Context: an optimization exercise on an open-source flow, tuned for small area, a short achievable clock period and few clock cycles per item. The choices shown serve that exercise and are no tape-out recipe.
Where RTL was checked, it was by simulation tests only, not by an equivalence proof against the original.
Not every run is shown, and edits may drop behaviour that the tests do not exercise.
The RTL of runs 2, 4, 7, 10, 14 and 15 was laid out without a check of its function.

--- flow/design.v: outline only ---
// module geofence: 3907 lines
module geofence (clk, reset, X, Y, R, valid, is_inside);
  // ...
==> flow/run.sh <==
#!/bin/bash
# synth_recipe.tcl (not shown) runs the flow's synth.tcl, then flattens the netlist and writes it again
# the make line also repeats each setting of config.mk as NAME=value (left out here)
make -C /OpenROAD-flow-scripts/flow DESIGN_CONFIG=/design/flow/config.mk WORK_HOME=/design/flow/orfs CLKGATE_MAP_FILE= SYNTH_SCRIPT=/design/flow/synth_recipe.tcl finish
==> flow/config.mk <==
export PLATFORM = sky130hd
export DESIGN_NAME = geofence
export DESIGN_NICKNAME = geofence
export VERILOG_FILES = /design/flow/design.v
export SDC_FILE = /design/flow/constraint.sdc
export NUM_CORES = 4
export LEC_CHECK = 0
export ABC_AREA = 1
export CAP_MARGIN = 20
export CORE_MARGIN = 2
export CORE_UTILIZATION = 60
export SLEW_MARGIN = 20
==> flow/constraint.sdc <==
create_clock -name core_clock -period 32.0 [get_ports {clk}]
set_input_delay 6.4000 -clock core_clock [delete_from_list [all_inputs] [get_ports {clk}]]
set_output_delay 6.4000 -clock core_clock [all_outputs]
set_load 0.01 [all_outputs]
run_1/cell_density.png
Drawn at 1 px/µm. The die is cut into 29 by 29 equal tiles; white is low, dark blue is high, 0 to 100% covered.
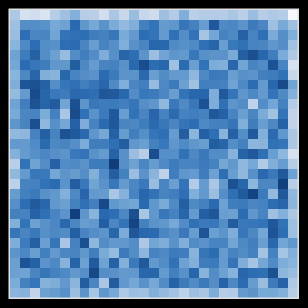
mean over tiles = 61%
tiles over 75% full = 18%
fullest tile = 95%
final core area utilization: 65.5%
initial core utilization: 60.9%
core box area: 79300 µm²

run_1/layer_met2.png
Drawn at 1 px/µm.
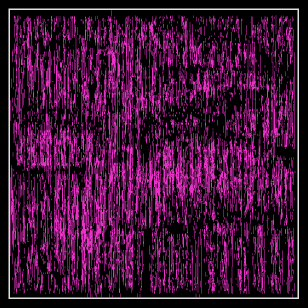
nets with wire on the layer = 5072
main direction = vertical
via count: 33029
global routing usage on met2: 44.3%
final WL: 106000 µm

run_1/layout.png
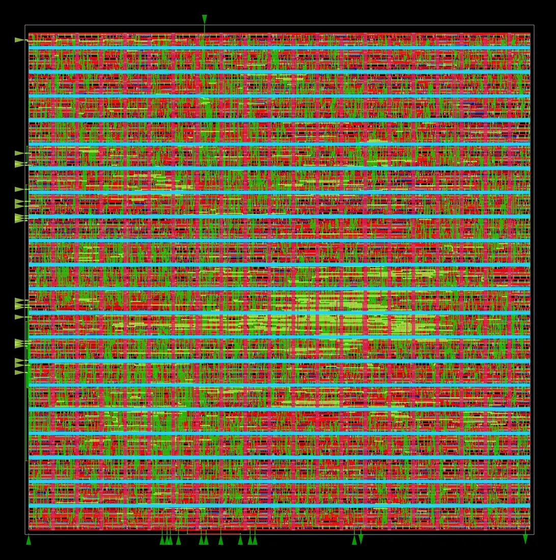
Top Ports: 35
final non-filler cell total: 6410
cell row count: 103
fin area: 52000 µm²

==> metrics.md, run 1 <==
| Metric | Value |
|---|---|
| CP max-delay cell | a221oi_1 |
| Most frequent cell after synthesis | inv_1 |
| Overall global routing resource usage | 27.2% |
| Post-synth top cells | inv_1 (1177), nand2_1 (958), fa_1 (576) |
| Worst hold path cell count | 0 |
| Critical Path Source Type | register |
| Iteration-0 DRC count of the detailed router | 1788 |
| Post-synthesis adder-cell area fraction | 36.5% |
| Mux share of post-synthesis cell area | 0.695% |
| Critical path peak fanout | 13 |
| Max cap viols | 0 |
| Hpwl dp | 85100 µm |
| Main combinational cell family by area after synthesis | adder cells |
| Full die area | 82700 µm² |
| Post_cts resized | 0 |
| Maximum buffer depth of the clock tree | 3 |
| Ys async rst share | 1.02% |
| Clock sink count | 587 |
| Inserted Clock Buffers | 68 |
| P&R area growth vs syn | 7.67% |
| Status | no timing/DRC/antenna violations |
| Mapped Area | 48300 µm² |
| Fmax | 0.0956 GHz |
| Cell repeated most along the worst path | inv_1 |
| Avg Synthesized Cell Area | 9.09 µm² |
| Tmin final | 10.46 ns |
| Number of synthesized flops with an enable pin | 220 |
| Die W | 288 µm |
| Placed cells | 6284 |
| Final hold viol count | 0 |
| RSZ-0062 raised after global routing | false |
| Antenna violations before repair | 1 |
| Final period util | 32.7% |
| Hold Path Class | reg2reg |
| Main synth FF type | dfxtp_1 |
| Post-CTS Hold Buffers | 0 |
| Multi-input combinational cell area | 29300 µm² |
| Clock transition at path regs | 0.06 ns |
| Synth warn | 5 |
| First-pass GRT wire length | 177000 µm |
| Post-CTS Setup Inserts | 0 |
| Routed Antenna Nets | 0 |
| Register bit count reported by yosys | 587 |
| Cells after synthesis | 5309 |
| TNS Setup | 0 ns |
| DRT Pass-1 Iters | 5 |
| Chip height | 288 µm |
| Pin count of the biggest net entering global routing | 61 |
| CTS tree | done |
| H-tree depth | 3 |
| Register area share after synthesis | 29.0% |
| Register area | 14000 µm² |
| Clk_skew | 0.0496 ns |
| Leading area contributor after synthesis | fa_1 |
| Synth Area in XOR/XNOR | 4.07% |
Testbench counts for the RTL of run 1, summed over its fixed seeds: cycles 8,448, objects 384.
[run 1: cell type report]
class | instances | area share (%)
diodes | 1 | 0.00482
clock buffers | 89 | 3.67
clock inverters | 35 | 0.910
inverters | 1197 | 8.65
multi-input cells | 3401 | 56.4
flip-flops and latches | 587 | 26.9
well taps | 1050 | 2.53
repair buffers | 50 | 0.906
[run 1: per-stage QoR]
step | setup WS (ns) | hold WS [ns] | cell area [µm²] | utilization (%)
2_1_floorplan | 24.32 | 0.310 | 48300 | -
4_1_cts | 21.56 | 0.321 | 51900 | 65.5
5_1_grt | 20.79 | 0.327 | 51900 | 65.5
6_report | 21.54 | 0.320 | 52000 | 65.5
3_5_place_dp | 21.59 | 0.312 | 49600 | 62.5
3_3_place_gp | 21.72 | 0.310 | 49600 | 62.5
[run 1: routing by layer]
| metal | wire length, µm | track usage (%) | share of wire [%] | vias to the layer above |
|---|---|---|---|---|
| met2 | 49000 | 44.3 | 46 | 754 |
| met5 | 0 | 0 | 0 | - |
| met4 | 2680 | 7.28 | 2.5 | 0 |
| li1 | - | - | - | 16303 |
| met1 | 48800 | 37.7 | 46 | 15813 |
| met3 | 5980 | 4.83 | 5.6 | 159 |
[run 1: logic make-up after synthesis]
logic type,Yosys count
AO/OA/AOI/OAI,643
adder cells (fa/ha/maj),1061
flip-flops,587
multiplexers,31
XOR/XNOR,221
buffers and inverters,1321
AND/OR/NAND/NOR,1445
[run 1: critical path, delay by kind of cell (launching register included)]
kind	cells	cell delay, ns
and+or+nand+nor	8	1.76
adders and majority gates	6	2.22
AOI/OAI and AO/OA	15	3.74
xor gates and xnor gates	1	0.30
DFF	1	0.52
buffers and inverters	9	1.74
run_1/io_fan.png
Drawn at 1 px/µm.
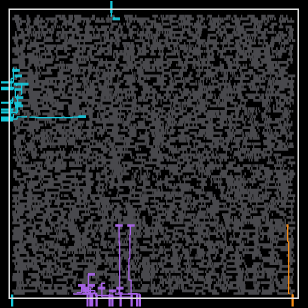

==> run 2: too many edits to list; what changed since run 1 <==
flow/design.v: 3907 -> 4155 lines; modules unchanged: 0
  geofence: edited, 3907 -> 4155 lines
--- a/flow/config.mk
+++ b/flow/config.mk
@@ -9,4 +9,4 @@
 export CAP_MARGIN = 20
 export CORE_MARGIN = 2
-export CORE_UTILIZATION = 60
+export CORE_UTILIZATION = 70
 export SLEW_MARGIN = 20
run_2/io_fan.png
Drawn at 1.5 px/µm.
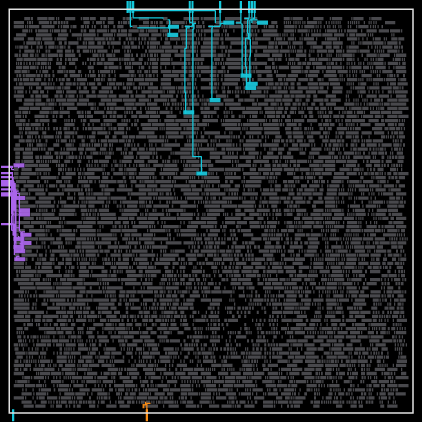
cyan -> R  # bits 11, direction input, end cells 10, buffers 10, wire 578 µm
orange -> is_inside  # bits 1, direction output, end cells 1, buffers 1, wire 11.1 µm
purple -> Y  # bits 10, direction input, end cells 10, buffers 10, wire 314 µm
IO buf count: 33

run_2/layer_met2.png
Drawn at 1.5 px/µm.
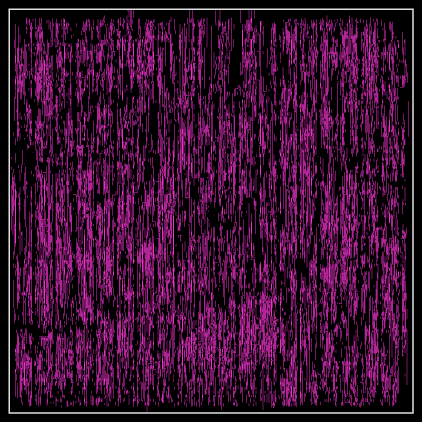
share of all routed wire = 49%
nets with wire on the layer = 5307
main direction = vertical
wire length on this layer = 54.1 mm
longest straight run = 102 µm
via count: 35954
global routing usage on met2: 54.7%
final WL: 111000 µm

==> run 2 against run 1 <==
Compared with the run above:
- still clean on timing, DRC and antenna
- synthesized area grew 1.2%
- final area grew 0.98%
- largest cell class unchanged
==> metrics.md, run 2 <==
| Metric | Value |
|---|---|
| Status | no timing/DRC/antenna violations |
| Tmin final | 9.02 ns |
| Cell row count | 96 |
| Max cap viols | 0 |
| Initial core utilization | 71.0% |
| First-pass GRT wire length | 182000 µm |
| Avg Synthesized Cell Area | 8.76 µm² |
| Post_cts resized | 0 |
| Die W | 268 µm |
| Maximum buffer depth of the clock tree | 3 |
| RSZ-0062 raised after global routing | false |
| Fmax | 0.111 GHz |
| Post-CTS Setup Inserts | 0 |
| Overall global routing resource usage | 31.9% |
| Inserted Clock Buffers | 67 |
| Placed cells | 6414 |
| Register bit count reported by yosys | 586 |
| CP max-delay cell | fa_1 |
| Final hold viol count | 0 |
| TNS Setup | 0 ns |
| Cells after synthesis | 5575 |
| DRT Pass-1 Iters | 5 |
| Routed Antenna Nets | 0 |
| H-tree depth | 3 |
| WHS | 0.323 ns |
| Number of synthesized flops with an enable pin | 220 |
| Critical Path Source Type | register |
| Clock transition at path regs | 0.06 ns |
| Antenna violations before repair | 0 |
| Pin count of the biggest net entering global routing | 95 |
| CTS tree | done |
| Critical path peak fanout | 7 |
| Post-CTS Hold Buffers | 0 |
| Leading area contributor after synthesis | fa_1 |
| N_diodes | 0 |
| Most frequent cell after synthesis | inv_1 |
| Clk_skew | 0.0314 ns |
| Core box area | 68800 µm² |
| Full die area | 71900 µm² |
| Most frequent cells in the layout | inv_1 (1170), nand2_1 (1073), ha_1 (547) |
| Final non-filler cell total | 6538 |
| Chip height | 268 µm |
| Clock sink count | 586 |
| Main synth FF type | dfxtp_1 |
| Final period util | 28.2% |
| P&R area growth vs syn | 7.39% |
| Register area share after synthesis | 28.6% |
| Hpwl dp | 85100 µm |
| Top Ports | 35 |
| Final core area utilization | 76.2% |
| Ys async rst share | 1.02% |
[run 2: final cells by class]
class                   count  area, µm²  area share, %
multi-input cells        3658      29900           57.0
clock inverters            35        517          0.985
well taps                 931       1160           2.22
inverters                1187       4460           8.50
repair buffers             52        473          0.902
flip-flops and latches    586      14000           26.6
clock buffers              89       1970           3.76
[run 2: per-stage QoR]
stage / area [µm²] / setup slack (ns)
2_1_floorplan: 48800 / 24.11
3_3_place_gp: 50000 / 23.14
3_5_place_dp: 50000 / 23.08
4_1_cts: 52400 / 23.02
5_1_grt: 52500 / 22.38
6_report: 52500 / 22.98
[run 2: logic make-up (layout without fill, tap and decap cells)]
family	count (synthesis)	in the layout	synth area share, %
simple gates	1636	1636	14.1
buf+inv	1331	1363	10.3
fa+ha+maj	1029	1029	33.8
compound gates	741	741	8.64
flops	586	586	28.6
xor+xnor	230	230	4.15
mux	22	22	0.489
[run 2: per-layer routing]
layer / global-route usage, % / vias up / wire length (µm)
li1: - / 17384 / -
met1: 42.0 / 17234 / 46400
met2: 54.7 / 1120 / 54100
met3: 4.13 / 216 / 6630
met4: 10.6 / 0 / 3590
met5: 0 / - / 0
[run 2: critical path, delay by kind of cell (launching register included)]
kind / cells / cell delay, ns
AOI/OAI and AO/OA: 10 / 2.03
xor gates and xnor gates: 1 / 0.21
adders and majority gates: 10 / 4.17
buffers and inverters: 6 / 0.63
DFF: 1 / 0.47
and+or+nand+nor: 9 / 1.42
run_2/metal_density.png
Drawn at 1.5 px/µm. The die is cut into 27 by 27 equal tiles; white is low, dark blue is high, scaled to the fullest tile. Values are wire area over tile area, all layers added.
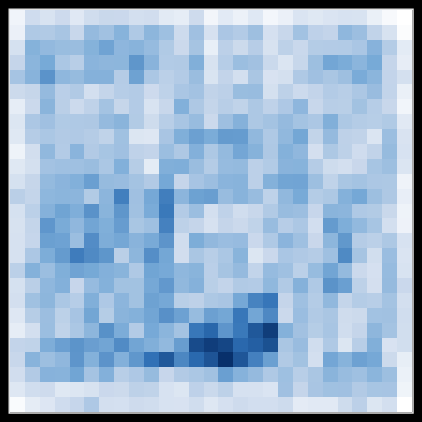

==> inputs of run 3 (changes only) <==
--- a/flow/design.v
+++ b/flow/design.v
@@ -1654,7 +1654,84 @@
 wire e_d2_212 = (e_d2_136 & e_d2_175) | (e_d2_136 & e_d2_174) | (e_d2_175 & e_d2_174);
 wire e_d2_213 = e_d2_140 ^ e_d2_177 ^ e_d2_176;
 wire e_d2_214 = (e_d2_140 & e_d2_177) | (e_d2_140 & e_d2_176) | (e_d2_177 & e_d2_176);
-wire [17:0] e_d2 = ({e_d2_212, e_d2_210, e_d2_208, e_d2_206, e_d2_204, e_d2_202, e_d2_200, e_d2_198, e_d2_196, e_d2_194, e_d2_192, e_d2_190, e_d2_188, e_d2_186, e_d2_184, e_d2_182, e_d2_180, e_d2_179} + {e_d2_213, e_d2_211, e_d2_209, e_d2_207, e_d2_205, e_d2_203, e_d2_201, e_d2_199, e_d2_197, e_d2_195, e_d2_193, e_d2_191, e_d2_189, e_d2_187, e_d2_185, e_d2_183, e_d2_181, e_d2_145});
+wire e_d2_215bk_g0 = e_d2_179 & e_d2_145;
+wire e_d2_215bk_p0 = e_d2_179 ^ e_d2_145;
+wire e_d2_215bk_g1 = e_d2_180 & e_d2_181;
+wire e_d2_215bk_p1 = e_d2_180 ^ e_d2_181;
+wire e_d2_215bk_g2 = e_d2_182 & e_d2_183;
+wire e_d2_215bk_p2 = e_d2_182 ^ e_d2_183;
+wire e_d2_215bk_g3 = e_d2_184 & e_d2_185;
+wire e_d2_215bk_p3 = e_d2_184 ^ e_d2_185;
+wire e_d2_215bk_g4 = e_d2_186 & e_d2_187;
+wire e_d2_215bk_p4 = e_d2_186 ^ e_d2_187;
+wire e_d2_215bk_g5 = e_d2_188 & e_d2_189;
+wire e_d2_215bk_p5 = e_d2_188 ^ e_d2_189;
+wire e_d2_215bk_g6 = e_d2_190 & e_d2_191;
+wire e_d2_215bk_p6 = e_d2_190 ^ e_d2_191;
+wire e_d2_215bk_g7 = e_d2_192 & e_d2_193;
+wire e_d2_215bk_p7 = e_d2_192 ^ e_d2_193;
+wire e_d2_215bk_g8 = e_d2_194 & e_d2_195;
+wire e_d2_215bk_p8 = e_d2_194 ^ e_d2_195;
+wire e_d2_215bk_g9 = e_d2_196 & e_d2_197;
+wire e_d2_215bk_p9 = e_d2_196 ^ e_d2_197;
+wire e_d2_215bk_g10 = e_d2_198 & e_d2_199;
+wire e_d2_215bk_p10 = e_d2_198 ^ e_d2_199;
+wire e_d2_215bk_g11 = e_d2_200 & e_d2_201;
+wire e_d2_215bk_p11 = e_d2_200 ^ e_d2_201;
+wire e_d2_215bk_g12 = e_d2_202 & e_d2_203;
+wire e_d2_215bk_p12 = e_d2_202 ^ e_d2_203;
+wire e_d2_215bk_g13 = e_d2_204 & e_d2_205;
+wire e_d2_215bk_p13 = e_d2_204 ^ e_d2_205;
+wire e_d2_215bk_g14 = e_d2_206 & e_d2_207;
+wire e_d2_215bk_p14 = e_d2_206 ^ e_d2_207;
+wire e_d2_215bk_g15 = e_d2_208 & e_d2_209;
+wire e_d2_215bk_p15 = e_d2_208 ^ e_d2_209;
+wire e_d2_215bk_g16 = e_d2_210 & e_d2_211;
+wire e_d2_215bk_p16 = e_d2_210 ^ e_d2_211;
+wire e_d2_215bk_g17 = e_d2_212 & e_d2_213;
+wire e_d2_215bk_p17 = e_d2_212 ^ e_d2_213;
+wire e_d2_215bk_G1 = e_d2_215bk_g1 | (e_d2_215bk_p1 & e_d2_215bk_g0);
+wire e_d2_215bk_G2 = e_d2_215bk_g3 | (e_d2_215bk_p3 & e_d2_215bk_g2);
+wire e_d2_215bk_P2 = e_d2_215bk_p3 & e_d2_215bk_p2;
+wire e_d2_215bk_G3 = e_d2_215bk_g5 | (e_d2_215bk_p5 & e_d2_215bk_g4);
+wire e_d2_215bk_P3 = e_d2_215bk_p5 & e_d2_215bk_p4;
+wire e_d2_215bk_G4 = e_d2_215bk_g7 | (e_d2_215bk_p7 & e_d2_215bk_g6);
+wire e_d2_215bk_P4 = e_d2_215bk_p7 & e_d2_215bk_p6;
+wire e_d2_215bk_G5 = e_d2_215bk_g9 | (e_d2_215bk_p9 & e_d2_215bk_g8);
+wire e_d2_215bk_P5 = e_d2_215bk_p9 & e_d2_215bk_p8;
+wire e_d2_215bk_G6 = e_d2_215bk_g11 | (e_d2_215bk_p11 & e_d2_215bk_g10);
+wire e_d2_215bk_P6 = e_d2_215bk_p11 & e_d2_215bk_p10;
+wire e_d2_215bk_G7 = e_d2_215bk_g13 | (e_d2_215bk_p13 & e_d2_215bk_g12);
+wire e_d2_215bk_P7 = e_d2_215bk_p13 & e_d2_215bk_p12;
+wire e_d2_215bk_G8 = e_d2_215bk_g15 | (e_d2_215bk_p15 & e_d2_215bk_g14);
+wire e_d2_215bk_P8 = e_d2_215bk_p15 & e_d2_215bk_p14;
+wire e_d2_215bk_G9 = e_d2_215bk_g17 | (e_d2_215bk_p17 & e_d2_215bk_g16);
+wire e_d2_215bk_P9 = e_d2_215bk_p17 & e_d2_215bk_p16;
+wire e_d2_215bk_G10 = e_d2_215bk_G2 | (e_d2_215bk_P2 & e_d2_215bk_G1);
+wire e_d2_215bk_G11 = e_d2_215bk_G4 | (e_d2_215bk_P4 & e_d2_215bk_G3);
+wire e_d2_215bk_P11 = e_d2_215bk_P4 & e_d2_215bk_P3;
+wire e_d2_215bk_G12 = e_d2_215bk_G6 | (e_d2_215bk_P6 & e_d2_215bk_G5);
+wire e_d2_215bk_P12 = e_d2_215bk_P6 & e_d2_215bk_P5;
+wire e_d2_215bk_G13 = e_d2_215bk_G8 | (e_d2_215bk_P8 & e_d2_215bk_G7);
+wire e_d2_215bk_P13 = e_d2_215bk_P8 & e_d2_215bk_P7;
+wire e_d2_215bk_G14 = e_d2_215bk_G11 | (e_d2_215bk_P11 & e_d2_215bk_G10);
+wire e_d2_215bk_G15 = e_d2_215bk_G13 | (e_d2_215bk_P13 & e_d2_215bk_G12);
+wire e_d2_215bk_P15 = e_d2_215bk_P13 & e_d2_215bk_P12;
+wire e_d2_215bk_G16 = e_d2_215bk_G15 | (e_d2_215bk_P15 & e_d2_215bk_G14);
+wire e_d2_215bk_G17 = e_d2_215bk_G12 | (e_d2_215bk_P12 & e_d2_215bk_G14);
+wire e_d2_215bk_G18 = e_d2_215bk_G3 | (e_d2_215bk_P3 & e_d2_215bk_G10);
+wire e_d2_215bk_G19 = e_d2_215bk_G5 | (e_d2_215bk_P5 & e_d2_215bk_G14);
+wire e_d2_215bk_G20 = e_d2_215bk_G7 | (e_d2_215bk_P7 & e_d2_215bk_G17);
+wire e_d2_215bk_G21 = e_d2_215bk_G9 | (e_d2_215bk_P9 & e_d2_215bk_G16);
+wire e_d2_215bk_G22 = e_d2_215bk_g2 | (e_d2_215bk_p2 & e_d2_215bk_G1);
+wire e_d2_215bk_G23 = e_d2_215bk_g4 | (e_d2_215bk_p4 & e_d2_215bk_G10);
+wire e_d2_215bk_G24 = e_d2_215bk_g6 | (e_d2_215bk_p6 & e_d2_215bk_G18);
+wire e_d2_215bk_G25 = e_d2_215bk_g8 | (e_d2_215bk_p8 & e_d2_215bk_G14);
+wire e_d2_215bk_G26 = e_d2_215bk_g10 | (e_d2_215bk_p10 & e_d2_215bk_G19);
+wire e_d2_215bk_G27 = e_d2_215bk_g12 | (e_d2_215bk_p12 & e_d2_215bk_G17);
+wire e_d2_215bk_G28 = e_d2_215bk_g14 | (e_d2_215bk_p14 & e_d2_215bk_G20);
+wire e_d2_215bk_G29 = e_d2_215bk_g16 | (e_d2_215bk_p16 & e_d2_215bk_G16);
+wire [17:0] e_d2 = {(e_d2_215bk_p17 ^ e_d2_215bk_G29), (e_d2_215bk_p16 ^ e_d2_215bk_G16), (e_d2_215bk_p15 ^ e_d2_215bk_G28), (e_d2_215bk_p14 ^ e_d2_215bk_G20), (e_d2_215bk_p13 ^ e_d2_215bk_G27), (e_d2_215bk_p12 ^ e_d2_215bk_G17), (e_d2_215bk_p11 ^ e_d2_215bk_G26), (e_d2_215bk_p10 ^ e_d2_215bk_G19), (e_d2_215bk_p9 ^ e_d2_215bk_G25), (e_d2_215bk_p8 ^ e_d2_215bk_G14), (e_d2_215bk_p7 ^ e_d2_215bk_G24), (e_d2_215bk_p6 ^ e_d2_215bk_G18), (e_d2_215bk_p5 ^ e_d2_215bk_G23), (e_d2_215bk_p4 ^ e_d2_215bk_G10), (e_d2_215bk_p3 ^ e_d2_215bk_G22), (e_d2_215bk_p2 ^ e_d2_215bk_G1), (e_d2_215bk_p1 ^ e_d2_215bk_g0), e_d2_215bk_p0};
 reg [17:0] q1_d2;
 always @(posedge clk) q1_d2 <= {e_d2[17], e_d2[16], e_d2[15], e_d2[14], e_d2[13], e_d2[12], e_d2[11], e_d2[10], e_d2[9], e_d2[8], e_d2[7], e_d2[6], e_d2[5], e_d2[4], e_d2[3], e_d2[2], e_d2[1], e_d2[0]};
 wire sa5_g0 = q1_d2[16] & 1'b0;
--- a/flow/config.mk
+++ b/flow/config.mk
@@ -8,5 +8,5 @@
 export ABC_AREA = 1
 export CAP_MARGIN = 20
 export CORE_MARGIN = 2
-export CORE_UTILIZATION = 70
+export CORE_UTILIZATION = 60
 export SLEW_MARGIN = 20
run_3/metal_density.png
Drawn at 1 px/µm. The die is cut into 29 by 29 equal tiles; white is low, dark blue is high, scaled to the fullest tile. Values are wire area over tile area, all layers added.
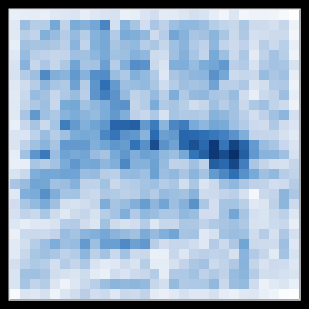
nearly empty tiles = 0.40%
fullest tile = 0.63
densest ninth of the die = centre
overall global routing resource usage: 27.9%
via count: 35061
Avg WL per Cell: 16.9 µm
final WL: 112000 µm

==> run 3 against run 2 <==
Compared with the run above:
- utilization is 11 points lower
- hold slack worse by 0.0075 ns
- final cell count is 1.8% higher
- global-route usage is 4.0 points lower
- via count is 2.5% lower
- highest routed layer unchanged
==> metrics.md, run 3 <==
| Metric | Value |
|---|---|
| Critical Path Source Type | register |
| CTS tree | done |
| Initial core utilization | 60.7% |
| Post-synthesis adder-cell area fraction | 34.0% |
| Post-CTS Setup Inserts | 0 |
| Antenna violations before repair | 3 |
| Top Ports | 35 |
| Avg Synthesized Cell Area | 8.81 µm² |
| Fmax | 0.112 GHz |
| Post-Synth Simple-Gate Area | 14.3% |
| Post_cts resized | 0 |
| CP max-delay cell | fa_1 |
| Critical path peak fanout | 6 |
| Full die area | 83700 µm² |
| Placed cells | 6522 |
| Clock transition at path regs | 0.06 ns |
| Most frequent cells in the layout | inv_1 (1147), nand2_1 (1067), ha_1 (545) |
| Register bit count reported by yosys | 586 |
| Mapped Area | 48900 µm² |
| Cell row count | 104 |
| Status | no timing/DRC/antenna violations |
| Final hold viol count | 0 |
| TNS Setup | 0 ns |
| H-tree depth | 3 |
| Synth warn | 5 |
| Worst slack at placement | 23.10 ns |
| GR Layer Usage met1 | 40.0% |
| Worst hold path cell count | 0 |
| Final Worst Setup Slack | 23.06 ns |
Testbench counts for the RTL of run 3, summed over its fixed seeds: cycles 8,448, objects 384.
run_3/layer_met2.png
Drawn at 1 px/µm.
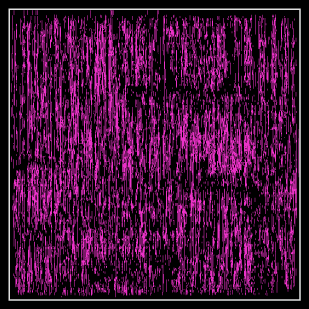
nets with wire on the layer = 5148
longest straight run = 100 µm
main direction = vertical
share of all routed wire = 45%
wire length on this layer = 50.7 mm
global routing usage on met2: 44.1%

==> run 3: area by class of cell <==
cell class	count	area, µm²	area share (%)
flip-flops and latches	586	14000	26.5
inverters	1176	4420	8.40
clock buffers	83	1890	3.59
diodes	2	5.00	0.00950
well taps	1060	1330	2.52
repair buffers	58	538	1.02
multi-input cells	3642	29900	56.8
clock inverters	47	612	1.16
==> run 3: critical path: cells and delay by family, from the launching register on <==
family | cells | cell delay [ns]
simple gates | 10 | 1.37
fa+ha+maj | 9 | 4.23
buf+inv | 8 | 0.79
compound gates | 8 | 1.94
flops | 1 | 0.48
==> run 3: kinds of logic after synthesis <==
group,count (synthesis)
AOI/OAI and AO/OA,731
xor gates and xnor gates,216
adders and majority gates,1035
buffers and inverters,1319
DFF,586
muxes,21
and+or+nand+nor,1639
==> run 3: per-stage QoR <==
step	instance area [µm²]	hold WS (ns)
floorplan	48900	0.310
global placement	50100	0.310
detailed placement	50200	0.312
CTS	52700	0.306
global route	52700	0.323
finish	52700	0.316
==> run 3: routing by layer <==
metal / wire length (µm) / part of all wire [%] / vias to the layer above
li1: - / - / 17316
met1: 51400 / 46 / 16682
met2: 50700 / 45 / 902
met3: 7500 / 6.7 / 161
met4: 2800 / 2.5 / 0
met5: 0 / 0 / -
run_3/cell_density.png
Drawn at 1 px/µm. The die is cut into 29 by 29 equal tiles; white is low, dark blue is high, 0 to 100% covered.
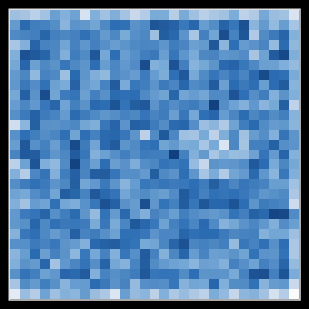

--- run 4: outline of the changes from run 3 ---
flow/design.v: 4232 -> 4299 lines; modules unchanged: 0
  geofence: edited, 4232 -> 4299 lines
run_4/cell_density.png
Drawn at 1 px/µm. The die is cut into 29 by 29 equal tiles; white is low, dark blue is high, 0 to 100% covered.
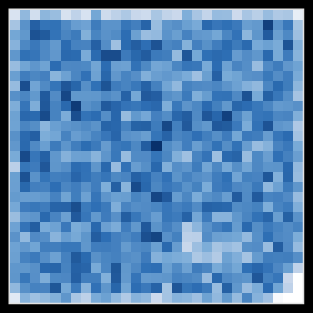
fullest tile = 100%
nearly empty tiles = 0.50%
tiles over 75% full = 18%
mean over tiles = 61%
initial core utilization: 60.8%
core box area: 82400 µm²
final core area utilization: 65.5%

run_4/layer_met2.png
Drawn at 1 px/µm.
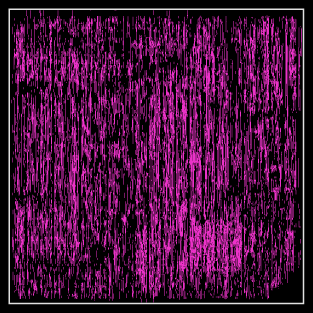
longest straight run = 101 µm
main direction = vertical
share of all routed wire = 47%
nets with wire on the layer = 5241
final WL: 114000 µm
global routing usage on met2: 46.5%
via count: 35356

==> run 4 against run 3 <==
Compared with the run above:
- clock-buffer cell count rose by 13
- register-to-register slack improved by 0.62 ns
- hold slack got worse by 0.0044 ns
- synthesized area grew 2.5%
- worst setup slack improved by 0.62 ns
- still clean
- flip-flop and latch count rose by 24
- die area rose by 2.4%
- highest routed layer is now met5
- critical path type unchanged
- via count rose by 0.84%
- sequential share of layout area rose by 0.28 points
- first-iteration DRC count grew 1.2%
==> metrics.md, run 4 <==
| Metric | Value |
|---|---|
| Status | no timing/DRC/antenna violations |
| Critical path peak fanout | 12 |
| Synth warn | 5 |
| Post_cts resized | 0 |
| Ys async rst share | 0.984% |
| Register area share after synthesis | 28.9% |
| Crit path buf inv count | 5 |
| Die W | 293 µm |
| Main synth FF type | dfxtp_1 |
| Antenna violations before repair | 5 |
| First-pass GRT wire length | 189000 µm |
| Mapped Area | 50100 µm² |
| P&R area growth vs syn | 7.74% |
| IO buf count | 33 |
| DRT Pass-1 Iters | 6 |
| GR peak layer | met2 |
| Critical Path Source Type | register |
| Final period util | 26.0% |
| Post-synth top cells | inv_1 (1289), nand2_1 (935), ha_1 (556) |
| Most frequent cells in the layout | inv_1 (1288), nand2_1 (933), ha_1 (556) |
| Inserted Clock Buffers | 70 |
| Top Ports | 35 |
| Avg WL per Cell | 17.0 µm |
| Register bit count reported by yosys | 610 |
| Worst hold path cell count | 0 |
| Pin count of the biggest net entering global routing | 91 |
| CP max-delay cell | ha_1 |
| Chip height | 293 µm |
| CTS tree | done |
| Clock transition at path regs | 0.06 ns |
| Clk_skew | 0.0377 ns |
| H-tree depth | 3 |
| Global Route met3 Usage | 4.08% |
| Cell row count | 105 |
| TNS Setup | 0 ns |
| Hpwl dp | 89000 µm |
| Routed Antenna Nets | 0 |
| RSZ-0062 raised after global routing | false |
| Fmax | 0.120 GHz |
| Hold Path Class | reg2reg |
| Cells after synthesis | 5617 |
| Critical Path Stages | 36 |
| Final hold viol count | 0 |
| GR Layer Usage met1 | 37.6% |
| Post-CTS Hold Buffers | 0 |
| Max cap viols | 0 |
==> run 4: cell types whose count changed in the layout (fill, tap and decap cells not counted), moves of 17 or more <==
cell	before	now
o21ai_0	288	438
inv_1	1147	1288
nand2_1	1067	933
nand3_1	201	87
dfxtp_1	359	383
fa_1	490	512
o21ai_1	48	26
nor2_1	223	206
==> run 4: kinds of logic after synthesis <==
kind of cell | after synthesis | synth area share [%]
muxes | 21 | 0.457
DFF | 610 | 28.9
and+or+nand+nor | 1374 | 11.7
buffers and inverters | 1448 | 10.9
xor gates and xnor gates | 223 | 3.93
AOI/OAI and AO/OA | 872 | 9.76
other | 1 | 0.00749
adders and majority gates | 1068 | 34.4
==> run 4: area by class of cell <==
cell class                 instances  area (µm²)
fill                            7006       28400
timing repair buffer              52         473
antenna                            1        2.50
clock buffer                      96        2040
tap                             1070        1340
inverter                        1313        4940
multi-input combinational       3559       30200
clock inverter                    33         489
sequential                       610       14400
==> run 4: stage by stage <==
step | worst slack (ns) | cells | area (µm²)
2_1_floorplan | 24.53 | 5617 | 50100
3_3_place_gp | 23.63 | 6604 | 51400
3_5_place_dp | 23.70 | 6604 | 51400
4_1_cts | 23.62 | 6733 | 53900
5_1_grt | 23.07 | 6733 | 53900
6_report | 23.68 | 6734 | 53900
==> run 4: routing by layer <==
layer  wire [µm]  share of wire [%]
met3        5930                5.2
met2       53800                 47
met1       51200                 45
met4        3190                2.8
met5           8             0.0070
run_4/metal_density.png
Drawn at 1 px/µm. The die is cut into 29 by 29 equal tiles; white is low, dark blue is high, scaled to the fullest tile. Values are wire area over tile area, all layers added.
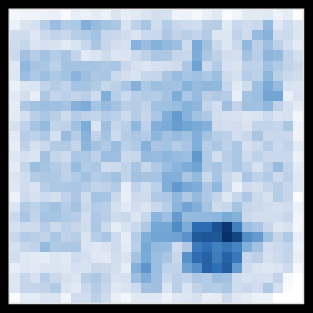

==> inputs of run 5 (changes only) <==
--- a/flow/design.v
+++ b/flow/design.v
@@ -997,7 +997,7 @@
 wire cmp1_G14 = cmp1_g8 | (cmp1_p8 & cmp1_G8);
 wire [9:0] cmp1_d = {(cmp1_p9 ^ cmp1_G14), (cmp1_p8 ^ cmp1_G8), (cmp1_p7 ^ cmp1_G13), (cmp1_p6 ^ cmp1_G9), (cmp1_p5 ^ cmp1_G12), (cmp1_p4 ^ cmp1_G6), (cmp1_p3 ^ cmp1_G11), (cmp1_p2 ^ cmp1_G1), (cmp1_p1 ^ cmp1_g0c), (cmp1_p0 ^ 1'b1)};
 wire cmp1_ge = cmp1_G10;
-assign bef[1] = (c < 5'd5) | ((cmp1_d != 0) & ~cmp1_d[9]);
+assign bef[1] = (c < 5'd5) | ~cmp1_d[9];    
 wire [KW-1:0] sk2 = sk[2];
 wire cmp2_g0 = sk2[0] & ~nkey[0];
 wire cmp2_p0 = sk2[0] ^ ~nkey[0];
@@ -1041,7 +1041,7 @@
 wire cmp2_G14 = cmp2_g8 | (cmp2_p8 & cmp2_G8);
 wire [9:0] cmp2_d = {(cmp2_p9 ^ cmp2_G14), (cmp2_p8 ^ cmp2_G8), (cmp2_p7 ^ cmp2_G13), (cmp2_p6 ^ cmp2_G9), (cmp2_p5 ^ cmp2_G12), (cmp2_p4 ^ cmp2_G6), (cmp2_p3 ^ cmp2_G11), (cmp2_p2 ^ cmp2_G1), (cmp2_p1 ^ cmp2_g0c), (cmp2_p0 ^ 1'b1)};
 wire cmp2_ge = cmp2_G10;
-assign bef[2] = (c < 5'd6) | ((cmp2_d != 0) & ~cmp2_d[9]);
+assign bef[2] = (c < 5'd6) | ~cmp2_d[9];    
 wire [KW-1:0] sk3 = sk[3];
 wire cmp3_g0 = sk3[0] & ~nkey[0];
 wire cmp3_p0 = sk3[0] ^ ~nkey[0];
@@ -1085,7 +1085,7 @@
 wire cmp3_G14 = cmp3_g8 | (cmp3_p8 & cmp3_G8);
 wire [9:0] cmp3_d = {(cmp3_p9 ^ cmp3_G14), (cmp3_p8 ^ cmp3_G8), (cmp3_p7 ^ cmp3_G13), (cmp3_p6 ^ cmp3_G9), (cmp3_p5 ^ cmp3_G12), (cmp3_p4 ^ cmp3_G6), (cmp3_p3 ^ cmp3_G11), (cmp3_p2 ^ cmp3_G1), (cmp3_p1 ^ cmp3_g0c), (cmp3_p0 ^ 1'b1)};
 wire cmp3_ge = cmp3_G10;
-assign bef[3] = (c < 5'd7) | ((cmp3_d != 0) & ~cmp3_d[9]);
+assign bef[3] = (c < 5'd7) | ~cmp3_d[9];    
 wire [KW-1:0] sk4 = sk[4];
 wire cmp4_g0 = sk4[0] & ~nkey[0];
 wire cmp4_p0 = sk4[0] ^ ~nkey[0];
@@ -1129,7 +1129,7 @@
 wire cmp4_G14 = cmp4_g8 | (cmp4_p8 & cmp4_G8);
 wire [9:0] cmp4_d = {(cmp4_p9 ^ cmp4_G14), (cmp4_p8 ^ cmp4_G8), (cmp4_p7 ^ cmp4_G13), (cmp4_p6 ^ cmp4_G9), (cmp4_p5 ^ cmp4_G12), (cmp4_p4 ^ cmp4_G6), (cmp4_p3 ^ cmp4_G11), (cmp4_p2 ^ cmp4_G1), (cmp4_p1 ^ cmp4_g0c), (cmp4_p0 ^ 1'b1)};
 wire cmp4_ge = cmp4_G10;
-assign bef[4] = (c < 5'd8) | ((cmp4_d != 0) & ~cmp4_d[9]);
+assign bef[4] = (c < 5'd8) | ~cmp4_d[9];    
 wire [KW-1:0] sk5 = sk[5];
 wire cmp5_g0 = sk5[0] & ~nkey[0];
 wire cmp5_p0 = sk5[0] ^ ~nkey[0];
@@ -1173,7 +1173,7 @@
 wire cmp5_G14 = cmp5_g8 | (cmp5_p8 & cmp5_G8);
 wire [9:0] cmp5_d = {(cmp5_p9 ^ cmp5_G14), (cmp5_p8 ^ cmp5_G8), (cmp5_p7 ^ cmp5_G13), (cmp5_p6 ^ cmp5_G9), (cmp5_p5 ^ cmp5_G12), (cmp5_p4 ^ cmp5_G6), (cmp5_p3 ^ cmp5_G11), (cmp5_p2 ^ cmp5_G1), (cmp5_p1 ^ cmp5_g0c), (cmp5_p0 ^ 1'b1)};
 wire cmp5_ge = cmp5_G10;
-assign bef[5] = (c < 5'd9) | ((cmp5_d != 0) & ~cmp5_d[9]);
+assign bef[5] = (c < 5'd9) | ~cmp5_d[9];    
 wire ins = (c >= 5'd4) && (c <= 5'd8);
 wire rot = (c >= 5'd9);
 integer s;
@@ -1654,84 +1654,7 @@
 wire e_d2_212 = (e_d2_136 & e_d2_175) | (e_d2_136 & e_d2_174) | (e_d2_175 & e_d2_174);
 wire e_d2_213 = e_d2_140 ^ e_d2_177 ^ e_d2_176;
 wire e_d2_214 = (e_d2_140 & e_d2_177) | (e_d2_140 & e_d2_176) | (e_d2_177 & e_d2_176);
-wire e_d2_215bk_g0 = e_d2_179 & e_d2_145;
-wire e_d2_215bk_p0 = e_d2_179 ^ e_d2_145;
-wire e_d2_215bk_g1 = e_d2_180 & e_d2_181;
-wire e_d2_215bk_p1 = e_d2_180 ^ e_d2_181;
-wire e_d2_215bk_g2 = e_d2_182 & e_d2_183;
-wire e_d2_215bk_p2 = e_d2_182 ^ e_d2_183;
-wire e_d2_215bk_g3 = e_d2_184 & e_d2_185;
-wire e_d2_215bk_p3 = e_d2_184 ^ e_d2_185;
-wire e_d2_215bk_g4 = e_d2_186 & e_d2_187;
-wire e_d2_215bk_p4 = e_d2_186 ^ e_d2_187;
-wire e_d2_215bk_g5 = e_d2_188 & e_d2_189;
-wire e_d2_215bk_p5 = e_d2_188 ^ e_d2_189;
-wire e_d2_215bk_g6 = e_d2_190 & e_d2_191;
-wire e_d2_215bk_p6 = e_d2_190 ^ e_d2_191;
-wire e_d2_215bk_g7 = e_d2_192 & e_d2_193;
-wire e_d2_215bk_p7 = e_d2_192 ^ e_d2_193;
-wire e_d2_215bk_g8 = e_d2_194 & e_d2_195;
-wire e_d2_215bk_p8 = e_d2_194 ^ e_d2_195;
-wire e_d2_215bk_g9 = e_d2_196 & e_d2_197;
-wire e_d2_215bk_p9 = e_d2_196 ^ e_d2_197;
-wire e_d2_215bk_g10 = e_d2_198 & e_d2_199;
-wire e_d2_215bk_p10 = e_d2_198 ^ e_d2_199;
-wire e_d2_215bk_g11 = e_d2_200 & e_d2_201;
-wire e_d2_215bk_p11 = e_d2_200 ^ e_d2_201;
-wire e_d2_215bk_g12 = e_d2_202 & e_d2_203;
-wire e_d2_215bk_p12 = e_d2_202 ^ e_d2_203;
-wire e_d2_215bk_g13 = e_d2_204 & e_d2_205;
-wire e_d2_215bk_p13 = e_d2_204 ^ e_d2_205;
-wire e_d2_215bk_g14 = e_d2_206 & e_d2_207;
-wire e_d2_215bk_p14 = e_d2_206 ^ e_d2_207;
-wire e_d2_215bk_g15 = e_d2_208 & e_d2_209;
-wire e_d2_215bk_p15 = e_d2_208 ^ e_d2_209;
-wire e_d2_215bk_g16 = e_d2_210 & e_d2_211;
-wire e_d2_215bk_p16 = e_d2_210 ^ e_d2_211;
-wire e_d2_215bk_g17 = e_d2_212 & e_d2_213;
-wire e_d2_215bk_p17 = e_d2_212 ^ e_d2_213;
-wire e_d2_215bk_G1 = e_d2_215bk_g1 | (e_d2_215bk_p1 & e_d2_215bk_g0);
-wire e_d2_215bk_G2 = e_d2_215bk_g3 | (e_d2_215bk_p3 & e_d2_215bk_g2);
-wire e_d2_215bk_P2 = e_d2_215bk_p3 & e_d2_215bk_p2;
-wire e_d2_215bk_G3 = e_d2_215bk_g5 | (e_d2_215bk_p5 & e_d2_215bk_g4);
-wire e_d2_215bk_P3 = e_d2_215bk_p5 & e_d2_215bk_p4;
-wire e_d2_215bk_G4 = e_d2_215bk_g7 | (e_d2_215bk_p7 & e_d2_215bk_g6);
-wire e_d2_215bk_P4 = e_d2_215bk_p7 & e_d2_215bk_p6;
-wire e_d2_215bk_G5 = e_d2_215bk_g9 | (e_d2_215bk_p9 & e_d2_215bk_g8);
-wire e_d2_215bk_P5 = e_d2_215bk_p9 & e_d2_215bk_p8;
-wire e_d2_215bk_G6 = e_d2_215bk_g11 | (e_d2_215bk_p11 & e_d2_215bk_g10);
-wire e_d2_215bk_P6 = e_d2_215bk_p11 & e_d2_215bk_p10;
-wire e_d2_215bk_G7 = e_d2_215bk_g13 | (e_d2_215bk_p13 & e_d2_215bk_g12);
-wire e_d2_215bk_P7 = e_d2_215bk_p13 & e_d2_215bk_p12;
-wire e_d2_215bk_G8 = e_d2_215bk_g15 | (e_d2_215bk_p15 & e_d2_215bk_g14);
-wire e_d2_215bk_P8 = e_d2_215bk_p15 & e_d2_215bk_p14;
-wire e_d2_215bk_G9 = e_d2_215bk_g17 | (e_d2_215bk_p17 & e_d2_215bk_g16);
-wire e_d2_215bk_P9 = e_d2_215bk_p17 & e_d2_215bk_p16;
-wire e_d2_215bk_G10 = e_d2_215bk_G2 | (e_d2_215bk_P2 & e_d2_215bk_G1);
-wire e_d2_215bk_G11 = e_d2_215bk_G4 | (e_d2_215bk_P4 & e_d2_215bk_G3);
-wire e_d2_215bk_P11 = e_d2_215bk_P4 & e_d2_215bk_P3;
-wire e_d2_215bk_G12 = e_d2_215bk_G6 | (e_d2_215bk_P6 & e_d2_215bk_G5);
-wire e_d2_215bk_P12 = e_d2_215bk_P6 & e_d2_215bk_P5;
-wire e_d2_215bk_G13 = e_d2_215bk_G8 | (e_d2_215bk_P8 & e_d2_215bk_G7);
-wire e_d2_215bk_P13 = e_d2_215bk_P8 & e_d2_215bk_P7;
-wire e_d2_215bk_G14 = e_d2_215bk_G11 | (e_d2_215bk_P11 & e_d2_215bk_G10);
-wire e_d2_215bk_G15 = e_d2_215bk_G13 | (e_d2_215bk_P13 & e_d2_215bk_G12);
-wire e_d2_215bk_P15 = e_d2_215bk_P13 & e_d2_215bk_P12;
-wire e_d2_215bk_G16 = e_d2_215bk_G15 | (e_d2_215bk_P15 & e_d2_215bk_G14);
-wire e_d2_215bk_G17 = e_d2_215bk_G12 | (e_d2_215bk_P12 & e_d2_215bk_G14);
-wire e_d2_215bk_G18 = e_d2_215bk_G3 | (e_d2_215bk_P3 & e_d2_215bk_G10);
-wire e_d2_215bk_G19 = e_d2_215bk_G5 | (e_d2_215bk_P5 & e_d2_215bk_G14);
-wire e_d2_215bk_G20 = e_d2_215bk_G7 | (e_d2_215bk_P7 & e_d2_215bk_G17);
-wire e_d2_215bk_G21 = e_d2_215bk_G9 | (e_d2_215bk_P9 & e_d2_215bk_G16);
-wire e_d2_215bk_G22 = e_d2_215bk_g2 | (e_d2_215bk_p2 & e_d2_215bk_G1);
-wire e_d2_215bk_G23 = e_d2_215bk_g4 | (e_d2_215bk_p4 & e_d2_215bk_G10);
-wire e_d2_215bk_G24 = e_d2_215bk_g6 | (e_d2_215bk_p6 & e_d2_215bk_G18);
-wire e_d2_215bk_G25 = e_d2_215bk_g8 | (e_d2_215bk_p8 & e_d2_215bk_G14);
-wire e_d2_215bk_G26 = e_d2_215bk_g10 | (e_d2_215bk_p10 & e_d2_215bk_G19);
-wire e_d2_215bk_G27 = e_d2_215bk_g12 | (e_d2_215bk_p12 & e_d2_215bk_G17);
-wire e_d2_215bk_G28 = e_d2_215bk_g14 | (e_d2_215bk_p14 & e_d2_215bk_G20);
-wire e_d2_215bk_G29 = e_d2_215bk_g16 | (e_d2_215bk_p16 & e_d2_215bk_G16);
-wire [17:0] e_d2 = {(e_d2_215bk_p17 ^ e_d2_215bk_G29), (e_d2_215bk_p16 ^ e_d2_215bk_G16), (e_d2_215bk_p15 ^ e_d2_215bk_G28), (e_d2_215bk_p14 ^ e_d2_215bk_G20), (e_d2_215bk_p13 ^ e_d2_215bk_G27), (e_d2_215bk_p12 ^ e_d2_215bk_G17), (e_d2_215bk_p11 ^ e_d2_215bk_G26), (e_d2_215bk_p10 ^ e_d2_215bk_G19), (e_d2_215bk_p9 ^ e_d2_215bk_G25), (e_d2_215bk_p8 ^ e_d2_215bk_G14), (e_d2_215bk_p7 ^ e_d2_215bk_G24), (e_d2_215bk_p6 ^ e_d2_215bk_G18), (e_d2_215bk_p5 ^ e_d2_215bk_G23), (e_d2_215bk_p4 ^ e_d2_215bk_G10), (e_d2_215bk_p3 ^ e_d2_215bk_G22), (e_d2_215bk_p2 ^ e_d2_215bk_G1), (e_d2_215bk_p1 ^ e_d2_215bk_g0), e_d2_215bk_p0};
+wire [17:0] e_d2 = ({e_d2_212, e_d2_210, e_d2_208, e_d2_206, e_d2_204, e_d2_202, e_d2_200, e_d2_198, e_d2_196, e_d2_194, e_d2_192, e_d2_190, e_d2_188, e_d2_186, e_d2_184, e_d2_182, e_d2_180, e_d2_179} + {e_d2_213, e_d2_211, e_d2_209, e_d2_207, e_d2_205, e_d2_203, e_d2_201, e_d2_199, e_d2_197, e_d2_195, e_d2_193, e_d2_191, e_d2_189, e_d2_187, e_d2_185, e_d2_183, e_d2_181, e_d2_145});
 reg [17:0] q1_d2;
 always @(posedge clk) q1_d2 <= {e_d2[17], e_d2[16], e_d2[15], e_d2[14], e_d2[13], e_d2[12], e_d2[11], e_d2[10], e_d2[9], e_d2[8], e_d2[7], e_d2[6], e_d2[5], e_d2[4], e_d2[3], e_d2[2], e_d2[1], e_d2[0]};
 wire sa5_g0 = q1_d2[16] & 1'b0;
--- a/flow/config.mk
+++ b/flow/config.mk
@@ -6,7 +6,7 @@
 export NUM_CORES = 4
 export LEC_CHECK = 0
 export ABC_AREA = 1
-export CAP_MARGIN = 20
+export CAP_MARGIN = 5
 export CORE_MARGIN = 2
 export CORE_UTILIZATION = 60
-export SLEW_MARGIN = 20
+export SLEW_MARGIN = 5
run_5/metal_density.png
Drawn at 1 px/µm. The die is cut into 29 by 29 equal tiles; white is low, dark blue is high, scaled to the fullest tile. Values are wire area over tile area, all layers added.
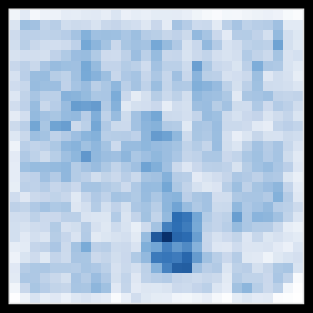
tiles over half the peak = 5.2%
fullest tile = 0.73
nearly empty tiles = 0.60%
mean over tiles = 0.21
via count: 35863
overall global routing resource usage: 27.6%
Avg WL per Cell: 16.8 µm
final WL: 115000 µm

==> run 5 against run 4 <==
Compared with the run above:
- first-iteration DRC count shrank 1.8%
- die area is essentially flat
- final area shrank 0.46%
- critical endpoint is now v_neg
- largest cell class unchanged
==> metrics.md, run 5 <==
| Metric | Value |
|---|---|
| Status | no timing/DRC/antenna violations |
| Cell repeated most along the worst path | fa_1 |
| Most frequent cell after synthesis | inv_1 |
| Routed Antenna Nets | 0 |
| Synth warn | 5 |
| Hold Path Class | reg2reg |
| Final period util | 25.9% |
| Clk_skew | 0.0368 ns |
| DRT Pass-1 Iters | 6 |
| Fillers | 7109 |
| CTS tree | done |
| Leading area contributor after synthesis | fa_1 |
| Cells after synthesis | 5730 |
| Register area | 14400 µm² |
| Critical Path Source Type | register |
| IO buf count | 33 |
| Clock sink count | 610 |
| Hpwl dp | 90300 µm |
| WHS | 0.315 ns |
| Avg Synthesized Cell Area | 8.73 µm² |
| Final Worst Setup Slack | 23.70 ns |
| Pin count of the biggest net entering global routing | 88 |
| Critical path peak fanout | 7 |
| Core box area | 82400 µm² |
| Number of synthesized flops with an enable pin | 220 |
| Final hold viol count | 0 |
| Ys async rst share | 0.984% |
| N_diodes | 0 |
| CP max-delay cell | fa_1 |
| Register bit count reported by yosys | 610 |
| Fmax | 0.120 GHz |
| Initial core utilization | 60.7% |
| Post-CTS Hold Buffers | 0 |
| RSZ-0062 raised after global routing | false |
| Multi-input combinational cell area | 30300 µm² |
| Post-synth top cells | inv_1 (1258), nand2_1 (1106), ha_1 (558) |
| TNS Setup | 0 ns |
| Clock transition at path regs | 0.06 ns |
| Register area share after synthesis | 28.9% |
| Inserted Clock Buffers | 70 |
Testbench counts for the RTL of run 5, summed over its fixed seeds: cycles 8,448, objects 384.
run_5/layout.png
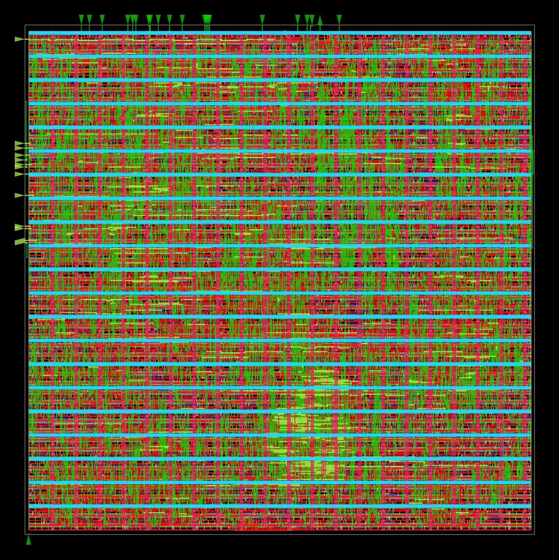
final core area utilization: 65.2%
chip height: 293 µm
fin area: 53700 µm²
Die W: 293 µm

## run 5: cell count changes after synthesis, moves of 11 or more
| cell | previous run | this run |
|---|---|---|
| nand2_1 | 935 | 1106 |
| o21ai_0 | 438 | 308 |
| nand3_1 | 88 | 208 |
| inv_1 | 1289 | 1258 |
| a21oi_1 | 209 | 233 |
| fa_1 | 512 | 488 |
| clkbuf_1 | 118 | 133 |
| o21bai_1 | 31 | 20 |
## run 5: worst max-delay path: cells and delay by family, from the launching register on
| family | cells | cell delay [ns] |
|---|---|---|
| xor gates and xnor gates | 1 | 0.16 |
| buffers and inverters | 6 | 0.47 |
| and+or+nand+nor | 11 | 1.33 |
| adders and majority gates | 9 | 3.86 |
| AOI/OAI and AO/OA | 9 | 1.93 |
| DFF | 1 | 0.47 |
## run 5: area by class of cell
cell class	instances	share of cell area, %
multi-input combinational	3694	56.4
sequential	610	26.9
inverter	1280	8.97
clock buffer	86	3.49
tap	1070	2.49
timing repair buffer	54	0.909
clock inverter	44	0.872
## run 5: logic make-up after synthesis
group	after synthesis	share of synthesized area (%)
other	1	0.00750
and+or+nand+nor	1657	14.1
DFF	610	28.9
adders and majority gates	1046	33.5
AOI/OAI and AO/OA	744	8.38
buffers and inverters	1426	10.7
xor gates and xnor gates	224	3.95
muxes	22	0.478
## run 5: metal layers
metal | global-route usage, % | part of all wire [%] | vias up
met5 | 0 | 0 | -
met3 | 3.27 | 4.3 | 155
met2 | 49.3 | 50 | 783
met4 | 6.58 | 2.2 | 0
li1 | - | - | 17787
met1 | 35.8 | 43 | 17138
## run 5: through the flow
stage	instance area, µm²	instances
floorplan	50000	5730
global placement	51300	6708
detailed placement	51300	6708
CTS	53700	6838
global route	53700	6838
finish	53700	6838
run_5/io_fan.png
Drawn at 1 px/µm.
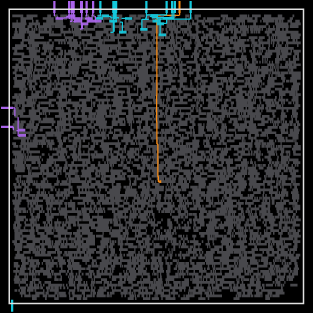

==> inputs of run 6 (changes only) <==
--- a/flow/config.mk
+++ b/flow/config.mk
@@ -6,7 +6,7 @@
 export NUM_CORES = 4
 export LEC_CHECK = 0
 export ABC_AREA = 1
-export CAP_MARGIN = 5
+export CAP_MARGIN = 20
 export CORE_MARGIN = 2
 export CORE_UTILIZATION = 60
-export SLEW_MARGIN = 5
+export SLEW_MARGIN = 20
run_6/io_fan.png
Drawn at 1 px/µm.
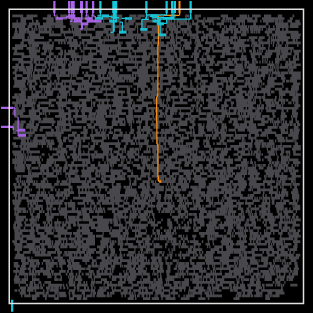
purple -> Y  # bits 10, direction input, end cells 10, buffers 10, wire 161 µm
cyan -> R  # bits 11, direction input, end cells 10, buffers 10, wire 295 µm
orange -> is_inside  # bits 1, direction output, end cells 1, buffers 1, wire 194 µm

run_6/layout.png
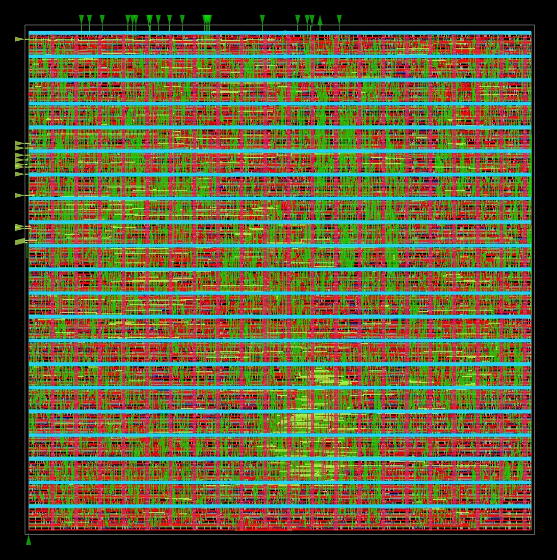
final core area utilization: 65.2%
final WL: 115000 µm
fin area: 53700 µm²
full die area: 85700 µm²

==> run 6 against run 5 <==
Compared with the run above:
- still clean
- final area barely moved
- wire length increased by 0.17%
- final cell count is the same
- fmax about the same
- clock-buffer cell count unchanged
- largest cell class unchanged
==> metrics.md, run 6 <==
| Metric | Value |
|---|---|
| Die W | 293 µm |
| Fmax | 0.121 GHz |
| Pin count of the biggest net entering global routing | 88 |
| Status | no timing/DRC/antenna violations |
| Clk_skew | 0.0377 ns |
| Ys async rst share | 0.984% |
| Hold Path Class | reg2reg |
| Critical Path Source Type | register |
| Multi-input combinational cell area | 30300 µm² |
| Main synth FF type | dfxtp_1 |
| CP max-delay cell | fa_1 |
| Max cap viols | 0 |
| Antenna violations before repair | 0 |
| Post_cts resized | 0 |
| Overall global routing resource usage | 27.6% |
| Register bit count reported by yosys | 610 |
| IO buf count | 33 |
| Mapped Area | 50000 µm² |
| Final period util | 25.9% |
| Most frequent cells in the layout | inv_1 (1258), nand2_1 (1102), ha_1 (558) |
| H-tree depth | 3 |
| Post-synth top cells | inv_1 (1258), nand2_1 (1106), ha_1 (558) |
| CTS tree | done |
| TNS Setup | 0 ns |
| RSZ-0062 raised after global routing | false |
| Synth warn | 5 |
| Post-CTS Setup Inserts | 0 |
| Hpwl dp | 90300 µm |
| Critical path peak fanout | 8 |
| DRT Pass-1 Iters | 6 |
| Cell repeated most along the worst path | inv_1 |
| Maximum buffer depth of the clock tree | 3 |
| Most frequent cell after synthesis | inv_1 |
==> run 6: cell counts after synthesis <==
Identical to the previous run, type by type.
==> run 6: through the flow <==
stage | utilization (%) | instance area [µm²] | instances | hold WS (ns) | worst slack (ns)
after detailed placement | 62.3 | 51300 | 6708 | 0.312 | 23.75
after global routing | 65.2 | 53700 | 6838 | 0.322 | 23.14
after floorplan | - | 50000 | 5730 | 0.310 | 24.96
after global placement | 62.3 | 51300 | 6708 | 0.310 | 23.76
after CTS | 65.2 | 53700 | 6838 | 0.317 | 23.69
final | 65.2 | 53700 | 6838 | 0.314 | 23.70
==> run 6: cell type report <==
cell class,instances,share of cell area (%)
Sequential cell,610,26.9
Clock buffer,86,3.49
Multi-Input combinational cell,3694,56.4
Tap cell,1070,2.49
Clock inverter,44,0.872
Inverter,1280,8.97
Timing Repair Buffer,54,0.909
==> run 6: cells by family after synthesis <==
group	count (synthesis)	synth area share, %
AND/OR/NAND/NOR	1657	14.1
buffers and inverters	1426	10.7
adder cells (fa/ha/maj)	1046	33.5
AO/OA/AOI/OAI	744	8.38
flip-flops	610	28.9
XOR/XNOR	224	3.95
multiplexers	22	0.478
other	1	0.00750
==> run 6: metal layers <==
layer / vias up / share of wire, % / track usage [%]
met1: 17196 / 43 / 35.8
li1: 17791 / - / -
met4: 0 / 2.2 / 6.58
met2: 739 / 50 / 49.3
met3: 160 / 4.1 / 3.27
met5: - / 0 / 0
==> run 6: critical path, delay by kind of cell, from the launching register on <==
| kind | cells | cell delay, ns |
|---|---|---|
| adders and majority gates | 9 | 4.18 |
| buffers and inverters | 8 | 0.74 |
| and+or+nand+nor | 5 | 0.48 |
| DFF | 1 | 0.40 |
| AOI/OAI and AO/OA | 12 | 2.24 |
| xor gates and xnor gates | 1 | 0.16 |
run_6/layer_met2.png
Drawn at 1 px/µm.
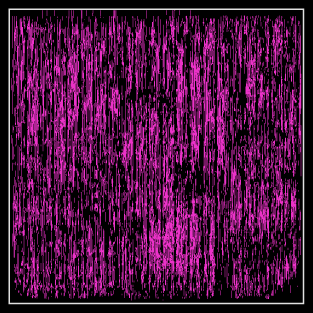

==> run 7: too many edits to list; what changed since run 6 <==
flow/design.v: 4222 -> 4299 lines; modules unchanged: 0
  geofence: edited, 4222 -> 4299 lines
run_7/layer_met2.png
Drawn at 1 px/µm.
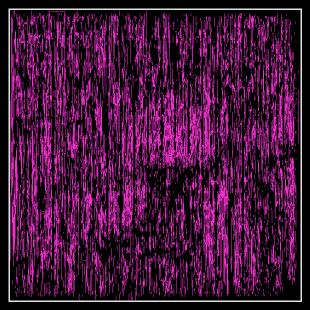
main direction = vertical
wire length on this layer = 53.2 mm
share of all routed wire = 48%
via count: 34367
global routing usage on met2: 47.3%

==> run 7 against run 6 <==
Compared with the run above:
- final cell count shrank 3.5%
- worst setup slack lost 0.63 ns
- sequential share of layout area grew 0.29 points
- flip-flop and latch count shrank 1
- utilization shrank 0.26 points
- first-iteration DRC count shrank 8.0%
- synthesized cell count shrank 4.4%
- register-to-register slack lost 0.63 ns
==> metrics.md, run 7 <==
| Metric | Value |
|---|---|
| Status | no timing/DRC/antenna violations |
| TNS Setup | 0 ns |
| Cell row count | 105 |
| Final hold viol count | 0 |
| Main synth FF type | dfxtp_1 |
| DRT Pass-1 Iters | 6 |
| Register bit count reported by yosys | 609 |
| Clock transition at path regs | 0.05 ns |
| Tmin final | 8.93 ns |
| Fillers | 6968 |
| CTS tree | done |
| Register area share after synthesis | 29.3% |
| Inserted Clock Buffers | 71 |
| RSZ-0062 raised after global routing | false |
| Hold Path Class | reg2reg |
| P&R area growth vs syn | 7.72% |
| Final core area utilization | 64.9% |
| Synth warn | 5 |
| Post-CTS Setup Inserts | 0 |
| Final period util | 27.9% |
| Clock sink count | 609 |
| Critical Path Source Type | register |
| Critical path peak fanout | 18 |
| IO buf count | 33 |
| First-pass GRT wire length | 183000 µm |
| Post-synth top cells | inv_1 (1164), nand2_1 (868), ha_1 (555) |
| Critical Path Stages | 38 |
| Hpwl dp | 86400 µm |
| Avg Synthesized Cell Area | 8.99 µm² |
| Most frequent cells in the layout | inv_1 (1162), nand2_1 (863), ha_1 (555) |
| Post_cts resized | 0 |
| WHS | 0.323 ns |
| Top Ports | 35 |
| Chip height | 290 µm |
| Max cap viols | 0 |
| Antenna violations before repair | 2 |
| N_diodes | 0 |
| Routed Antenna Nets | 0 |
| Worst hold path cell count | 0 |
| Number of synthesized flops with an enable pin | 220 |
| Iteration-0 DRC count of the detailed router | 2075 |
run_7/io_fan.png
Drawn at 1 px/µm.
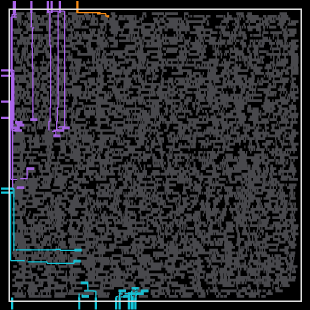
orange -> is_inside  # bits 1, direction output, end cells 1, buffers 1, wire 39.2 µm
purple -> Y  # bits 10, direction input, end cells 10, buffers 10, wire 1050 µm
cyan -> R  # bits 11, direction input, end cells 10, buffers 10, wire 373 µm

-- run 7: cell count changes after synthesis, moves of 20 or more --
cell,previous run,this run
nand2_1,1106,868
o21ai_0,308,435
nand3_1,208,89
nor2_1,210,307
inv_1,1258,1164
fa_1,488,512
clkbuf_1,133,113
-- run 7: kinds of logic after synthesis --
| group | synth area share, % |
|---|---|
| AO/OA/AOI/OAI | 9.77 |
| XOR/XNOR | 4.08 |
| adder cells (fa/ha/maj) | 34.9 |
| buffers and inverters | 10.1 |
| flip-flops | 29.3 |
| multiplexers | 0.615 |
| other | 0.00761 |
| AND/OR/NAND/NOR | 11.2 |
-- run 7: metal layers --
layer / part of all wire [%] / vias to the layer above / GRT usage (%)
met5: 0 / - / 0
met4: 3.4 / 0 / 9.15
met3: 3.9 / 191 / 2.59
met2: 48 / 689 / 47.3
met1: 44 / 16347 / 35.6
li1: - / 17140 / -
-- run 7: final cells by class --
class	count	area share, %
clock buffers	95	3.83
multi-input cells	3550	56.4
well taps	1070	2.52
inverters	1184	8.38
repair buffers	57	0.958
clock inverters	37	0.759
flip-flops and latches	609	27.2
-- run 7: worst reg2reg max path: cells and delay by family (launching register included) --
family	cells	cell delay, ns
and+or+nand+nor	16	2.95
DFF	1	0.54
adders and majority gates	4	1.34
buffers and inverters	6	1.65
xor gates and xnor gates	1	0.18
AOI/OAI and AO/OA	11	2.18
-- run 7: per-stage QoR --
step	setup WS (ns)	instances
floorplan	24.49	5477
global placement	22.80	6469
detailed placement	22.71	6469
CTS	22.66	6601
global route	22.18	6602
finish	23.07	6602
run_7/cell_density.png
Drawn at 1 px/µm. The die is cut into 29 by 29 equal tiles; white is low, dark blue is high, 0 to 100% covered.
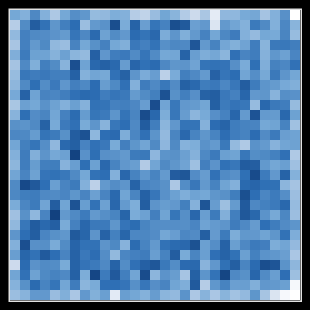

## Run 8: large edit since run 7, in outline
flow/design.v: 4299 -> 4100 lines; modules unchanged: 0
  geofence: edited, 4299 -> 4100 lines
run_8/cell_density.png
Drawn at 1 px/µm. The die is cut into 29 by 29 equal tiles; white is low, dark blue is high, 0 to 100% covered.
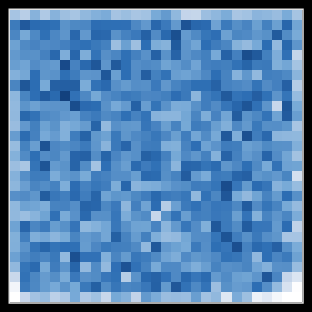
nearly empty tiles = 0.50%
tiles over 75% full = 15%
fullest tile = 93%
initial core utilization: 60.7%
final core area utilization: 64.9%
core box area: 82100 µm²

run_8/layer_met2.png
Drawn at 1 px/µm.
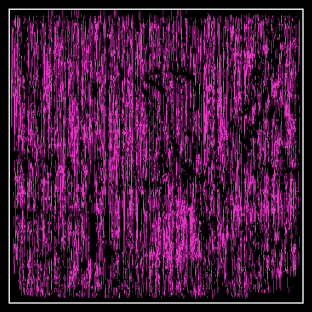
longest straight run = 108 µm
nets with wire on the layer = 5336
share of all routed wire = 50%
wire length on this layer = 58.4 mm
main direction = vertical
via count: 36197
final WL: 116000 µm
global routing usage on met2: 49.7%

==> run 8 against run 7 <==
Compared with the run above:
- flip-flop and latch count decreased by 42
- highest routed layer unchanged
- synthesized area rose by 1.1%
- critical path type is now in2reg
- worst setup slack improved by 0.077 ns
- fmax grew 0.87%
==> metrics.md, run 8 <==
| Metric | Value |
|---|---|
| GR peak layer | met2 |
| N_diodes | 0 |
| Status | no timing/DRC/antenna violations |
| Cells after synthesis | 5757 |
| First-pass GRT wire length | 190000 µm |
| Number of synthesized flops with an enable pin | 220 |
| Fmax | 0.113 GHz |
| P&R area growth vs syn | 7.02% |
| DRT Pass-1 Iters | 6 |
| Iteration-0 DRC count of the detailed router | 2151 |
| Clock sink count | 567 |
| Die W | 292 µm |
| Avg WL per Cell | 17.0 µm |
| CP top delay family | simple AND/OR/NAND/NOR gates |
| Hpwl dp | 92000 µm |
| TNS Setup | 0 ns |
| Chip height | 292 µm |
| Inserted Clock Buffers | 68 |
| GR Layer Usage met1 | 35.3% |
| Antenna violations before repair | 0 |
| Post-CTS Setup Inserts | 0 |
| Ys async rst share | 1.06% |
| Top Ports | 35 |
| CP max-delay cell | clkdlybuf4s50_1 |
| Worst hold path cell count | 0 |
| Global Route met3 Usage | 3.16% |
| Critical Path Source Type | primary input |
| Most frequent cells in the layout | inv_1 (1229), nand2_1 (1096), ha_1 (569) |
| Tmin final | 8.85 ns |
| Pin count of the biggest net entering global routing | 183 |
| Most frequent cell after synthesis | inv_1 |
| Critical path peak fanout | 10 |
| Placed cells | 6722 |
| IO buf count | 33 |
| Final non-filler cell total | 6846 |
| Max cap viols | 0 |
Testbench counts for the RTL of run 8, summed over its fixed seeds: cycles 8,064, objects 384.
## run 8: area by class of cell
type                            count  area (µm²)
Inverter                         1250        4700
Fill cell                        7047       28800
Timing Repair Buffer               48         455
Clock buffer                       92        1990
Multi-Input combinational cell   3787       30800
Tap cell                         1070        1340
Sequential cell                   567       13600
Clock inverter                     32         420
## run 8: worst register-to-register path: cells and delay by family (launching register included)
kind                     cells  cell delay, ns
buffers and inverters        3            0.60
flip-flops                   1            0.37
AO/OA/AOI/OAI               11            3.35
XOR/XNOR                     1            0.16
adder cells (fa/ha/maj)      4            1.39
AND/OR/NAND/NOR             17            2.48
## run 8: cell families after synthesis
| family | synth area share, % |
|---|---|
| xor+xnor | 4.09 |
| fa+ha+maj | 34.2 |
| compound gates | 8.32 |
| simple gates | 14.7 |
| mux | 0.553 |
| flops | 27.3 |
| other cells | 0.00753 |
| buf+inv | 10.9 |
## run 8: per-stage QoR
step	hold slack (ns)	area, µm²	worst slack, ns
global placement	0.310	50900	22.46
global route	0.319	53300	22.79
floorplan	0.310	49800	23.68
finish	0.318	53300	23.15
detailed placement	0.312	50900	22.53
CTS	0.319	53300	23.18
## run 8: layer usage
metal	part of all wire (%)	up-vias
met5	0	-
met4	3.2	0
met3	3.8	189
met2	50	745
met1	43	17359
li1	-	17904
run_8/metal_density.png
Drawn at 1 px/µm. The die is cut into 29 by 29 equal tiles; white is low, dark blue is high, scaled to the fullest tile. Values are wire area over tile area, all layers added.
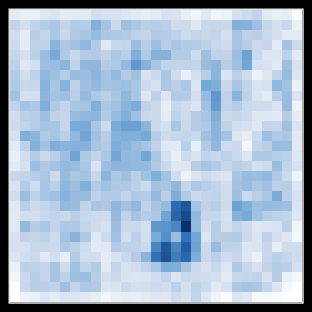

## Run 9: large edit since run 8, in outline
flow/design.v: 4100 -> 4097 lines; modules unchanged: 0
  geofence: edited, 4100 -> 4097 lines
run_9/metal_density.png
Drawn at 1 px/µm. The die is cut into 29 by 29 equal tiles; white is low, dark blue is high, scaled to the fullest tile. Values are wire area over tile area, all layers added.
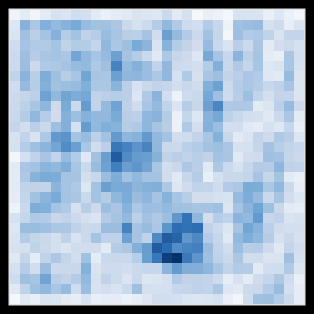
mean over tiles = 0.22
tiles over half the peak = 8.3%
fullest tile = 0.70
via count: 36342
final WL: 118000 µm

run_9/cell_density.png
Drawn at 1 px/µm. The die is cut into 29 by 29 equal tiles; white is low, dark blue is high, 0 to 100% covered.
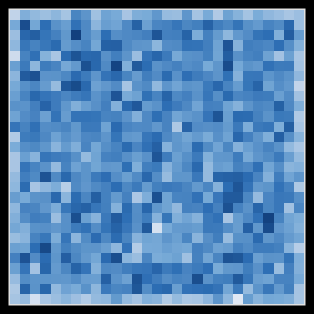
tiles over 75% full = 14%
mean over tiles = 61%
fullest tile = 94%
initial core utilization: 60.5%
final core area utilization: 64.8%
core box area: 83400 µm²

==> run 9 against run 8 <==
Compared with the run above:
- sequential share of layout area rose by 0.32 points
- synthesized area up 1.3%
- clock skew grew 0.0036 ns
- critical path type is now reg2reg
- final area increased by 1.4%
- via count rose by 0.40%
- utilization shrank 0.13 points
- flip-flop and latch count grew 18
- synthesized cell count rose by 0.35%
- first-iteration DRC count increased by 7.2%
- worst setup slack gained 0.27 ns
==> metrics.md, run 9 <==
| Metric | Value |
|---|---|
| Synth warn | 7 |
| DP Area | 51700 µm² |
| Worst slack at placement | 22.96 ns |
| Maximum buffer depth of the clock tree | 3 |
| Ys async rst share | 1.03% |
| Routed Antenna Nets | 0 |
| Global Route met3 Usage | 3.76% |
| Number of synthesized flops with an enable pin | 220 |
| Antenna violations before repair | 1 |
| Cell row count | 106 |
| Most frequent cell after synthesis | inv_1 |
| Inserted Clock Buffers | 69 |
| Placed cells | 6761 |
| Iteration-0 DRC count of the detailed router | 2305 |
| Hpwl dp | 92800 µm |
| Max cap viols | 0 |
| Tmin final | 8.58 ns |
| IO buf count | 33 |
| Final non-filler cell total | 6888 |
| DRT Pass-1 Iters | 6 |
| Critical Path Source Type | register |
| CP max-delay cell | fa_1 |
| Main synth FF type | dfxtp_1 |
| P&R area growth vs syn | 7.12% |
| Critical path peak fanout | 9 |
| Fmax | 0.117 GHz |
| Post-CTS Hold Buffers | 0 |
| Final period util | 26.8% |
| Final hold viol count | 0 |
| N_diodes | 0 |
| Register area share after synthesis | 27.6% |
| First-pass GRT wire length | 191000 µm |
| Cells after synthesis | 5777 |
| Status | no timing/DRC/antenna violations |
| Post_cts resized | 0 |
| Fin area | 54100 µm² |
| Avg Synthesized Cell Area | 8.74 µm² |
| H-tree depth | 3 |
| CTS tree | done |
| Avg WL per Cell | 17.1 µm |
| Overall global routing resource usage | 28.1% |
Testbench counts for the RTL of run 9, summed over its fixed seeds: cycles 8,064, objects 384.
-- run 9: final cells by class --
| cell class | count | area [µm²] |
|---|---|---|
| repair buffers | 59 | 526 |
| multi-input cells | 3773 | 31100 |
| fillers | 7209 | 29400 |
| inverters | 1264 | 4750 |
| flip-flops and latches | 585 | 13900 |
| clock buffers | 95 | 1980 |
| clock inverters | 32 | 394 |
| well taps | 1080 | 1350 |
-- run 9: metal layers --
layer / routed length, µm / vias up
li1: - / 18046
met5: 10 / -
met2: 57500 / 805
met3: 5700 / 201
met4: 4460 / 2
met1: 50200 / 17288
-- run 9: cells by family (layout without fill, tap and decap cells) --
| kind of cell | Yosys count | after routing | synth area share, % |
|---|---|---|---|
| flip-flops | 585 | 585 | 27.6 |
| multiplexers | 15 | 15 | 0.327 |
| other | 1 | 1 | 0.00743 |
| adder cells (fa/ha/maj) | 1073 | 1073 | 34.0 |
| AND/OR/NAND/NOR | 1684 | 1684 | 14.2 |
| AO/OA/AOI/OAI | 761 | 761 | 8.82 |
| XOR/XNOR | 239 | 239 | 4.18 |
| buffers and inverters | 1419 | 1450 | 10.8 |
-- run 9: metrics by stage --
stage	hold WS, ns
after floorplan	0.310
after detailed placement	0.312
after global placement	0.310
after CTS	0.311
final	0.312
after global routing	0.313
-- run 9: worst max-delay path: cells and delay by family (launching register included) --
family	cells	cell delay (ns)
adders and majority gates	9	4.18
AOI/OAI and AO/OA	12	2.10
buffers and inverters	8	0.85
and+or+nand+nor	5	0.45
DFF	1	0.40
xor gates and xnor gates	1	0.41
run_9/layer_met2.png
Drawn at 1 px/µm.
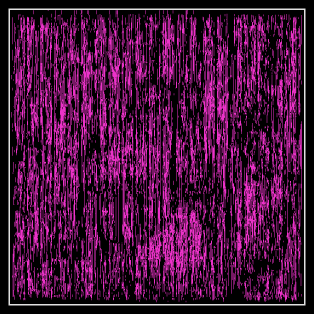

## Run 10: large edit since run 9, in outline
flow/design.v: 4097 -> 4080 lines; modules unchanged: 0
  geofence: edited, 4097 -> 4080 lines
run_10/layer_met2.png
Drawn at 1 px/µm.
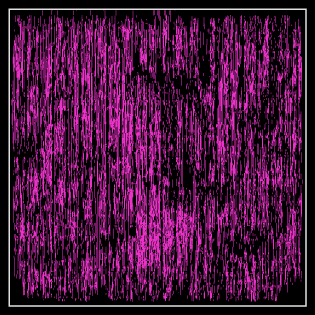
main direction = vertical
nets with wire on the layer = 5414
longest straight run = 91.9 µm
share of all routed wire = 50%
wire length on this layer = 58.9 mm
global routing usage on met2: 49.6%
via count: 36523
final WL: 117000 µm

==> run 10 against run 9 <==
Compared with the run above:
- critical endpoint is now idyp[9]
- fmax increased by 2.0%
==> metrics.md, run 10 <==
| Metric | Value |
|---|---|
| DRT Pass-1 Iters | 7 |
| Ys async rst share | 1.01% |
| CTS tree | done |
| Post_cts resized | 0 |
| Most frequent cell after synthesis | inv_1 |
| Clk_skew | 0.0347 ns |
| Top Ports | 35 |
| Maximum buffer depth of the clock tree | 3 |
| First-pass GRT wire length | 192000 µm |
| Worst slack at placement | 22.97 ns |
| Status | no timing/DRC/antenna violations |
| Post-CTS Setup Inserts | 0 |
| Iteration-0 DRC count of the detailed router | 2291 |
| Critical path peak fanout | 3 |
| P&R area growth vs syn | 7.14% |
| Pin count of the biggest net entering global routing | 96 |
| Main synth FF type | dfxtp_1 |
| Hpwl dp | 92200 µm |
| Initial core utilization | 60.7% |
| Cells after synthesis | 5855 |
| Critical Path Source Type | primary input |
| Die W | 295 µm |
| Post-CTS Hold Buffers | 0 |
| Final non-filler cell total | 7011 |
| Hold Path Class | reg2reg |
| Fin area | 54500 µm² |
| Leading area contributor after synthesis | fa_1 |
| Final period util | 26.3% |
| N_diodes | 0 |
| Synth warn | 7 |
| Clock sink count | 597 |
run_10/metal_density.png
Drawn at 1 px/µm. The die is cut into 30 by 30 equal tiles; white is low, dark blue is high, scaled to the fullest tile. Values are wire area over tile area, all layers added.
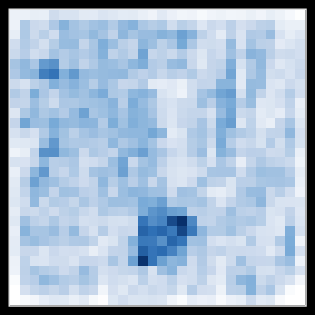
nearly empty tiles = 0.80%
mean over tiles = 0.21
tiles over half the peak = 6.1%
densest ninth of the die = bottom centre
fullest tile = 0.72
overall global routing resource usage: 27.7%
Avg WL per Cell: 16.7 µm

## run 10: cell types whose count changed in the layout (fill, tap and decap cells not counted), sizes merged, moves of 6 or more
cell    change
inv        +48
a21oi      -15
nand2      +13
o21ai      +13
dfxtp      +12
nor2       +11
fa          +9
clkbuf      -8
a211oi      +6
bufinv      +6
clkinv      +6
nand3b      -6
## run 10: critical path: stages
cell and delay (ns):
clkdlybuf4s50_1 0.58, inv_1 0.10, ha_1 0.22, fa_1 0.41
nor3_1 0.20, nor2_1 0.06, nand2_1 0.14, nand2_1 0.07
o2111ai_1 0.10, inv_1 0.08, fa_1 0.39, xnor2_1 0.15
## run 10: cells by family (layout without fill, tap and decap cells)
family                     Yosys count  after routing  share of synthesized area, %
AOI/OAI and AO/OA                  743            743                          8.41
xor gates and xnor gates           231            231                          3.99
adders and majority gates         1078           1078                          34.0
buffers and inverters             1479           1501                          11.2
DFF                                597            597                          27.9
muxes                               15             15                         0.325
other                                1              1                       0.00737
and+or+nand+nor                   1711           1711                          14.2
## run 10: layer usage
layer | share of wire, % | GRT usage (%) | wire, µm | up-vias
li1 | - | - | - | 18132
met1 | 42 | 34.8 | 49400 | 17424
met2 | 50 | 49.6 | 58900 | 754
met3 | 4.2 | 3.40 | 4900 | 207
met4 | 3.3 | 9.06 | 3870 | 6
met5 | 0.038 | 0 | 44 | -
## run 10: layout make-up
type / count / area, µm²
well taps: 1134 / 1420
inverters: 1319 / 4960
flip-flops and latches: 597 / 14200
fillers: 7193 / 29300
clock buffers: 87 / 1840
repair buffers: 59 / 526
clock inverters: 36 / 549
multi-input cells: 3779 / 31000
run_10/layout.png
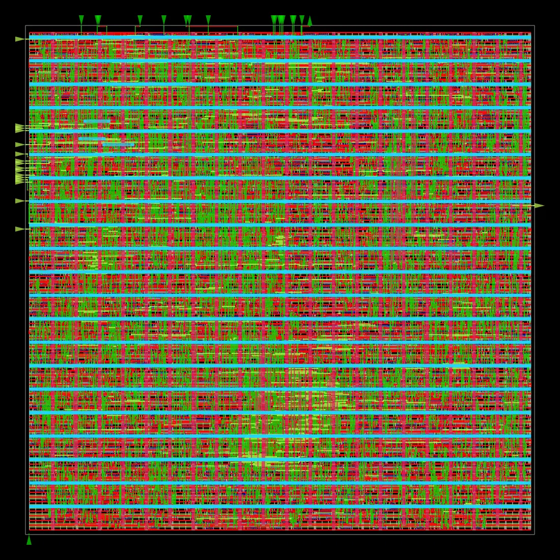

--- run 11: outline of the changes from run 10 ---
flow/design.v: 4080 -> 3888 lines; modules unchanged: 0
  geofence: edited, 4080 -> 3888 lines
--- a/flow/config.mk
+++ b/flow/config.mk
@@ -9,4 +9,4 @@
 export CAP_MARGIN = 20
 export CORE_MARGIN = 2
-export CORE_UTILIZATION = 60
+export CORE_UTILIZATION = 75
 export SLEW_MARGIN = 20
run_11/layout.png
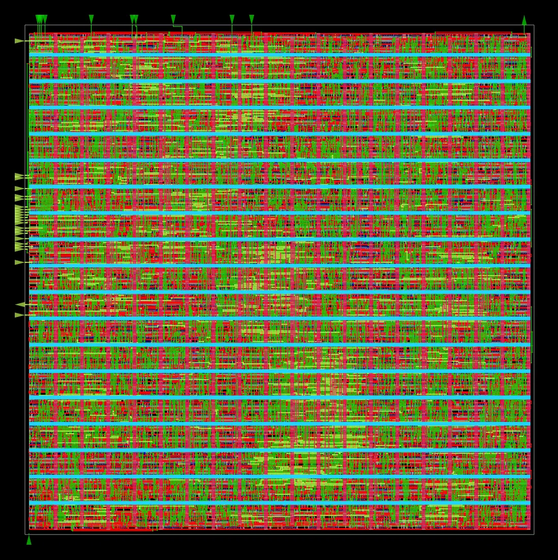
final WL: 119000 µm
final non-filler cell total: 6699
full die area: 69100 µm²

==> run 11 against run 10 <==
Compared with the run above:
- die area fell by 21%
- still clean on timing, DRC and antenna
- highest routed layer is now met4
- global-route usage rose by 7.5 points
- register-to-register slack got worse by 0.28 ns
==> metrics.md, run 11 <==
| Metric | Value |
|---|---|
| Post-Synth Simple-Gate Area | 14.6% |
| Avg WL per Cell | 17.8 µm |
| Critical Path Source Type | register |
| Maximum buffer depth of the clock tree | 3 |
| Main combinational cell family by area after synthesis | adder cells |
| Most frequent cells in the layout | inv_1 (1236), nand2_1 (1113), ha_1 (541) |
| Cell repeated most along the worst path | inv_1 |
| First-pass GRT wire length | 196000 µm |
| Die W | 263 µm |
| Number of synthesized flops with an enable pin | 220 |
| Final period util | 26.0% |
| Chip height | 263 µm |
| Most frequent cell after synthesis | inv_1 |
| Post-synthesis adder-cell area fraction | 32.8% |
| Clock transition at path regs | 0.06 ns |
| Crit path buf inv count | 8 |
| Cells after synthesis | 5813 |
| Fmax | 0.120 GHz |
| Post-CTS Setup Inserts | 0 |
| Iteration-0 DRC count of the detailed router | 3200 |
| RSZ-0062 raised after global routing | false |
| Tmin final | 8.32 ns |
| H-tree depth | 3 |
| Worst slack at placement | 23.22 ns |
| Critical Path Stages | 34 |
| Hpwl dp | 91000 µm |
| DRT Pass-1 Iters | 9 |
| Final hold viol count | 0 |
| Overall global routing resource usage | 35.2% |
| P&R area growth vs syn | 6.44% |
| Post-synth top cells | inv_1 (1236), nand2_1 (1114), ha_1 (541) |
| CP top delay family | adder cells |
| Synth Area in Compound Gates | 8.84% |
| Antenna violations before repair | 0 |
| Synth warn | 7 |
| Inserted Clock Buffers | 68 |
| CTS tree | done |
| Register area share after synthesis | 28.2% |
| Clock sink count | 597 |
| Clk_skew | 0.0323 ns |
| Avg Synthesized Cell Area | 8.65 µm² |
| CP max-delay cell | fa_1 |
| Status | no timing/DRC/antenna violations |
| Final Worst Setup Slack | 23.68 ns |
| Post-CTS Hold Buffers | 0 |
Testbench counts for the RTL of run 11, summed over its fixed seeds: cycles 8,064, objects 384.
run_11/cell_density.png
Drawn at 1.5 px/µm. The die is cut into 26 by 26 equal tiles; white is low, dark blue is high, 0 to 100% covered.
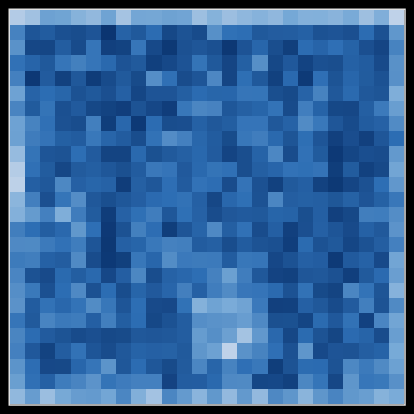
fullest tile = 98%
mean over tiles = 76%
tiles over 75% full = 60%
core box area: 66100 µm²
initial core utilization: 76.1%
final core area utilization: 81.0%

## run 11: changes by cell type in the layout (fill, tap and decap cells not counted), moves of 9 or more
| cell | change |
|---|---|
| inv_1 | -57 |
| nand2_1 | +41 |
| ha_1 | -29 |
| xor2_1 | +24 |
| fa_1 | -22 |
| nor2_1 | -19 |
| a21oi_1 | +13 |
| xnor2_1 | -11 |
| clkbuf_1 | +9 |
| inv_2 | -9 |
## run 11: logic make-up (layout without fill, tap and decap cells)
| family | count (synthesis) | in the layout |
|---|---|---|
| simple gates | 1741 | 1741 |
| buf+inv | 1419 | 1441 |
| fa+ha+maj | 1027 | 1027 |
| compound gates | 767 | 767 |
| flops | 597 | 597 |
| xor+xnor | 245 | 245 |
| mux | 16 | 16 |
| other cells | 1 | 1 |
## run 11: final cells by class
cell class / instances / area (µm²)
Tap cell: 864 / 1080
Clock buffer: 98 / 1930
Inverter: 1251 / 4700
Clock inverter: 28 / 390
Timing Repair Buffer: 64 / 563
Sequential cell: 597 / 14200
Multi-Input combinational cell: 3797 / 30700
Fill cell: 4391 / 12600
## run 11: through the flow
step	util [%]	instance area [µm²]	hold slack [ns]	std cells
finish	81.0	53500	0.326	6699
global route	81.0	53500	0.331	6699
CTS	80.9	53500	0.325	6699
detailed placement	77.4	51200	0.312	6573
global placement	77.4	51200	0.310	6573
floorplan	-	50300	0.310	5813
## run 11: layer usage
layer	share of wire [%]	track usage, %	vias to the layer above	routed length (µm)
met5	0	0	-	0
met4	4.2	14.3	0	5050
met3	6.9	5.05	342	8210
met2	49	61.8	1366	58700
met1	40	43.9	18215	47000
li1	-	-	18078	-
run_11/layer_met2.png
Drawn at 1.5 px/µm.
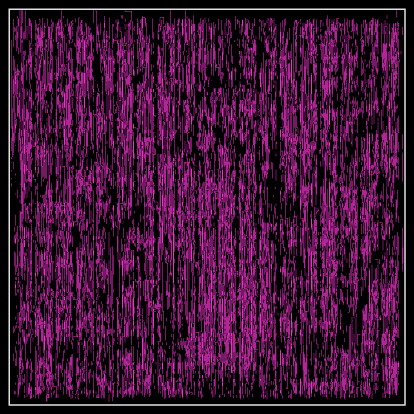

==> inputs of run 12 (changes only) <==
--- a/flow/config.mk
+++ b/flow/config.mk
@@ -8,5 +8,5 @@
 export ABC_AREA = 1
 export CAP_MARGIN = 20
 export CORE_MARGIN = 2
-export CORE_UTILIZATION = 75
+export CORE_UTILIZATION = 60
 export SLEW_MARGIN = 20
run_12/layer_met2.png
Drawn at 1 px/µm.
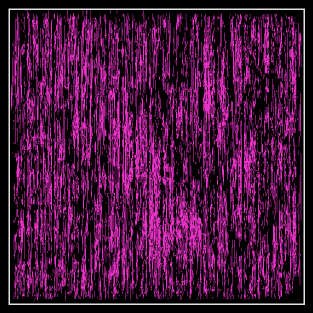
share of all routed wire = 50%
longest straight run = 106 µm
main direction = vertical
nets with wire on the layer = 5348
wire length on this layer = 58.5 mm
global routing usage on met2: 49.6%
final WL: 118000 µm
via count: 36596

==> run 12 against run 11 <==
Compared with the run above:
- critical path depth fell by 23
- final area rose by 0.76%
- sequential share of layout area down 0.20 points
- non-clock buffer count grew 6
- first-iteration DRC count fell by 31%
- worst setup slack improved by 0.11 ns
- register-to-register slack better by 0.20 ns
- clock skew grew 0.0080 ns
- die area up 25%
==> metrics.md, run 12 <==
| Metric | Value |
|---|---|
| Cell row count | 106 |
| H-tree depth | 3 |
| Inserted Clock Buffers | 71 |
| Hpwl dp | 92300 µm |
| Synth warn | 7 |
| Top Ports | 35 |
| Cells after synthesis | 5813 |
| P&R area growth vs syn | 7.24% |
| First-pass GRT wire length | 192000 µm |
| CTS tree | done |
| TNS Setup | 0 ns |
| Status | no timing/DRC/antenna violations |
| Worst hold path cell count | 0 |
| Full die area | 86100 µm² |
| Mapped Area | 50300 µm² |
| Die W | 293 µm |
| Avg Synthesized Cell Area | 8.65 µm² |
| Fmax | 0.122 GHz |
| Number of synthesized flops with an enable pin | 220 |
| Critical path peak fanout | 7 |
| IO buf count | 33 |
| Maximum buffer depth of the clock tree | 3 |
| Main synth FF type | dfxtp_1 |
| RSZ-0062 raised after global routing | false |
run_12/metal_density.png
Drawn at 1 px/µm. The die is cut into 29 by 29 equal tiles; white is low, dark blue is high, scaled to the fullest tile. Values are wire area over tile area, all layers added.
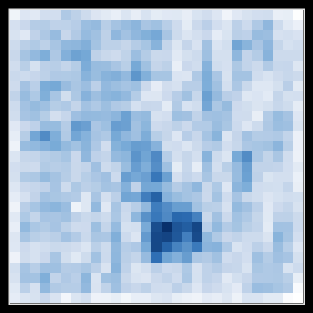
mean over tiles = 0.22
tiles over half the peak = 8.2%
nearly empty tiles = 0.20%
fullest tile = 0.70
Avg WL per Cell: 17.0 µm
overall global routing resource usage: 28.1%

run 12: metal layers:
metal / vias up / share of wire [%] / global-route usage (%)
met2: 789 / 50 / 49.6
met5: - / 0 / 0
met4: 0 / 2.9 / 8.65
li1: 18103 / - / -
met3: 207 / 4.3 / 2.99
met1: 17497 / 43 / 36.4
run 12: kinds of logic (layout without fill, tap and decap cells):
logic type / Yosys count / in the layout / share of synthesized area [%]
fa+ha+maj: 1027 / 1027 / 32.8
buf+inv: 1419 / 1451 / 10.8
simple gates: 1741 / 1741 / 14.6
mux: 16 / 16 / 0.348
compound gates: 767 / 767 / 8.84
flops: 597 / 597 / 28.2
other cells: 1 / 1 / 0.00746
xor+xnor: 245 / 245 / 4.30
run 12: cell type report:
class / count / area (µm²) / area share (%)
multi-input cells: 3797 / 30700 / 56.9
flip-flops and latches: 597 / 14200 / 26.3
inverters: 1251 / 4700 / 8.72
clock buffers: 95 / 1940 / 3.59
well taps: 1080 / 1350 / 2.51
repair buffers: 70 / 608 / 1.13
clock inverters: 35 / 470 / 0.873
run 12: stage by stage:
step / instance area, µm² / setup WS, ns / instances / hold slack (ns) / utilization (%)
3_5_place_dp: 51500 / 23.18 / 6794 / 0.312 / 61.8
2_1_floorplan: 50300 / 24.02 / 5813 / 0.310 / -
6_report: 53900 / 23.79 / 6925 / 0.293 / 64.7
3_3_place_gp: 51500 / 23.18 / 6794 / 0.310 / 61.8
4_1_cts: 53900 / 23.72 / 6924 / 0.300 / 64.7
5_1_grt: 53900 / 23.19 / 6925 / 0.309 / 64.7
run 12: worst max-delay path: stages:
cell and delay [ns]:
clkdlybuf4s50_1 0.63, inv_1 0.10, ha_1 0.42, nand2_1 0.13
o21ai_0 0.32, a21oi_1 0.11, o21bai_1 0.23, a21oi_1 0.10
nor2_1 0.09, nor2_1 0.06, xnor2_1 0.13
run_12/layout.png
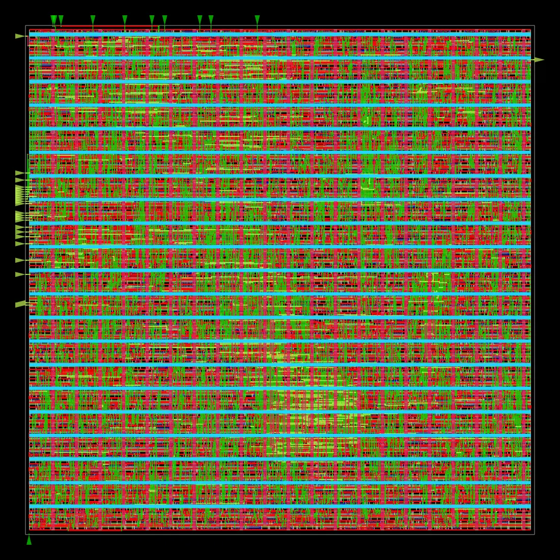

==> inputs of run 13 (changes only) <==
--- a/flow/config.mk
+++ b/flow/config.mk
@@ -9,4 +9,6 @@
 export CAP_MARGIN = 20
 export CORE_MARGIN = 2
 export CORE_UTILIZATION = 60
+export CTS_BUF_LIST = sky130_fd_sc_hd__clkbuf_8
+export CTS_CLUSTER_SIZE = 30
 export SLEW_MARGIN = 20
run_13/layout.png
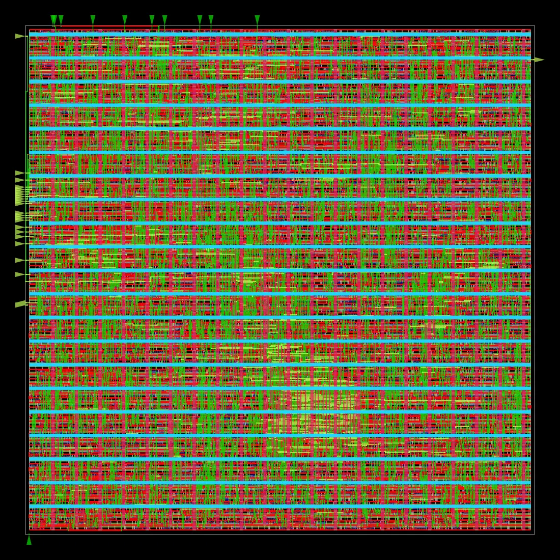
Die W: 293 µm
full die area: 86100 µm²
fin area: 53900 µm²
final non-filler cell total: 6993
chip height: 293 µm

run_13/metal_density.png
Drawn at 1 px/µm. The die is cut into 29 by 29 equal tiles; white is low, dark blue is high, scaled to the fullest tile. Values are wire area over tile area, all layers added.
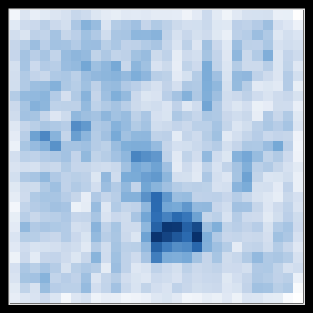
fullest tile = 0.74
tiles over half the peak = 6.1%
nearly empty tiles = 0.20%
via count: 36944
final WL: 118000 µm
overall global routing resource usage: 28.1%
Avg WL per Cell: 16.9 µm

==> run 13 against run 12 <==
Compared with the run above:
- global-route usage barely moved
- worst setup slack got worse by 0.077 ns
- die area did not move
- critical path depth fell by 9
- utilization barely moved
==> metrics.md, run 13 <==
| Metric | Value |
|---|---|
| Most frequent cell after synthesis | inv_1 |
| Fillers | 7314 |
| Critical path peak fanout | 1 |
| Maximum buffer depth of the clock tree | 3 |
| IO buf count | 33 |
| CP peak stage delay | 0.57 ns |
| CTS tree | done |
| Post-CTS Setup Inserts | 0 |
| Top Ports | 35 |
| First-pass GRT wire length | 192000 µm |
| Pin count of the biggest net entering global routing | 104 |
| Crit path buf inv count | 2 |
| Clock transition at path regs | 0.07 ns |
| Synth Area in XOR/XNOR | 4.30% |
| Placed cells | 6794 |
| Leading area contributor after synthesis | fa_1 |
| Hold Path Class | reg2reg |
| Initial core utilization | 60.4% |
| Routed Antenna Nets | 0 |
| Post-synth top cells | inv_1 (1236), nand2_1 (1114), ha_1 (541) |
| Inserted Clock Buffers | 104 |
| Number of synthesized flops with an enable pin | 220 |
| Hpwl dp | 92300 µm |
| Status | no timing/DRC/antenna violations |
| Clock sink count | 597 |
| Fmax | 0.121 GHz |
| TNS Setup | 0 ns |
| Cells after synthesis | 5813 |
| Tmin final | 8.29 ns |
| RSZ-0062 raised after global routing | false |
| CP top delay family | flip-flops |
| Mux share of post-synthesis cell area | 0.348% |
| Iteration-0 DRC count of the detailed router | 2377 |
| Mapped Area | 50300 µm² |
| Antenna violations before repair | 2 |
| DRT Pass-1 Iters | 6 |
| Cell row count | 106 |
| P&R area growth vs syn | 7.31% |
[run 13: stage by stage]
step | hold slack, ns
global placement | 0.310
finish | 0.298
detailed placement | 0.312
global route | 0.327
CTS | 0.303
floorplan | 0.310
[run 13: cells by family after synthesis]
logic type	after synthesis
muxes	16
buffers and inverters	1419
other	1
DFF	597
and+or+nand+nor	1741
AOI/OAI and AO/OA	767
xor gates and xnor gates	245
adders and majority gates	1027
[run 13: layout make-up]
cell class / instances / area, µm² / share of cell area [%]
diodes: 3 / 7.51 / 0.0139
clock inverters: 59 / 562 / 1.04
well taps: 1080 / 1350 / 2.50
repair buffers: 70 / 608 / 1.13
multi-input cells: 3797 / 30700 / 56.8
flip-flops and latches: 597 / 14200 / 26.3
inverters: 1251 / 4700 / 8.71
clock buffers: 136 / 1870 / 3.47
[run 13: layer usage]
layer | up-vias | GRT usage [%] | routed length [µm]
met1 | 17645 | 36.3 | 51000
met2 | 866 | 49.4 | 58400
met3 | 236 | 3.56 | 5570
li1 | 18197 | - | -
met5 | - | 0 | 0
met4 | 0 | 8.51 | 3280
run_13/layer_met2.png
Drawn at 1 px/µm.
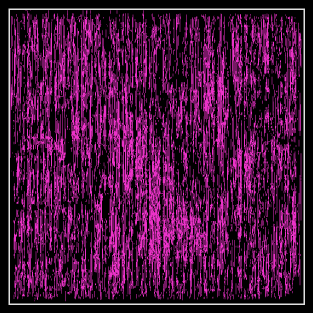

## Run 14: large edit since run 13, in outline
flow/design.v: 3888 -> 3818 lines; modules unchanged: 0
  geofence: edited, 3888 -> 3818 lines
--- a/flow/config.mk
+++ b/flow/config.mk
@@ -10,5 +10,3 @@
 export CORE_MARGIN = 2
 export CORE_UTILIZATION = 60
-export CTS_BUF_LIST = sky130_fd_sc_hd__clkbuf_8
-export CTS_CLUSTER_SIZE = 30
 export SLEW_MARGIN = 20
run_14/layer_met2.png
Drawn at 1 px/µm.
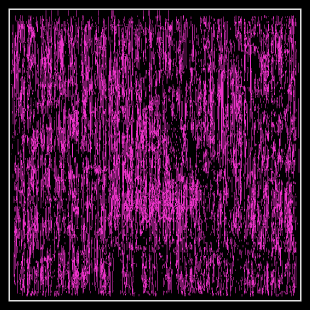
nets with wire on the layer = 5207
main direction = vertical
share of all routed wire = 49%
global routing usage on met2: 48.4%
via count: 35944

run_14/layout.png
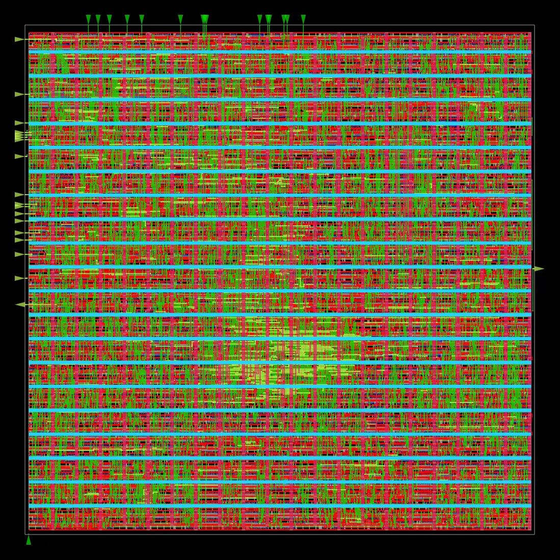
final WL: 116000 µm
final non-filler cell total: 6770

==> run 14 against run 13 <==
Compared with the run above:
- largest cell class unchanged
- non-clock buffer count shrank 2
- first-iteration DRC count shrank 2.8%
- synthesized cell count shrank 2.3%
- fmax shrank 7.3%
- register-to-register slack lost 0.87 ns
- utilization grew 0.47 points
- worst setup slack lost 0.66 ns
- global-route usage grew 0.12 points
- final cell count shrank 3.2%
- still clean on timing, DRC and antenna
==> metrics.md, run 14 <==
| Metric | Value |
|---|---|
| Status | no timing/DRC/antenna violations |
| Most frequent cells in the layout | inv_1 (1173), nand2_1 (1143), ha_1 (527) |
| Hold Path Class | reg2reg |
| Hpwl dp | 89600 µm |
| Post_cts resized | 0 |
| Pin count of the biggest net entering global routing | 102 |
| Antenna violations before repair | 0 |
| Multi-input combinational cell area | 30300 µm² |
| Most frequent cell after synthesis | inv_1 |
| Synth warn | 7 |
| Fmax | 0.112 GHz |
| Final hold viol count | 0 |
| Iteration-0 DRC count of the detailed router | 2311 |
| Tmin final | 8.95 ns |
| Worst slack at placement | 22.95 ns |
| Critical Path Source Type | register |
| Initial core utilization | 60.8% |
| Leading area contributor after synthesis | fa_1 |
| IO buf count | 33 |
| Cells after synthesis | 5682 |
| Register area | 13700 µm² |
| Cell row count | 104 |
| Ys async rst share | 1.05% |
| CP peak stage delay | 0.67 ns |
| CP top delay family | adder cells |
| Full die area | 84100 µm² |
| N_diodes | 0 |
| DRT Pass-1 Iters | 7 |
| H-tree depth | 3 |
| CP max-delay cell | a221oi_1 |
| Post-synth top cells | inv_1 (1173), nand2_1 (1145), ha_1 (527) |
## run 14: cell type report
class	count	area share (%)
tap	1060	2.52
clock buffer	90	3.63
sequential	572	26.0
inverter	1189	8.48
timing repair buffer	68	1.13
clock inverter	32	0.871
multi-input combinational	3759	57.4
## run 14: cells by family after synthesis
group / count (synthesis) / synth area share (%)
AOI/OAI and AO/OA: 766 / 9.04
xor gates and xnor gates: 246 / 4.42
adders and majority gates: 1007 / 33.0
buffers and inverters: 1351 / 10.5
DFF: 572 / 27.9
muxes: 15 / 0.336
and+or+nand+nor: 1725 / 14.8
## run 14: routing by layer
| metal | part of all wire, % | routed length (µm) | global-route usage [%] |
|---|---|---|---|
| met2 | 49 | 56400 | 48.4 |
| met5 | 0 | 0 | 0 |
| met1 | 43 | 50400 | 37.6 |
| met3 | 4.9 | 5640 | 3.55 |
| met4 | 3.3 | 3820 | 8.57 |
## run 14: worst reg2reg max path, delay by kind of cell (launching register included)
family	cells	cell delay [ns]
adders and majority gates	9	3.67
AOI/OAI and AO/OA	10	2.56
and+or+nand+nor	9	1.45
buffers and inverters	5	0.79
DFF	1	0.41
## run 14: through the flow
| stage | hold WS (ns) | area, µm² | utilization, % | std cells |
|---|---|---|---|---|
| finish | 0.306 | 52700 | 65.2 | 6770 |
| detailed placement | 0.312 | 50300 | 62.3 | 6648 |
| global placement | 0.310 | 50300 | 62.3 | 6648 |
| floorplan | 0.310 | 49100 | - | 5682 |
| CTS | 0.303 | 52700 | 65.2 | 6770 |
| global route | 0.308 | 52700 | 65.2 | 6770 |
run_14/metal_density.png
Drawn at 1 px/µm. The die is cut into 29 by 29 equal tiles; white is low, dark blue is high, scaled to the fullest tile. Values are wire area over tile area, all layers added.
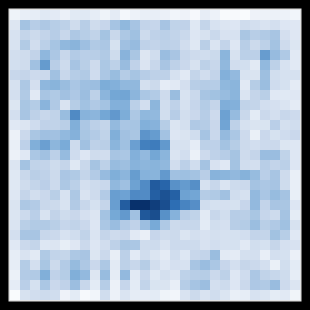

--- run 15: outline of the changes from run 14 ---
flow/design.v: 3818 -> 4176 lines; modules unchanged: 0
  geofence: edited, 3818 -> 4176 lines
run_15/metal_density.png
Drawn at 1 px/µm. The die is cut into 30 by 30 equal tiles; white is low, dark blue is high, scaled to the fullest tile. Values are wire area over tile area, all layers added.
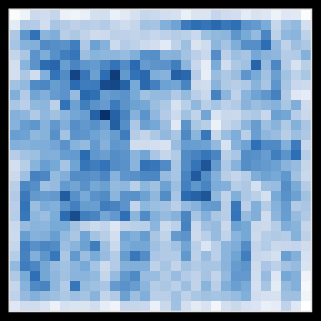
mean over tiles = 0.21
fullest tile = 0.48
tiles over half the peak = 34%
nearly empty tiles = 0.20%
emptiest ninth of the die = lower right
via count: 37158
final WL: 117000 µm
Avg WL per Cell: 16.3 µm
overall global routing resource usage: 27.1%

run_15/io_fan.png
Drawn at 1 px/µm.
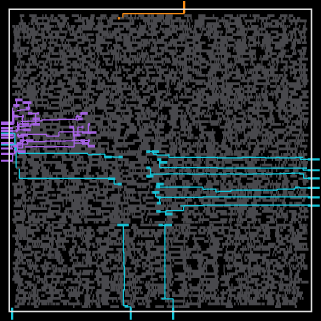
orange -> is_inside  # bits 1, direction output, end cells 1, buffers 1, wire 68.8 µm
purple -> Y  # bits 10, direction input, end cells 34, buffers 10, wire 600 µm
cyan -> R  # bits 11, direction input, end cells 20, buffers 10, wire 1510 µm

==> run 15 against run 14 <==
Compared with the run above:
- register-to-register slack improved by 0.49 ns
- critical endpoint is now iay[5]
- still clean on timing, DRC and antenna
- flip-flop and latch count increased by 36
- utilization decreased by 0.20 points
- final area increased by 7.4%
- hold slack improved by 0.0062 ns
- final cell count increased by 6.3%
- first-iteration DRC count decreased by 3.2%
- synthesized area increased by 7.6%
- via count increased by 3.4%
- non-clock buffer count decreased by 13
==> metrics.md, run 15 <==
| Metric | Value |
|---|---|
| Status | no timing/DRC/antenna violations |
| First-pass GRT wire length | 196000 µm |
| Final core area utilization | 65.0% |
| Mapped Area | 52800 µm² |
| Cell row count | 108 |
| Hold Path Class | reg2reg |
| Final hold viol count | 0 |
| Most frequent cell after synthesis | inv_1 |
| Post-synth top cells | inv_1 (1301), nand2_1 (1197), ha_1 (585) |
| IO buf count | 33 |
| Fmax | 0.112 GHz |
| Max cap viols | 0 |
| Avg Synthesized Cell Area | 8.77 µm² |
| Tmin final | 8.96 ns |
| Register area share after synthesis | 27.3% |
| Fin area | 56600 µm² |
| Syn_nets | 7209 |
| DR top layer | met5 |
| Clk_skew | 0.0469 ns |
| Routed Antenna Nets | 0 |
| Register bit count reported by yosys | 608 |
| Post_cts resized | 0 |
| Cells after synthesis | 6020 |
| H-tree depth | 3 |
| N_diodes | 0 |
| Clock transition at path regs | 0.06 ns |
| TNS Setup | 0 ns |
| Die W | 301 µm |
| Full die area | 90400 µm² |
| Iteration-0 DRC count of the detailed router | 2237 |
| Leading area contributor after synthesis | fa_1 |
| Initial core utilization | 60.7% |
| Ys async rst share | 0.987% |
| Met3 wire length | 5760 µm |
| Top Ports | 35 |
| Synth warn | 7 |
| Post-CTS Hold Buffers | 0 |
| Pin count of the biggest net entering global routing | 183 |
| Antenna violations before repair | 6 |
| DP Area | 54000 µm² |
| Total length of routed met2 wires | 54700 µm |
| Via/cell ratio | 5.16 |
| Placed cells | 7066 |
| Main synth FF type | dfxtp_1 |
| Final period util | 28.0% |
| Chip height | 301 µm |
| Clock sink count | 608 |
| CTS tree | done |
| Post-CTS Setup Inserts | 0 |
| RSZ-0062 raised after global routing | false |
| Inserted Clock Buffers | 72 |
| Fillers | 7420 |
| # setup viols final | 0 |
| Maximum buffer depth of the clock tree | 3 |
| Nets@finish | 7174 |
| Critical path peak fanout | 10 |
| Number of synthesized flops with an enable pin | 220 |
[run 15: final cells by class]
| type | count | area, µm² | share of cell area (%) |
|---|---|---|---|
| multi-input cells | 3916 | 32700 | 57.7 |
| repair buffers | 55 | 528 | 0.933 |
| well taps | 1155 | 1450 | 2.55 |
| inverters | 1332 | 5000 | 8.83 |
| clock inverters | 28 | 372 | 0.657 |
| clock buffers | 103 | 2160 | 3.82 |
| flip-flops and latches | 608 | 14400 | 25.5 |
[run 15: stage by stage]
| stage | worst slack (ns) |
|---|---|
| 5_1_grt | 22.72 |
| 4_1_cts | 23.11 |
| 3_5_place_dp | 22.44 |
| 2_1_floorplan | 23.68 |
| 6_report | 23.04 |
| 3_3_place_gp | 22.47 |
[run 15: kinds of logic (layout without fill, tap and decap cells)]
kind of cell	count (synthesis)	count (layout)	synth area share, %
adders and majority gates	1156	1156	35.5
DFF	608	608	27.3
and+or+nand+nor	1930	1930	15.3
buffers and inverters	1496	1518	10.9
xor gates and xnor gates	237	237	3.96
muxes	25	25	0.502
AOI/OAI and AO/OA	568	568	6.48
[run 15: metal layers]
metal,track usage [%],vias up
met4,7.83,2
met5,0,-
met2,45.2,747
met3,3.95,162
li1,-,18458
met1,37.0,17789
[run 15: worst max-delay path, cell delays in order]
cell,delay [ns]
clkdlybuf4s50_1,0.58
inv_1,0.08
ha_1,0.21
fa_1,0.40
nor3_1,0.22
nor2_1,0.06
nand2_1,0.14
nand2_1,0.08
o2111ai_1,0.12
nand3_1,0.13
nand2_1,0.43
inv_1,0.28
nand2_1,0.11
nand2_1,0.06
xnor2_1,0.19

## Gallery

Cell area per tile.
image #1
Drawn at 1 px/µm. The die is cut into 29 by 29 equal tiles; white is low, dark blue is high, 0 to 100% covered.
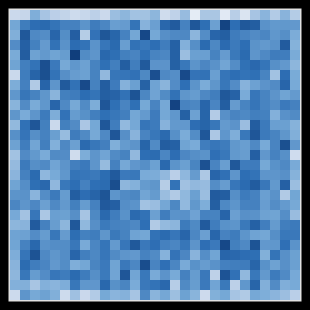
image #2
Drawn at 1 px/µm. The die is cut into 30 by 30 equal tiles; white is low, dark blue is high, 0 to 100% covered.
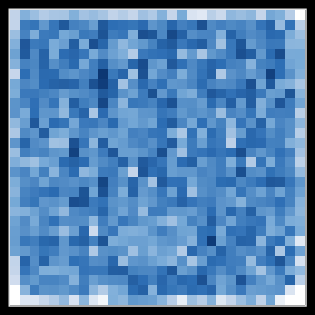
image #3
Drawn at 1 px/µm. The die is cut into 29 by 29 equal tiles; white is low, dark blue is high, 0 to 100% covered.
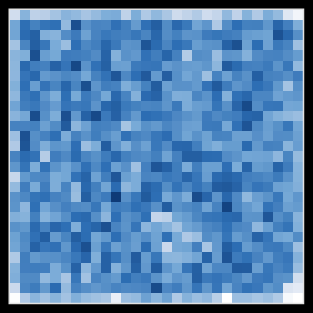
image #4
Drawn at 1.5 px/µm. The die is cut into 27 by 27 equal tiles; white is low, dark blue is high, 0 to 100% covered.
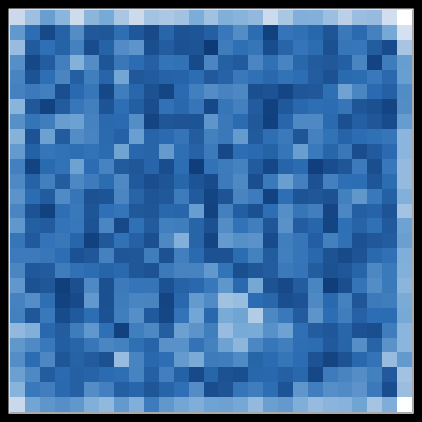
image #5
Drawn at 1 px/µm. The die is cut into 29 by 29 equal tiles; white is low, dark blue is high, 0 to 100% covered.
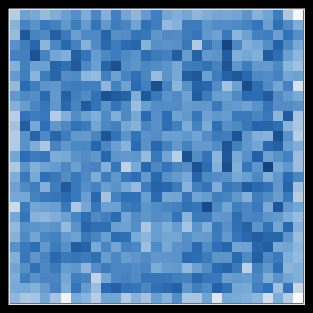
image #6
Drawn at 1 px/µm. The die is cut into 30 by 30 equal tiles; white is low, dark blue is high, 0 to 100% covered.
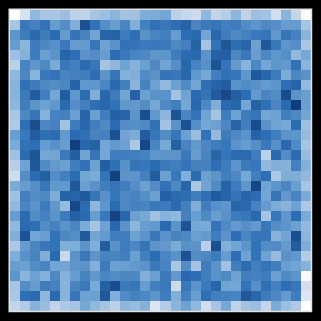
run 10: image #2
run 13: image #5
run 6: image #3
run 15: image #6
run 14: image #1
run 2: image #4
The one with the smallest die is image #4.

Key to image #4:
fullest tile = 96%
nearly empty tiles = 0.30%
tiles over 75% full = 48%


## Gallery

The whole layout, all layers.
(a)
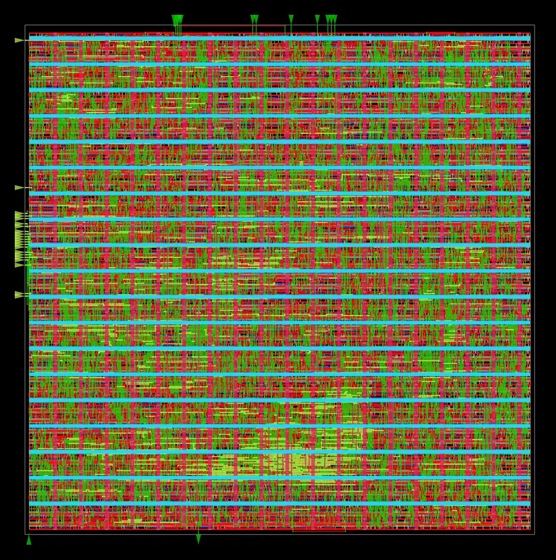
(b)
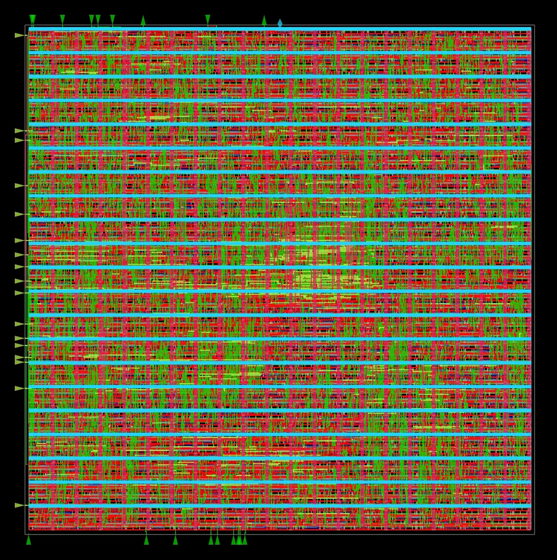
(c)
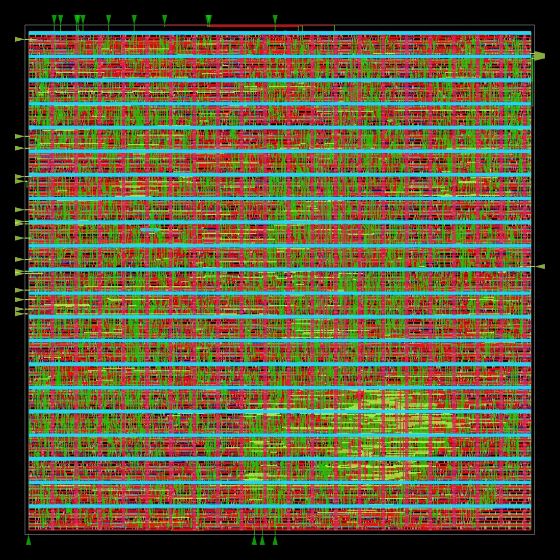
(d)
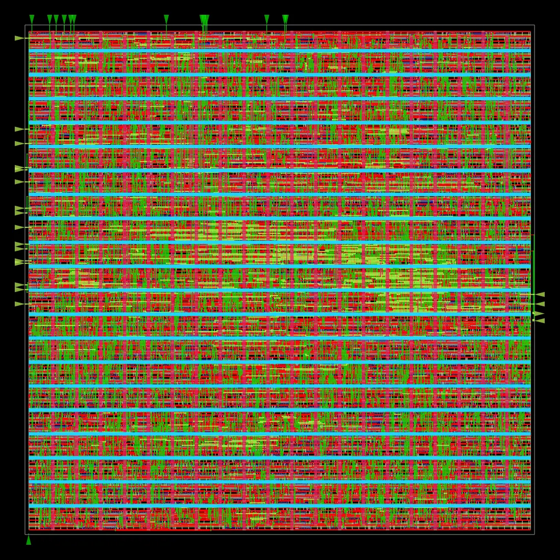
(e)
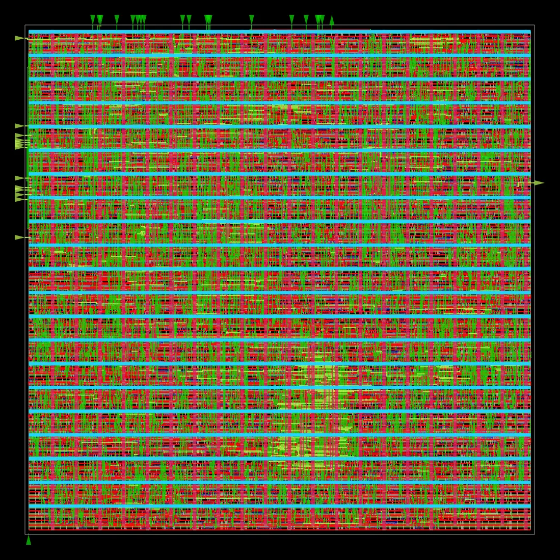
(f)
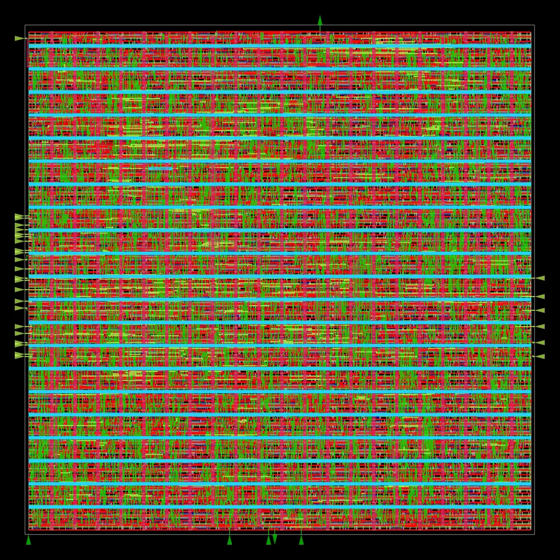
| picture | from |
|---|---|
| (d) | run 3 |
| (b) | run 7 |
| (f) | run 15 |
| (e) | run 8 |
| (c) | run 4 |
| (a) | run 2 |
The one with the highest utilization is (a).
The one with the smallest die is (a).

[static timing again, ports no longer ideal]
In the flow no input, the clock included, has a driving cell. The finished layouts below were timed again as built, in two steps.
Step 1, drivers: a clkbuf_16 drives clk and a buf_2 each remaining input, both assumed.
Step 2 moves the port delays by t, midway between the first and last clock arrival at a register: inputs arrive t later, outputs are due t later. That takes back most of the time a late clock gives input paths.
a / b / c = ideal ports / drivers / drivers and shift; a / b = the first two.
run | t, ns | setup slack, ns | worst setup path after step 2
run 1 | 0.691 | 21.536 / 21.536 / 21.536 | register to register
run 2 | 0.686 | 22.979 / 22.979 / 22.979 | register to register
run 3 | 0.693 | 23.063 / 23.063 / 23.063 | register to register
run 4 | 0.692 | 23.683 / 23.683 / 23.683 | register to register
run 5 | 0.693 | 23.700 / 23.700 / 23.700 | register to register
run 6 | 0.695 | 23.703 / 23.703 / 23.703 | register to register
run 7 | 0.708 | 23.069 / 23.069 / 23.069 | register to register
run 8 | 0.695 | 23.146 / 23.188 / 22.493 | input to register
run 9 | 0.698 | 23.417 / 23.417 / 22.890 | input to register
run 10 | 0.700 | 23.582 / 23.601 / 22.901 | input to register
run 11 | 0.695 | 23.677 / 23.677 / 23.118 | input to register
run 12 | 0.692 | 23.786 / 23.768 / 23.142 | input to register
run 13 | 0.824 | 23.709 / 23.651 / 23.148 | input to register
run 14 | 0.682 | 23.052 / 23.052 / 23.052 | register to register
run 15 | 0.708 | 23.041 / 23.093 / 22.386 | input to register
After both steps setup and hold are still met in every run listed. For run 10, which loses most, drivers alone change the setup slack by +0.019 ns; drivers and shift together by -0.681 ns.
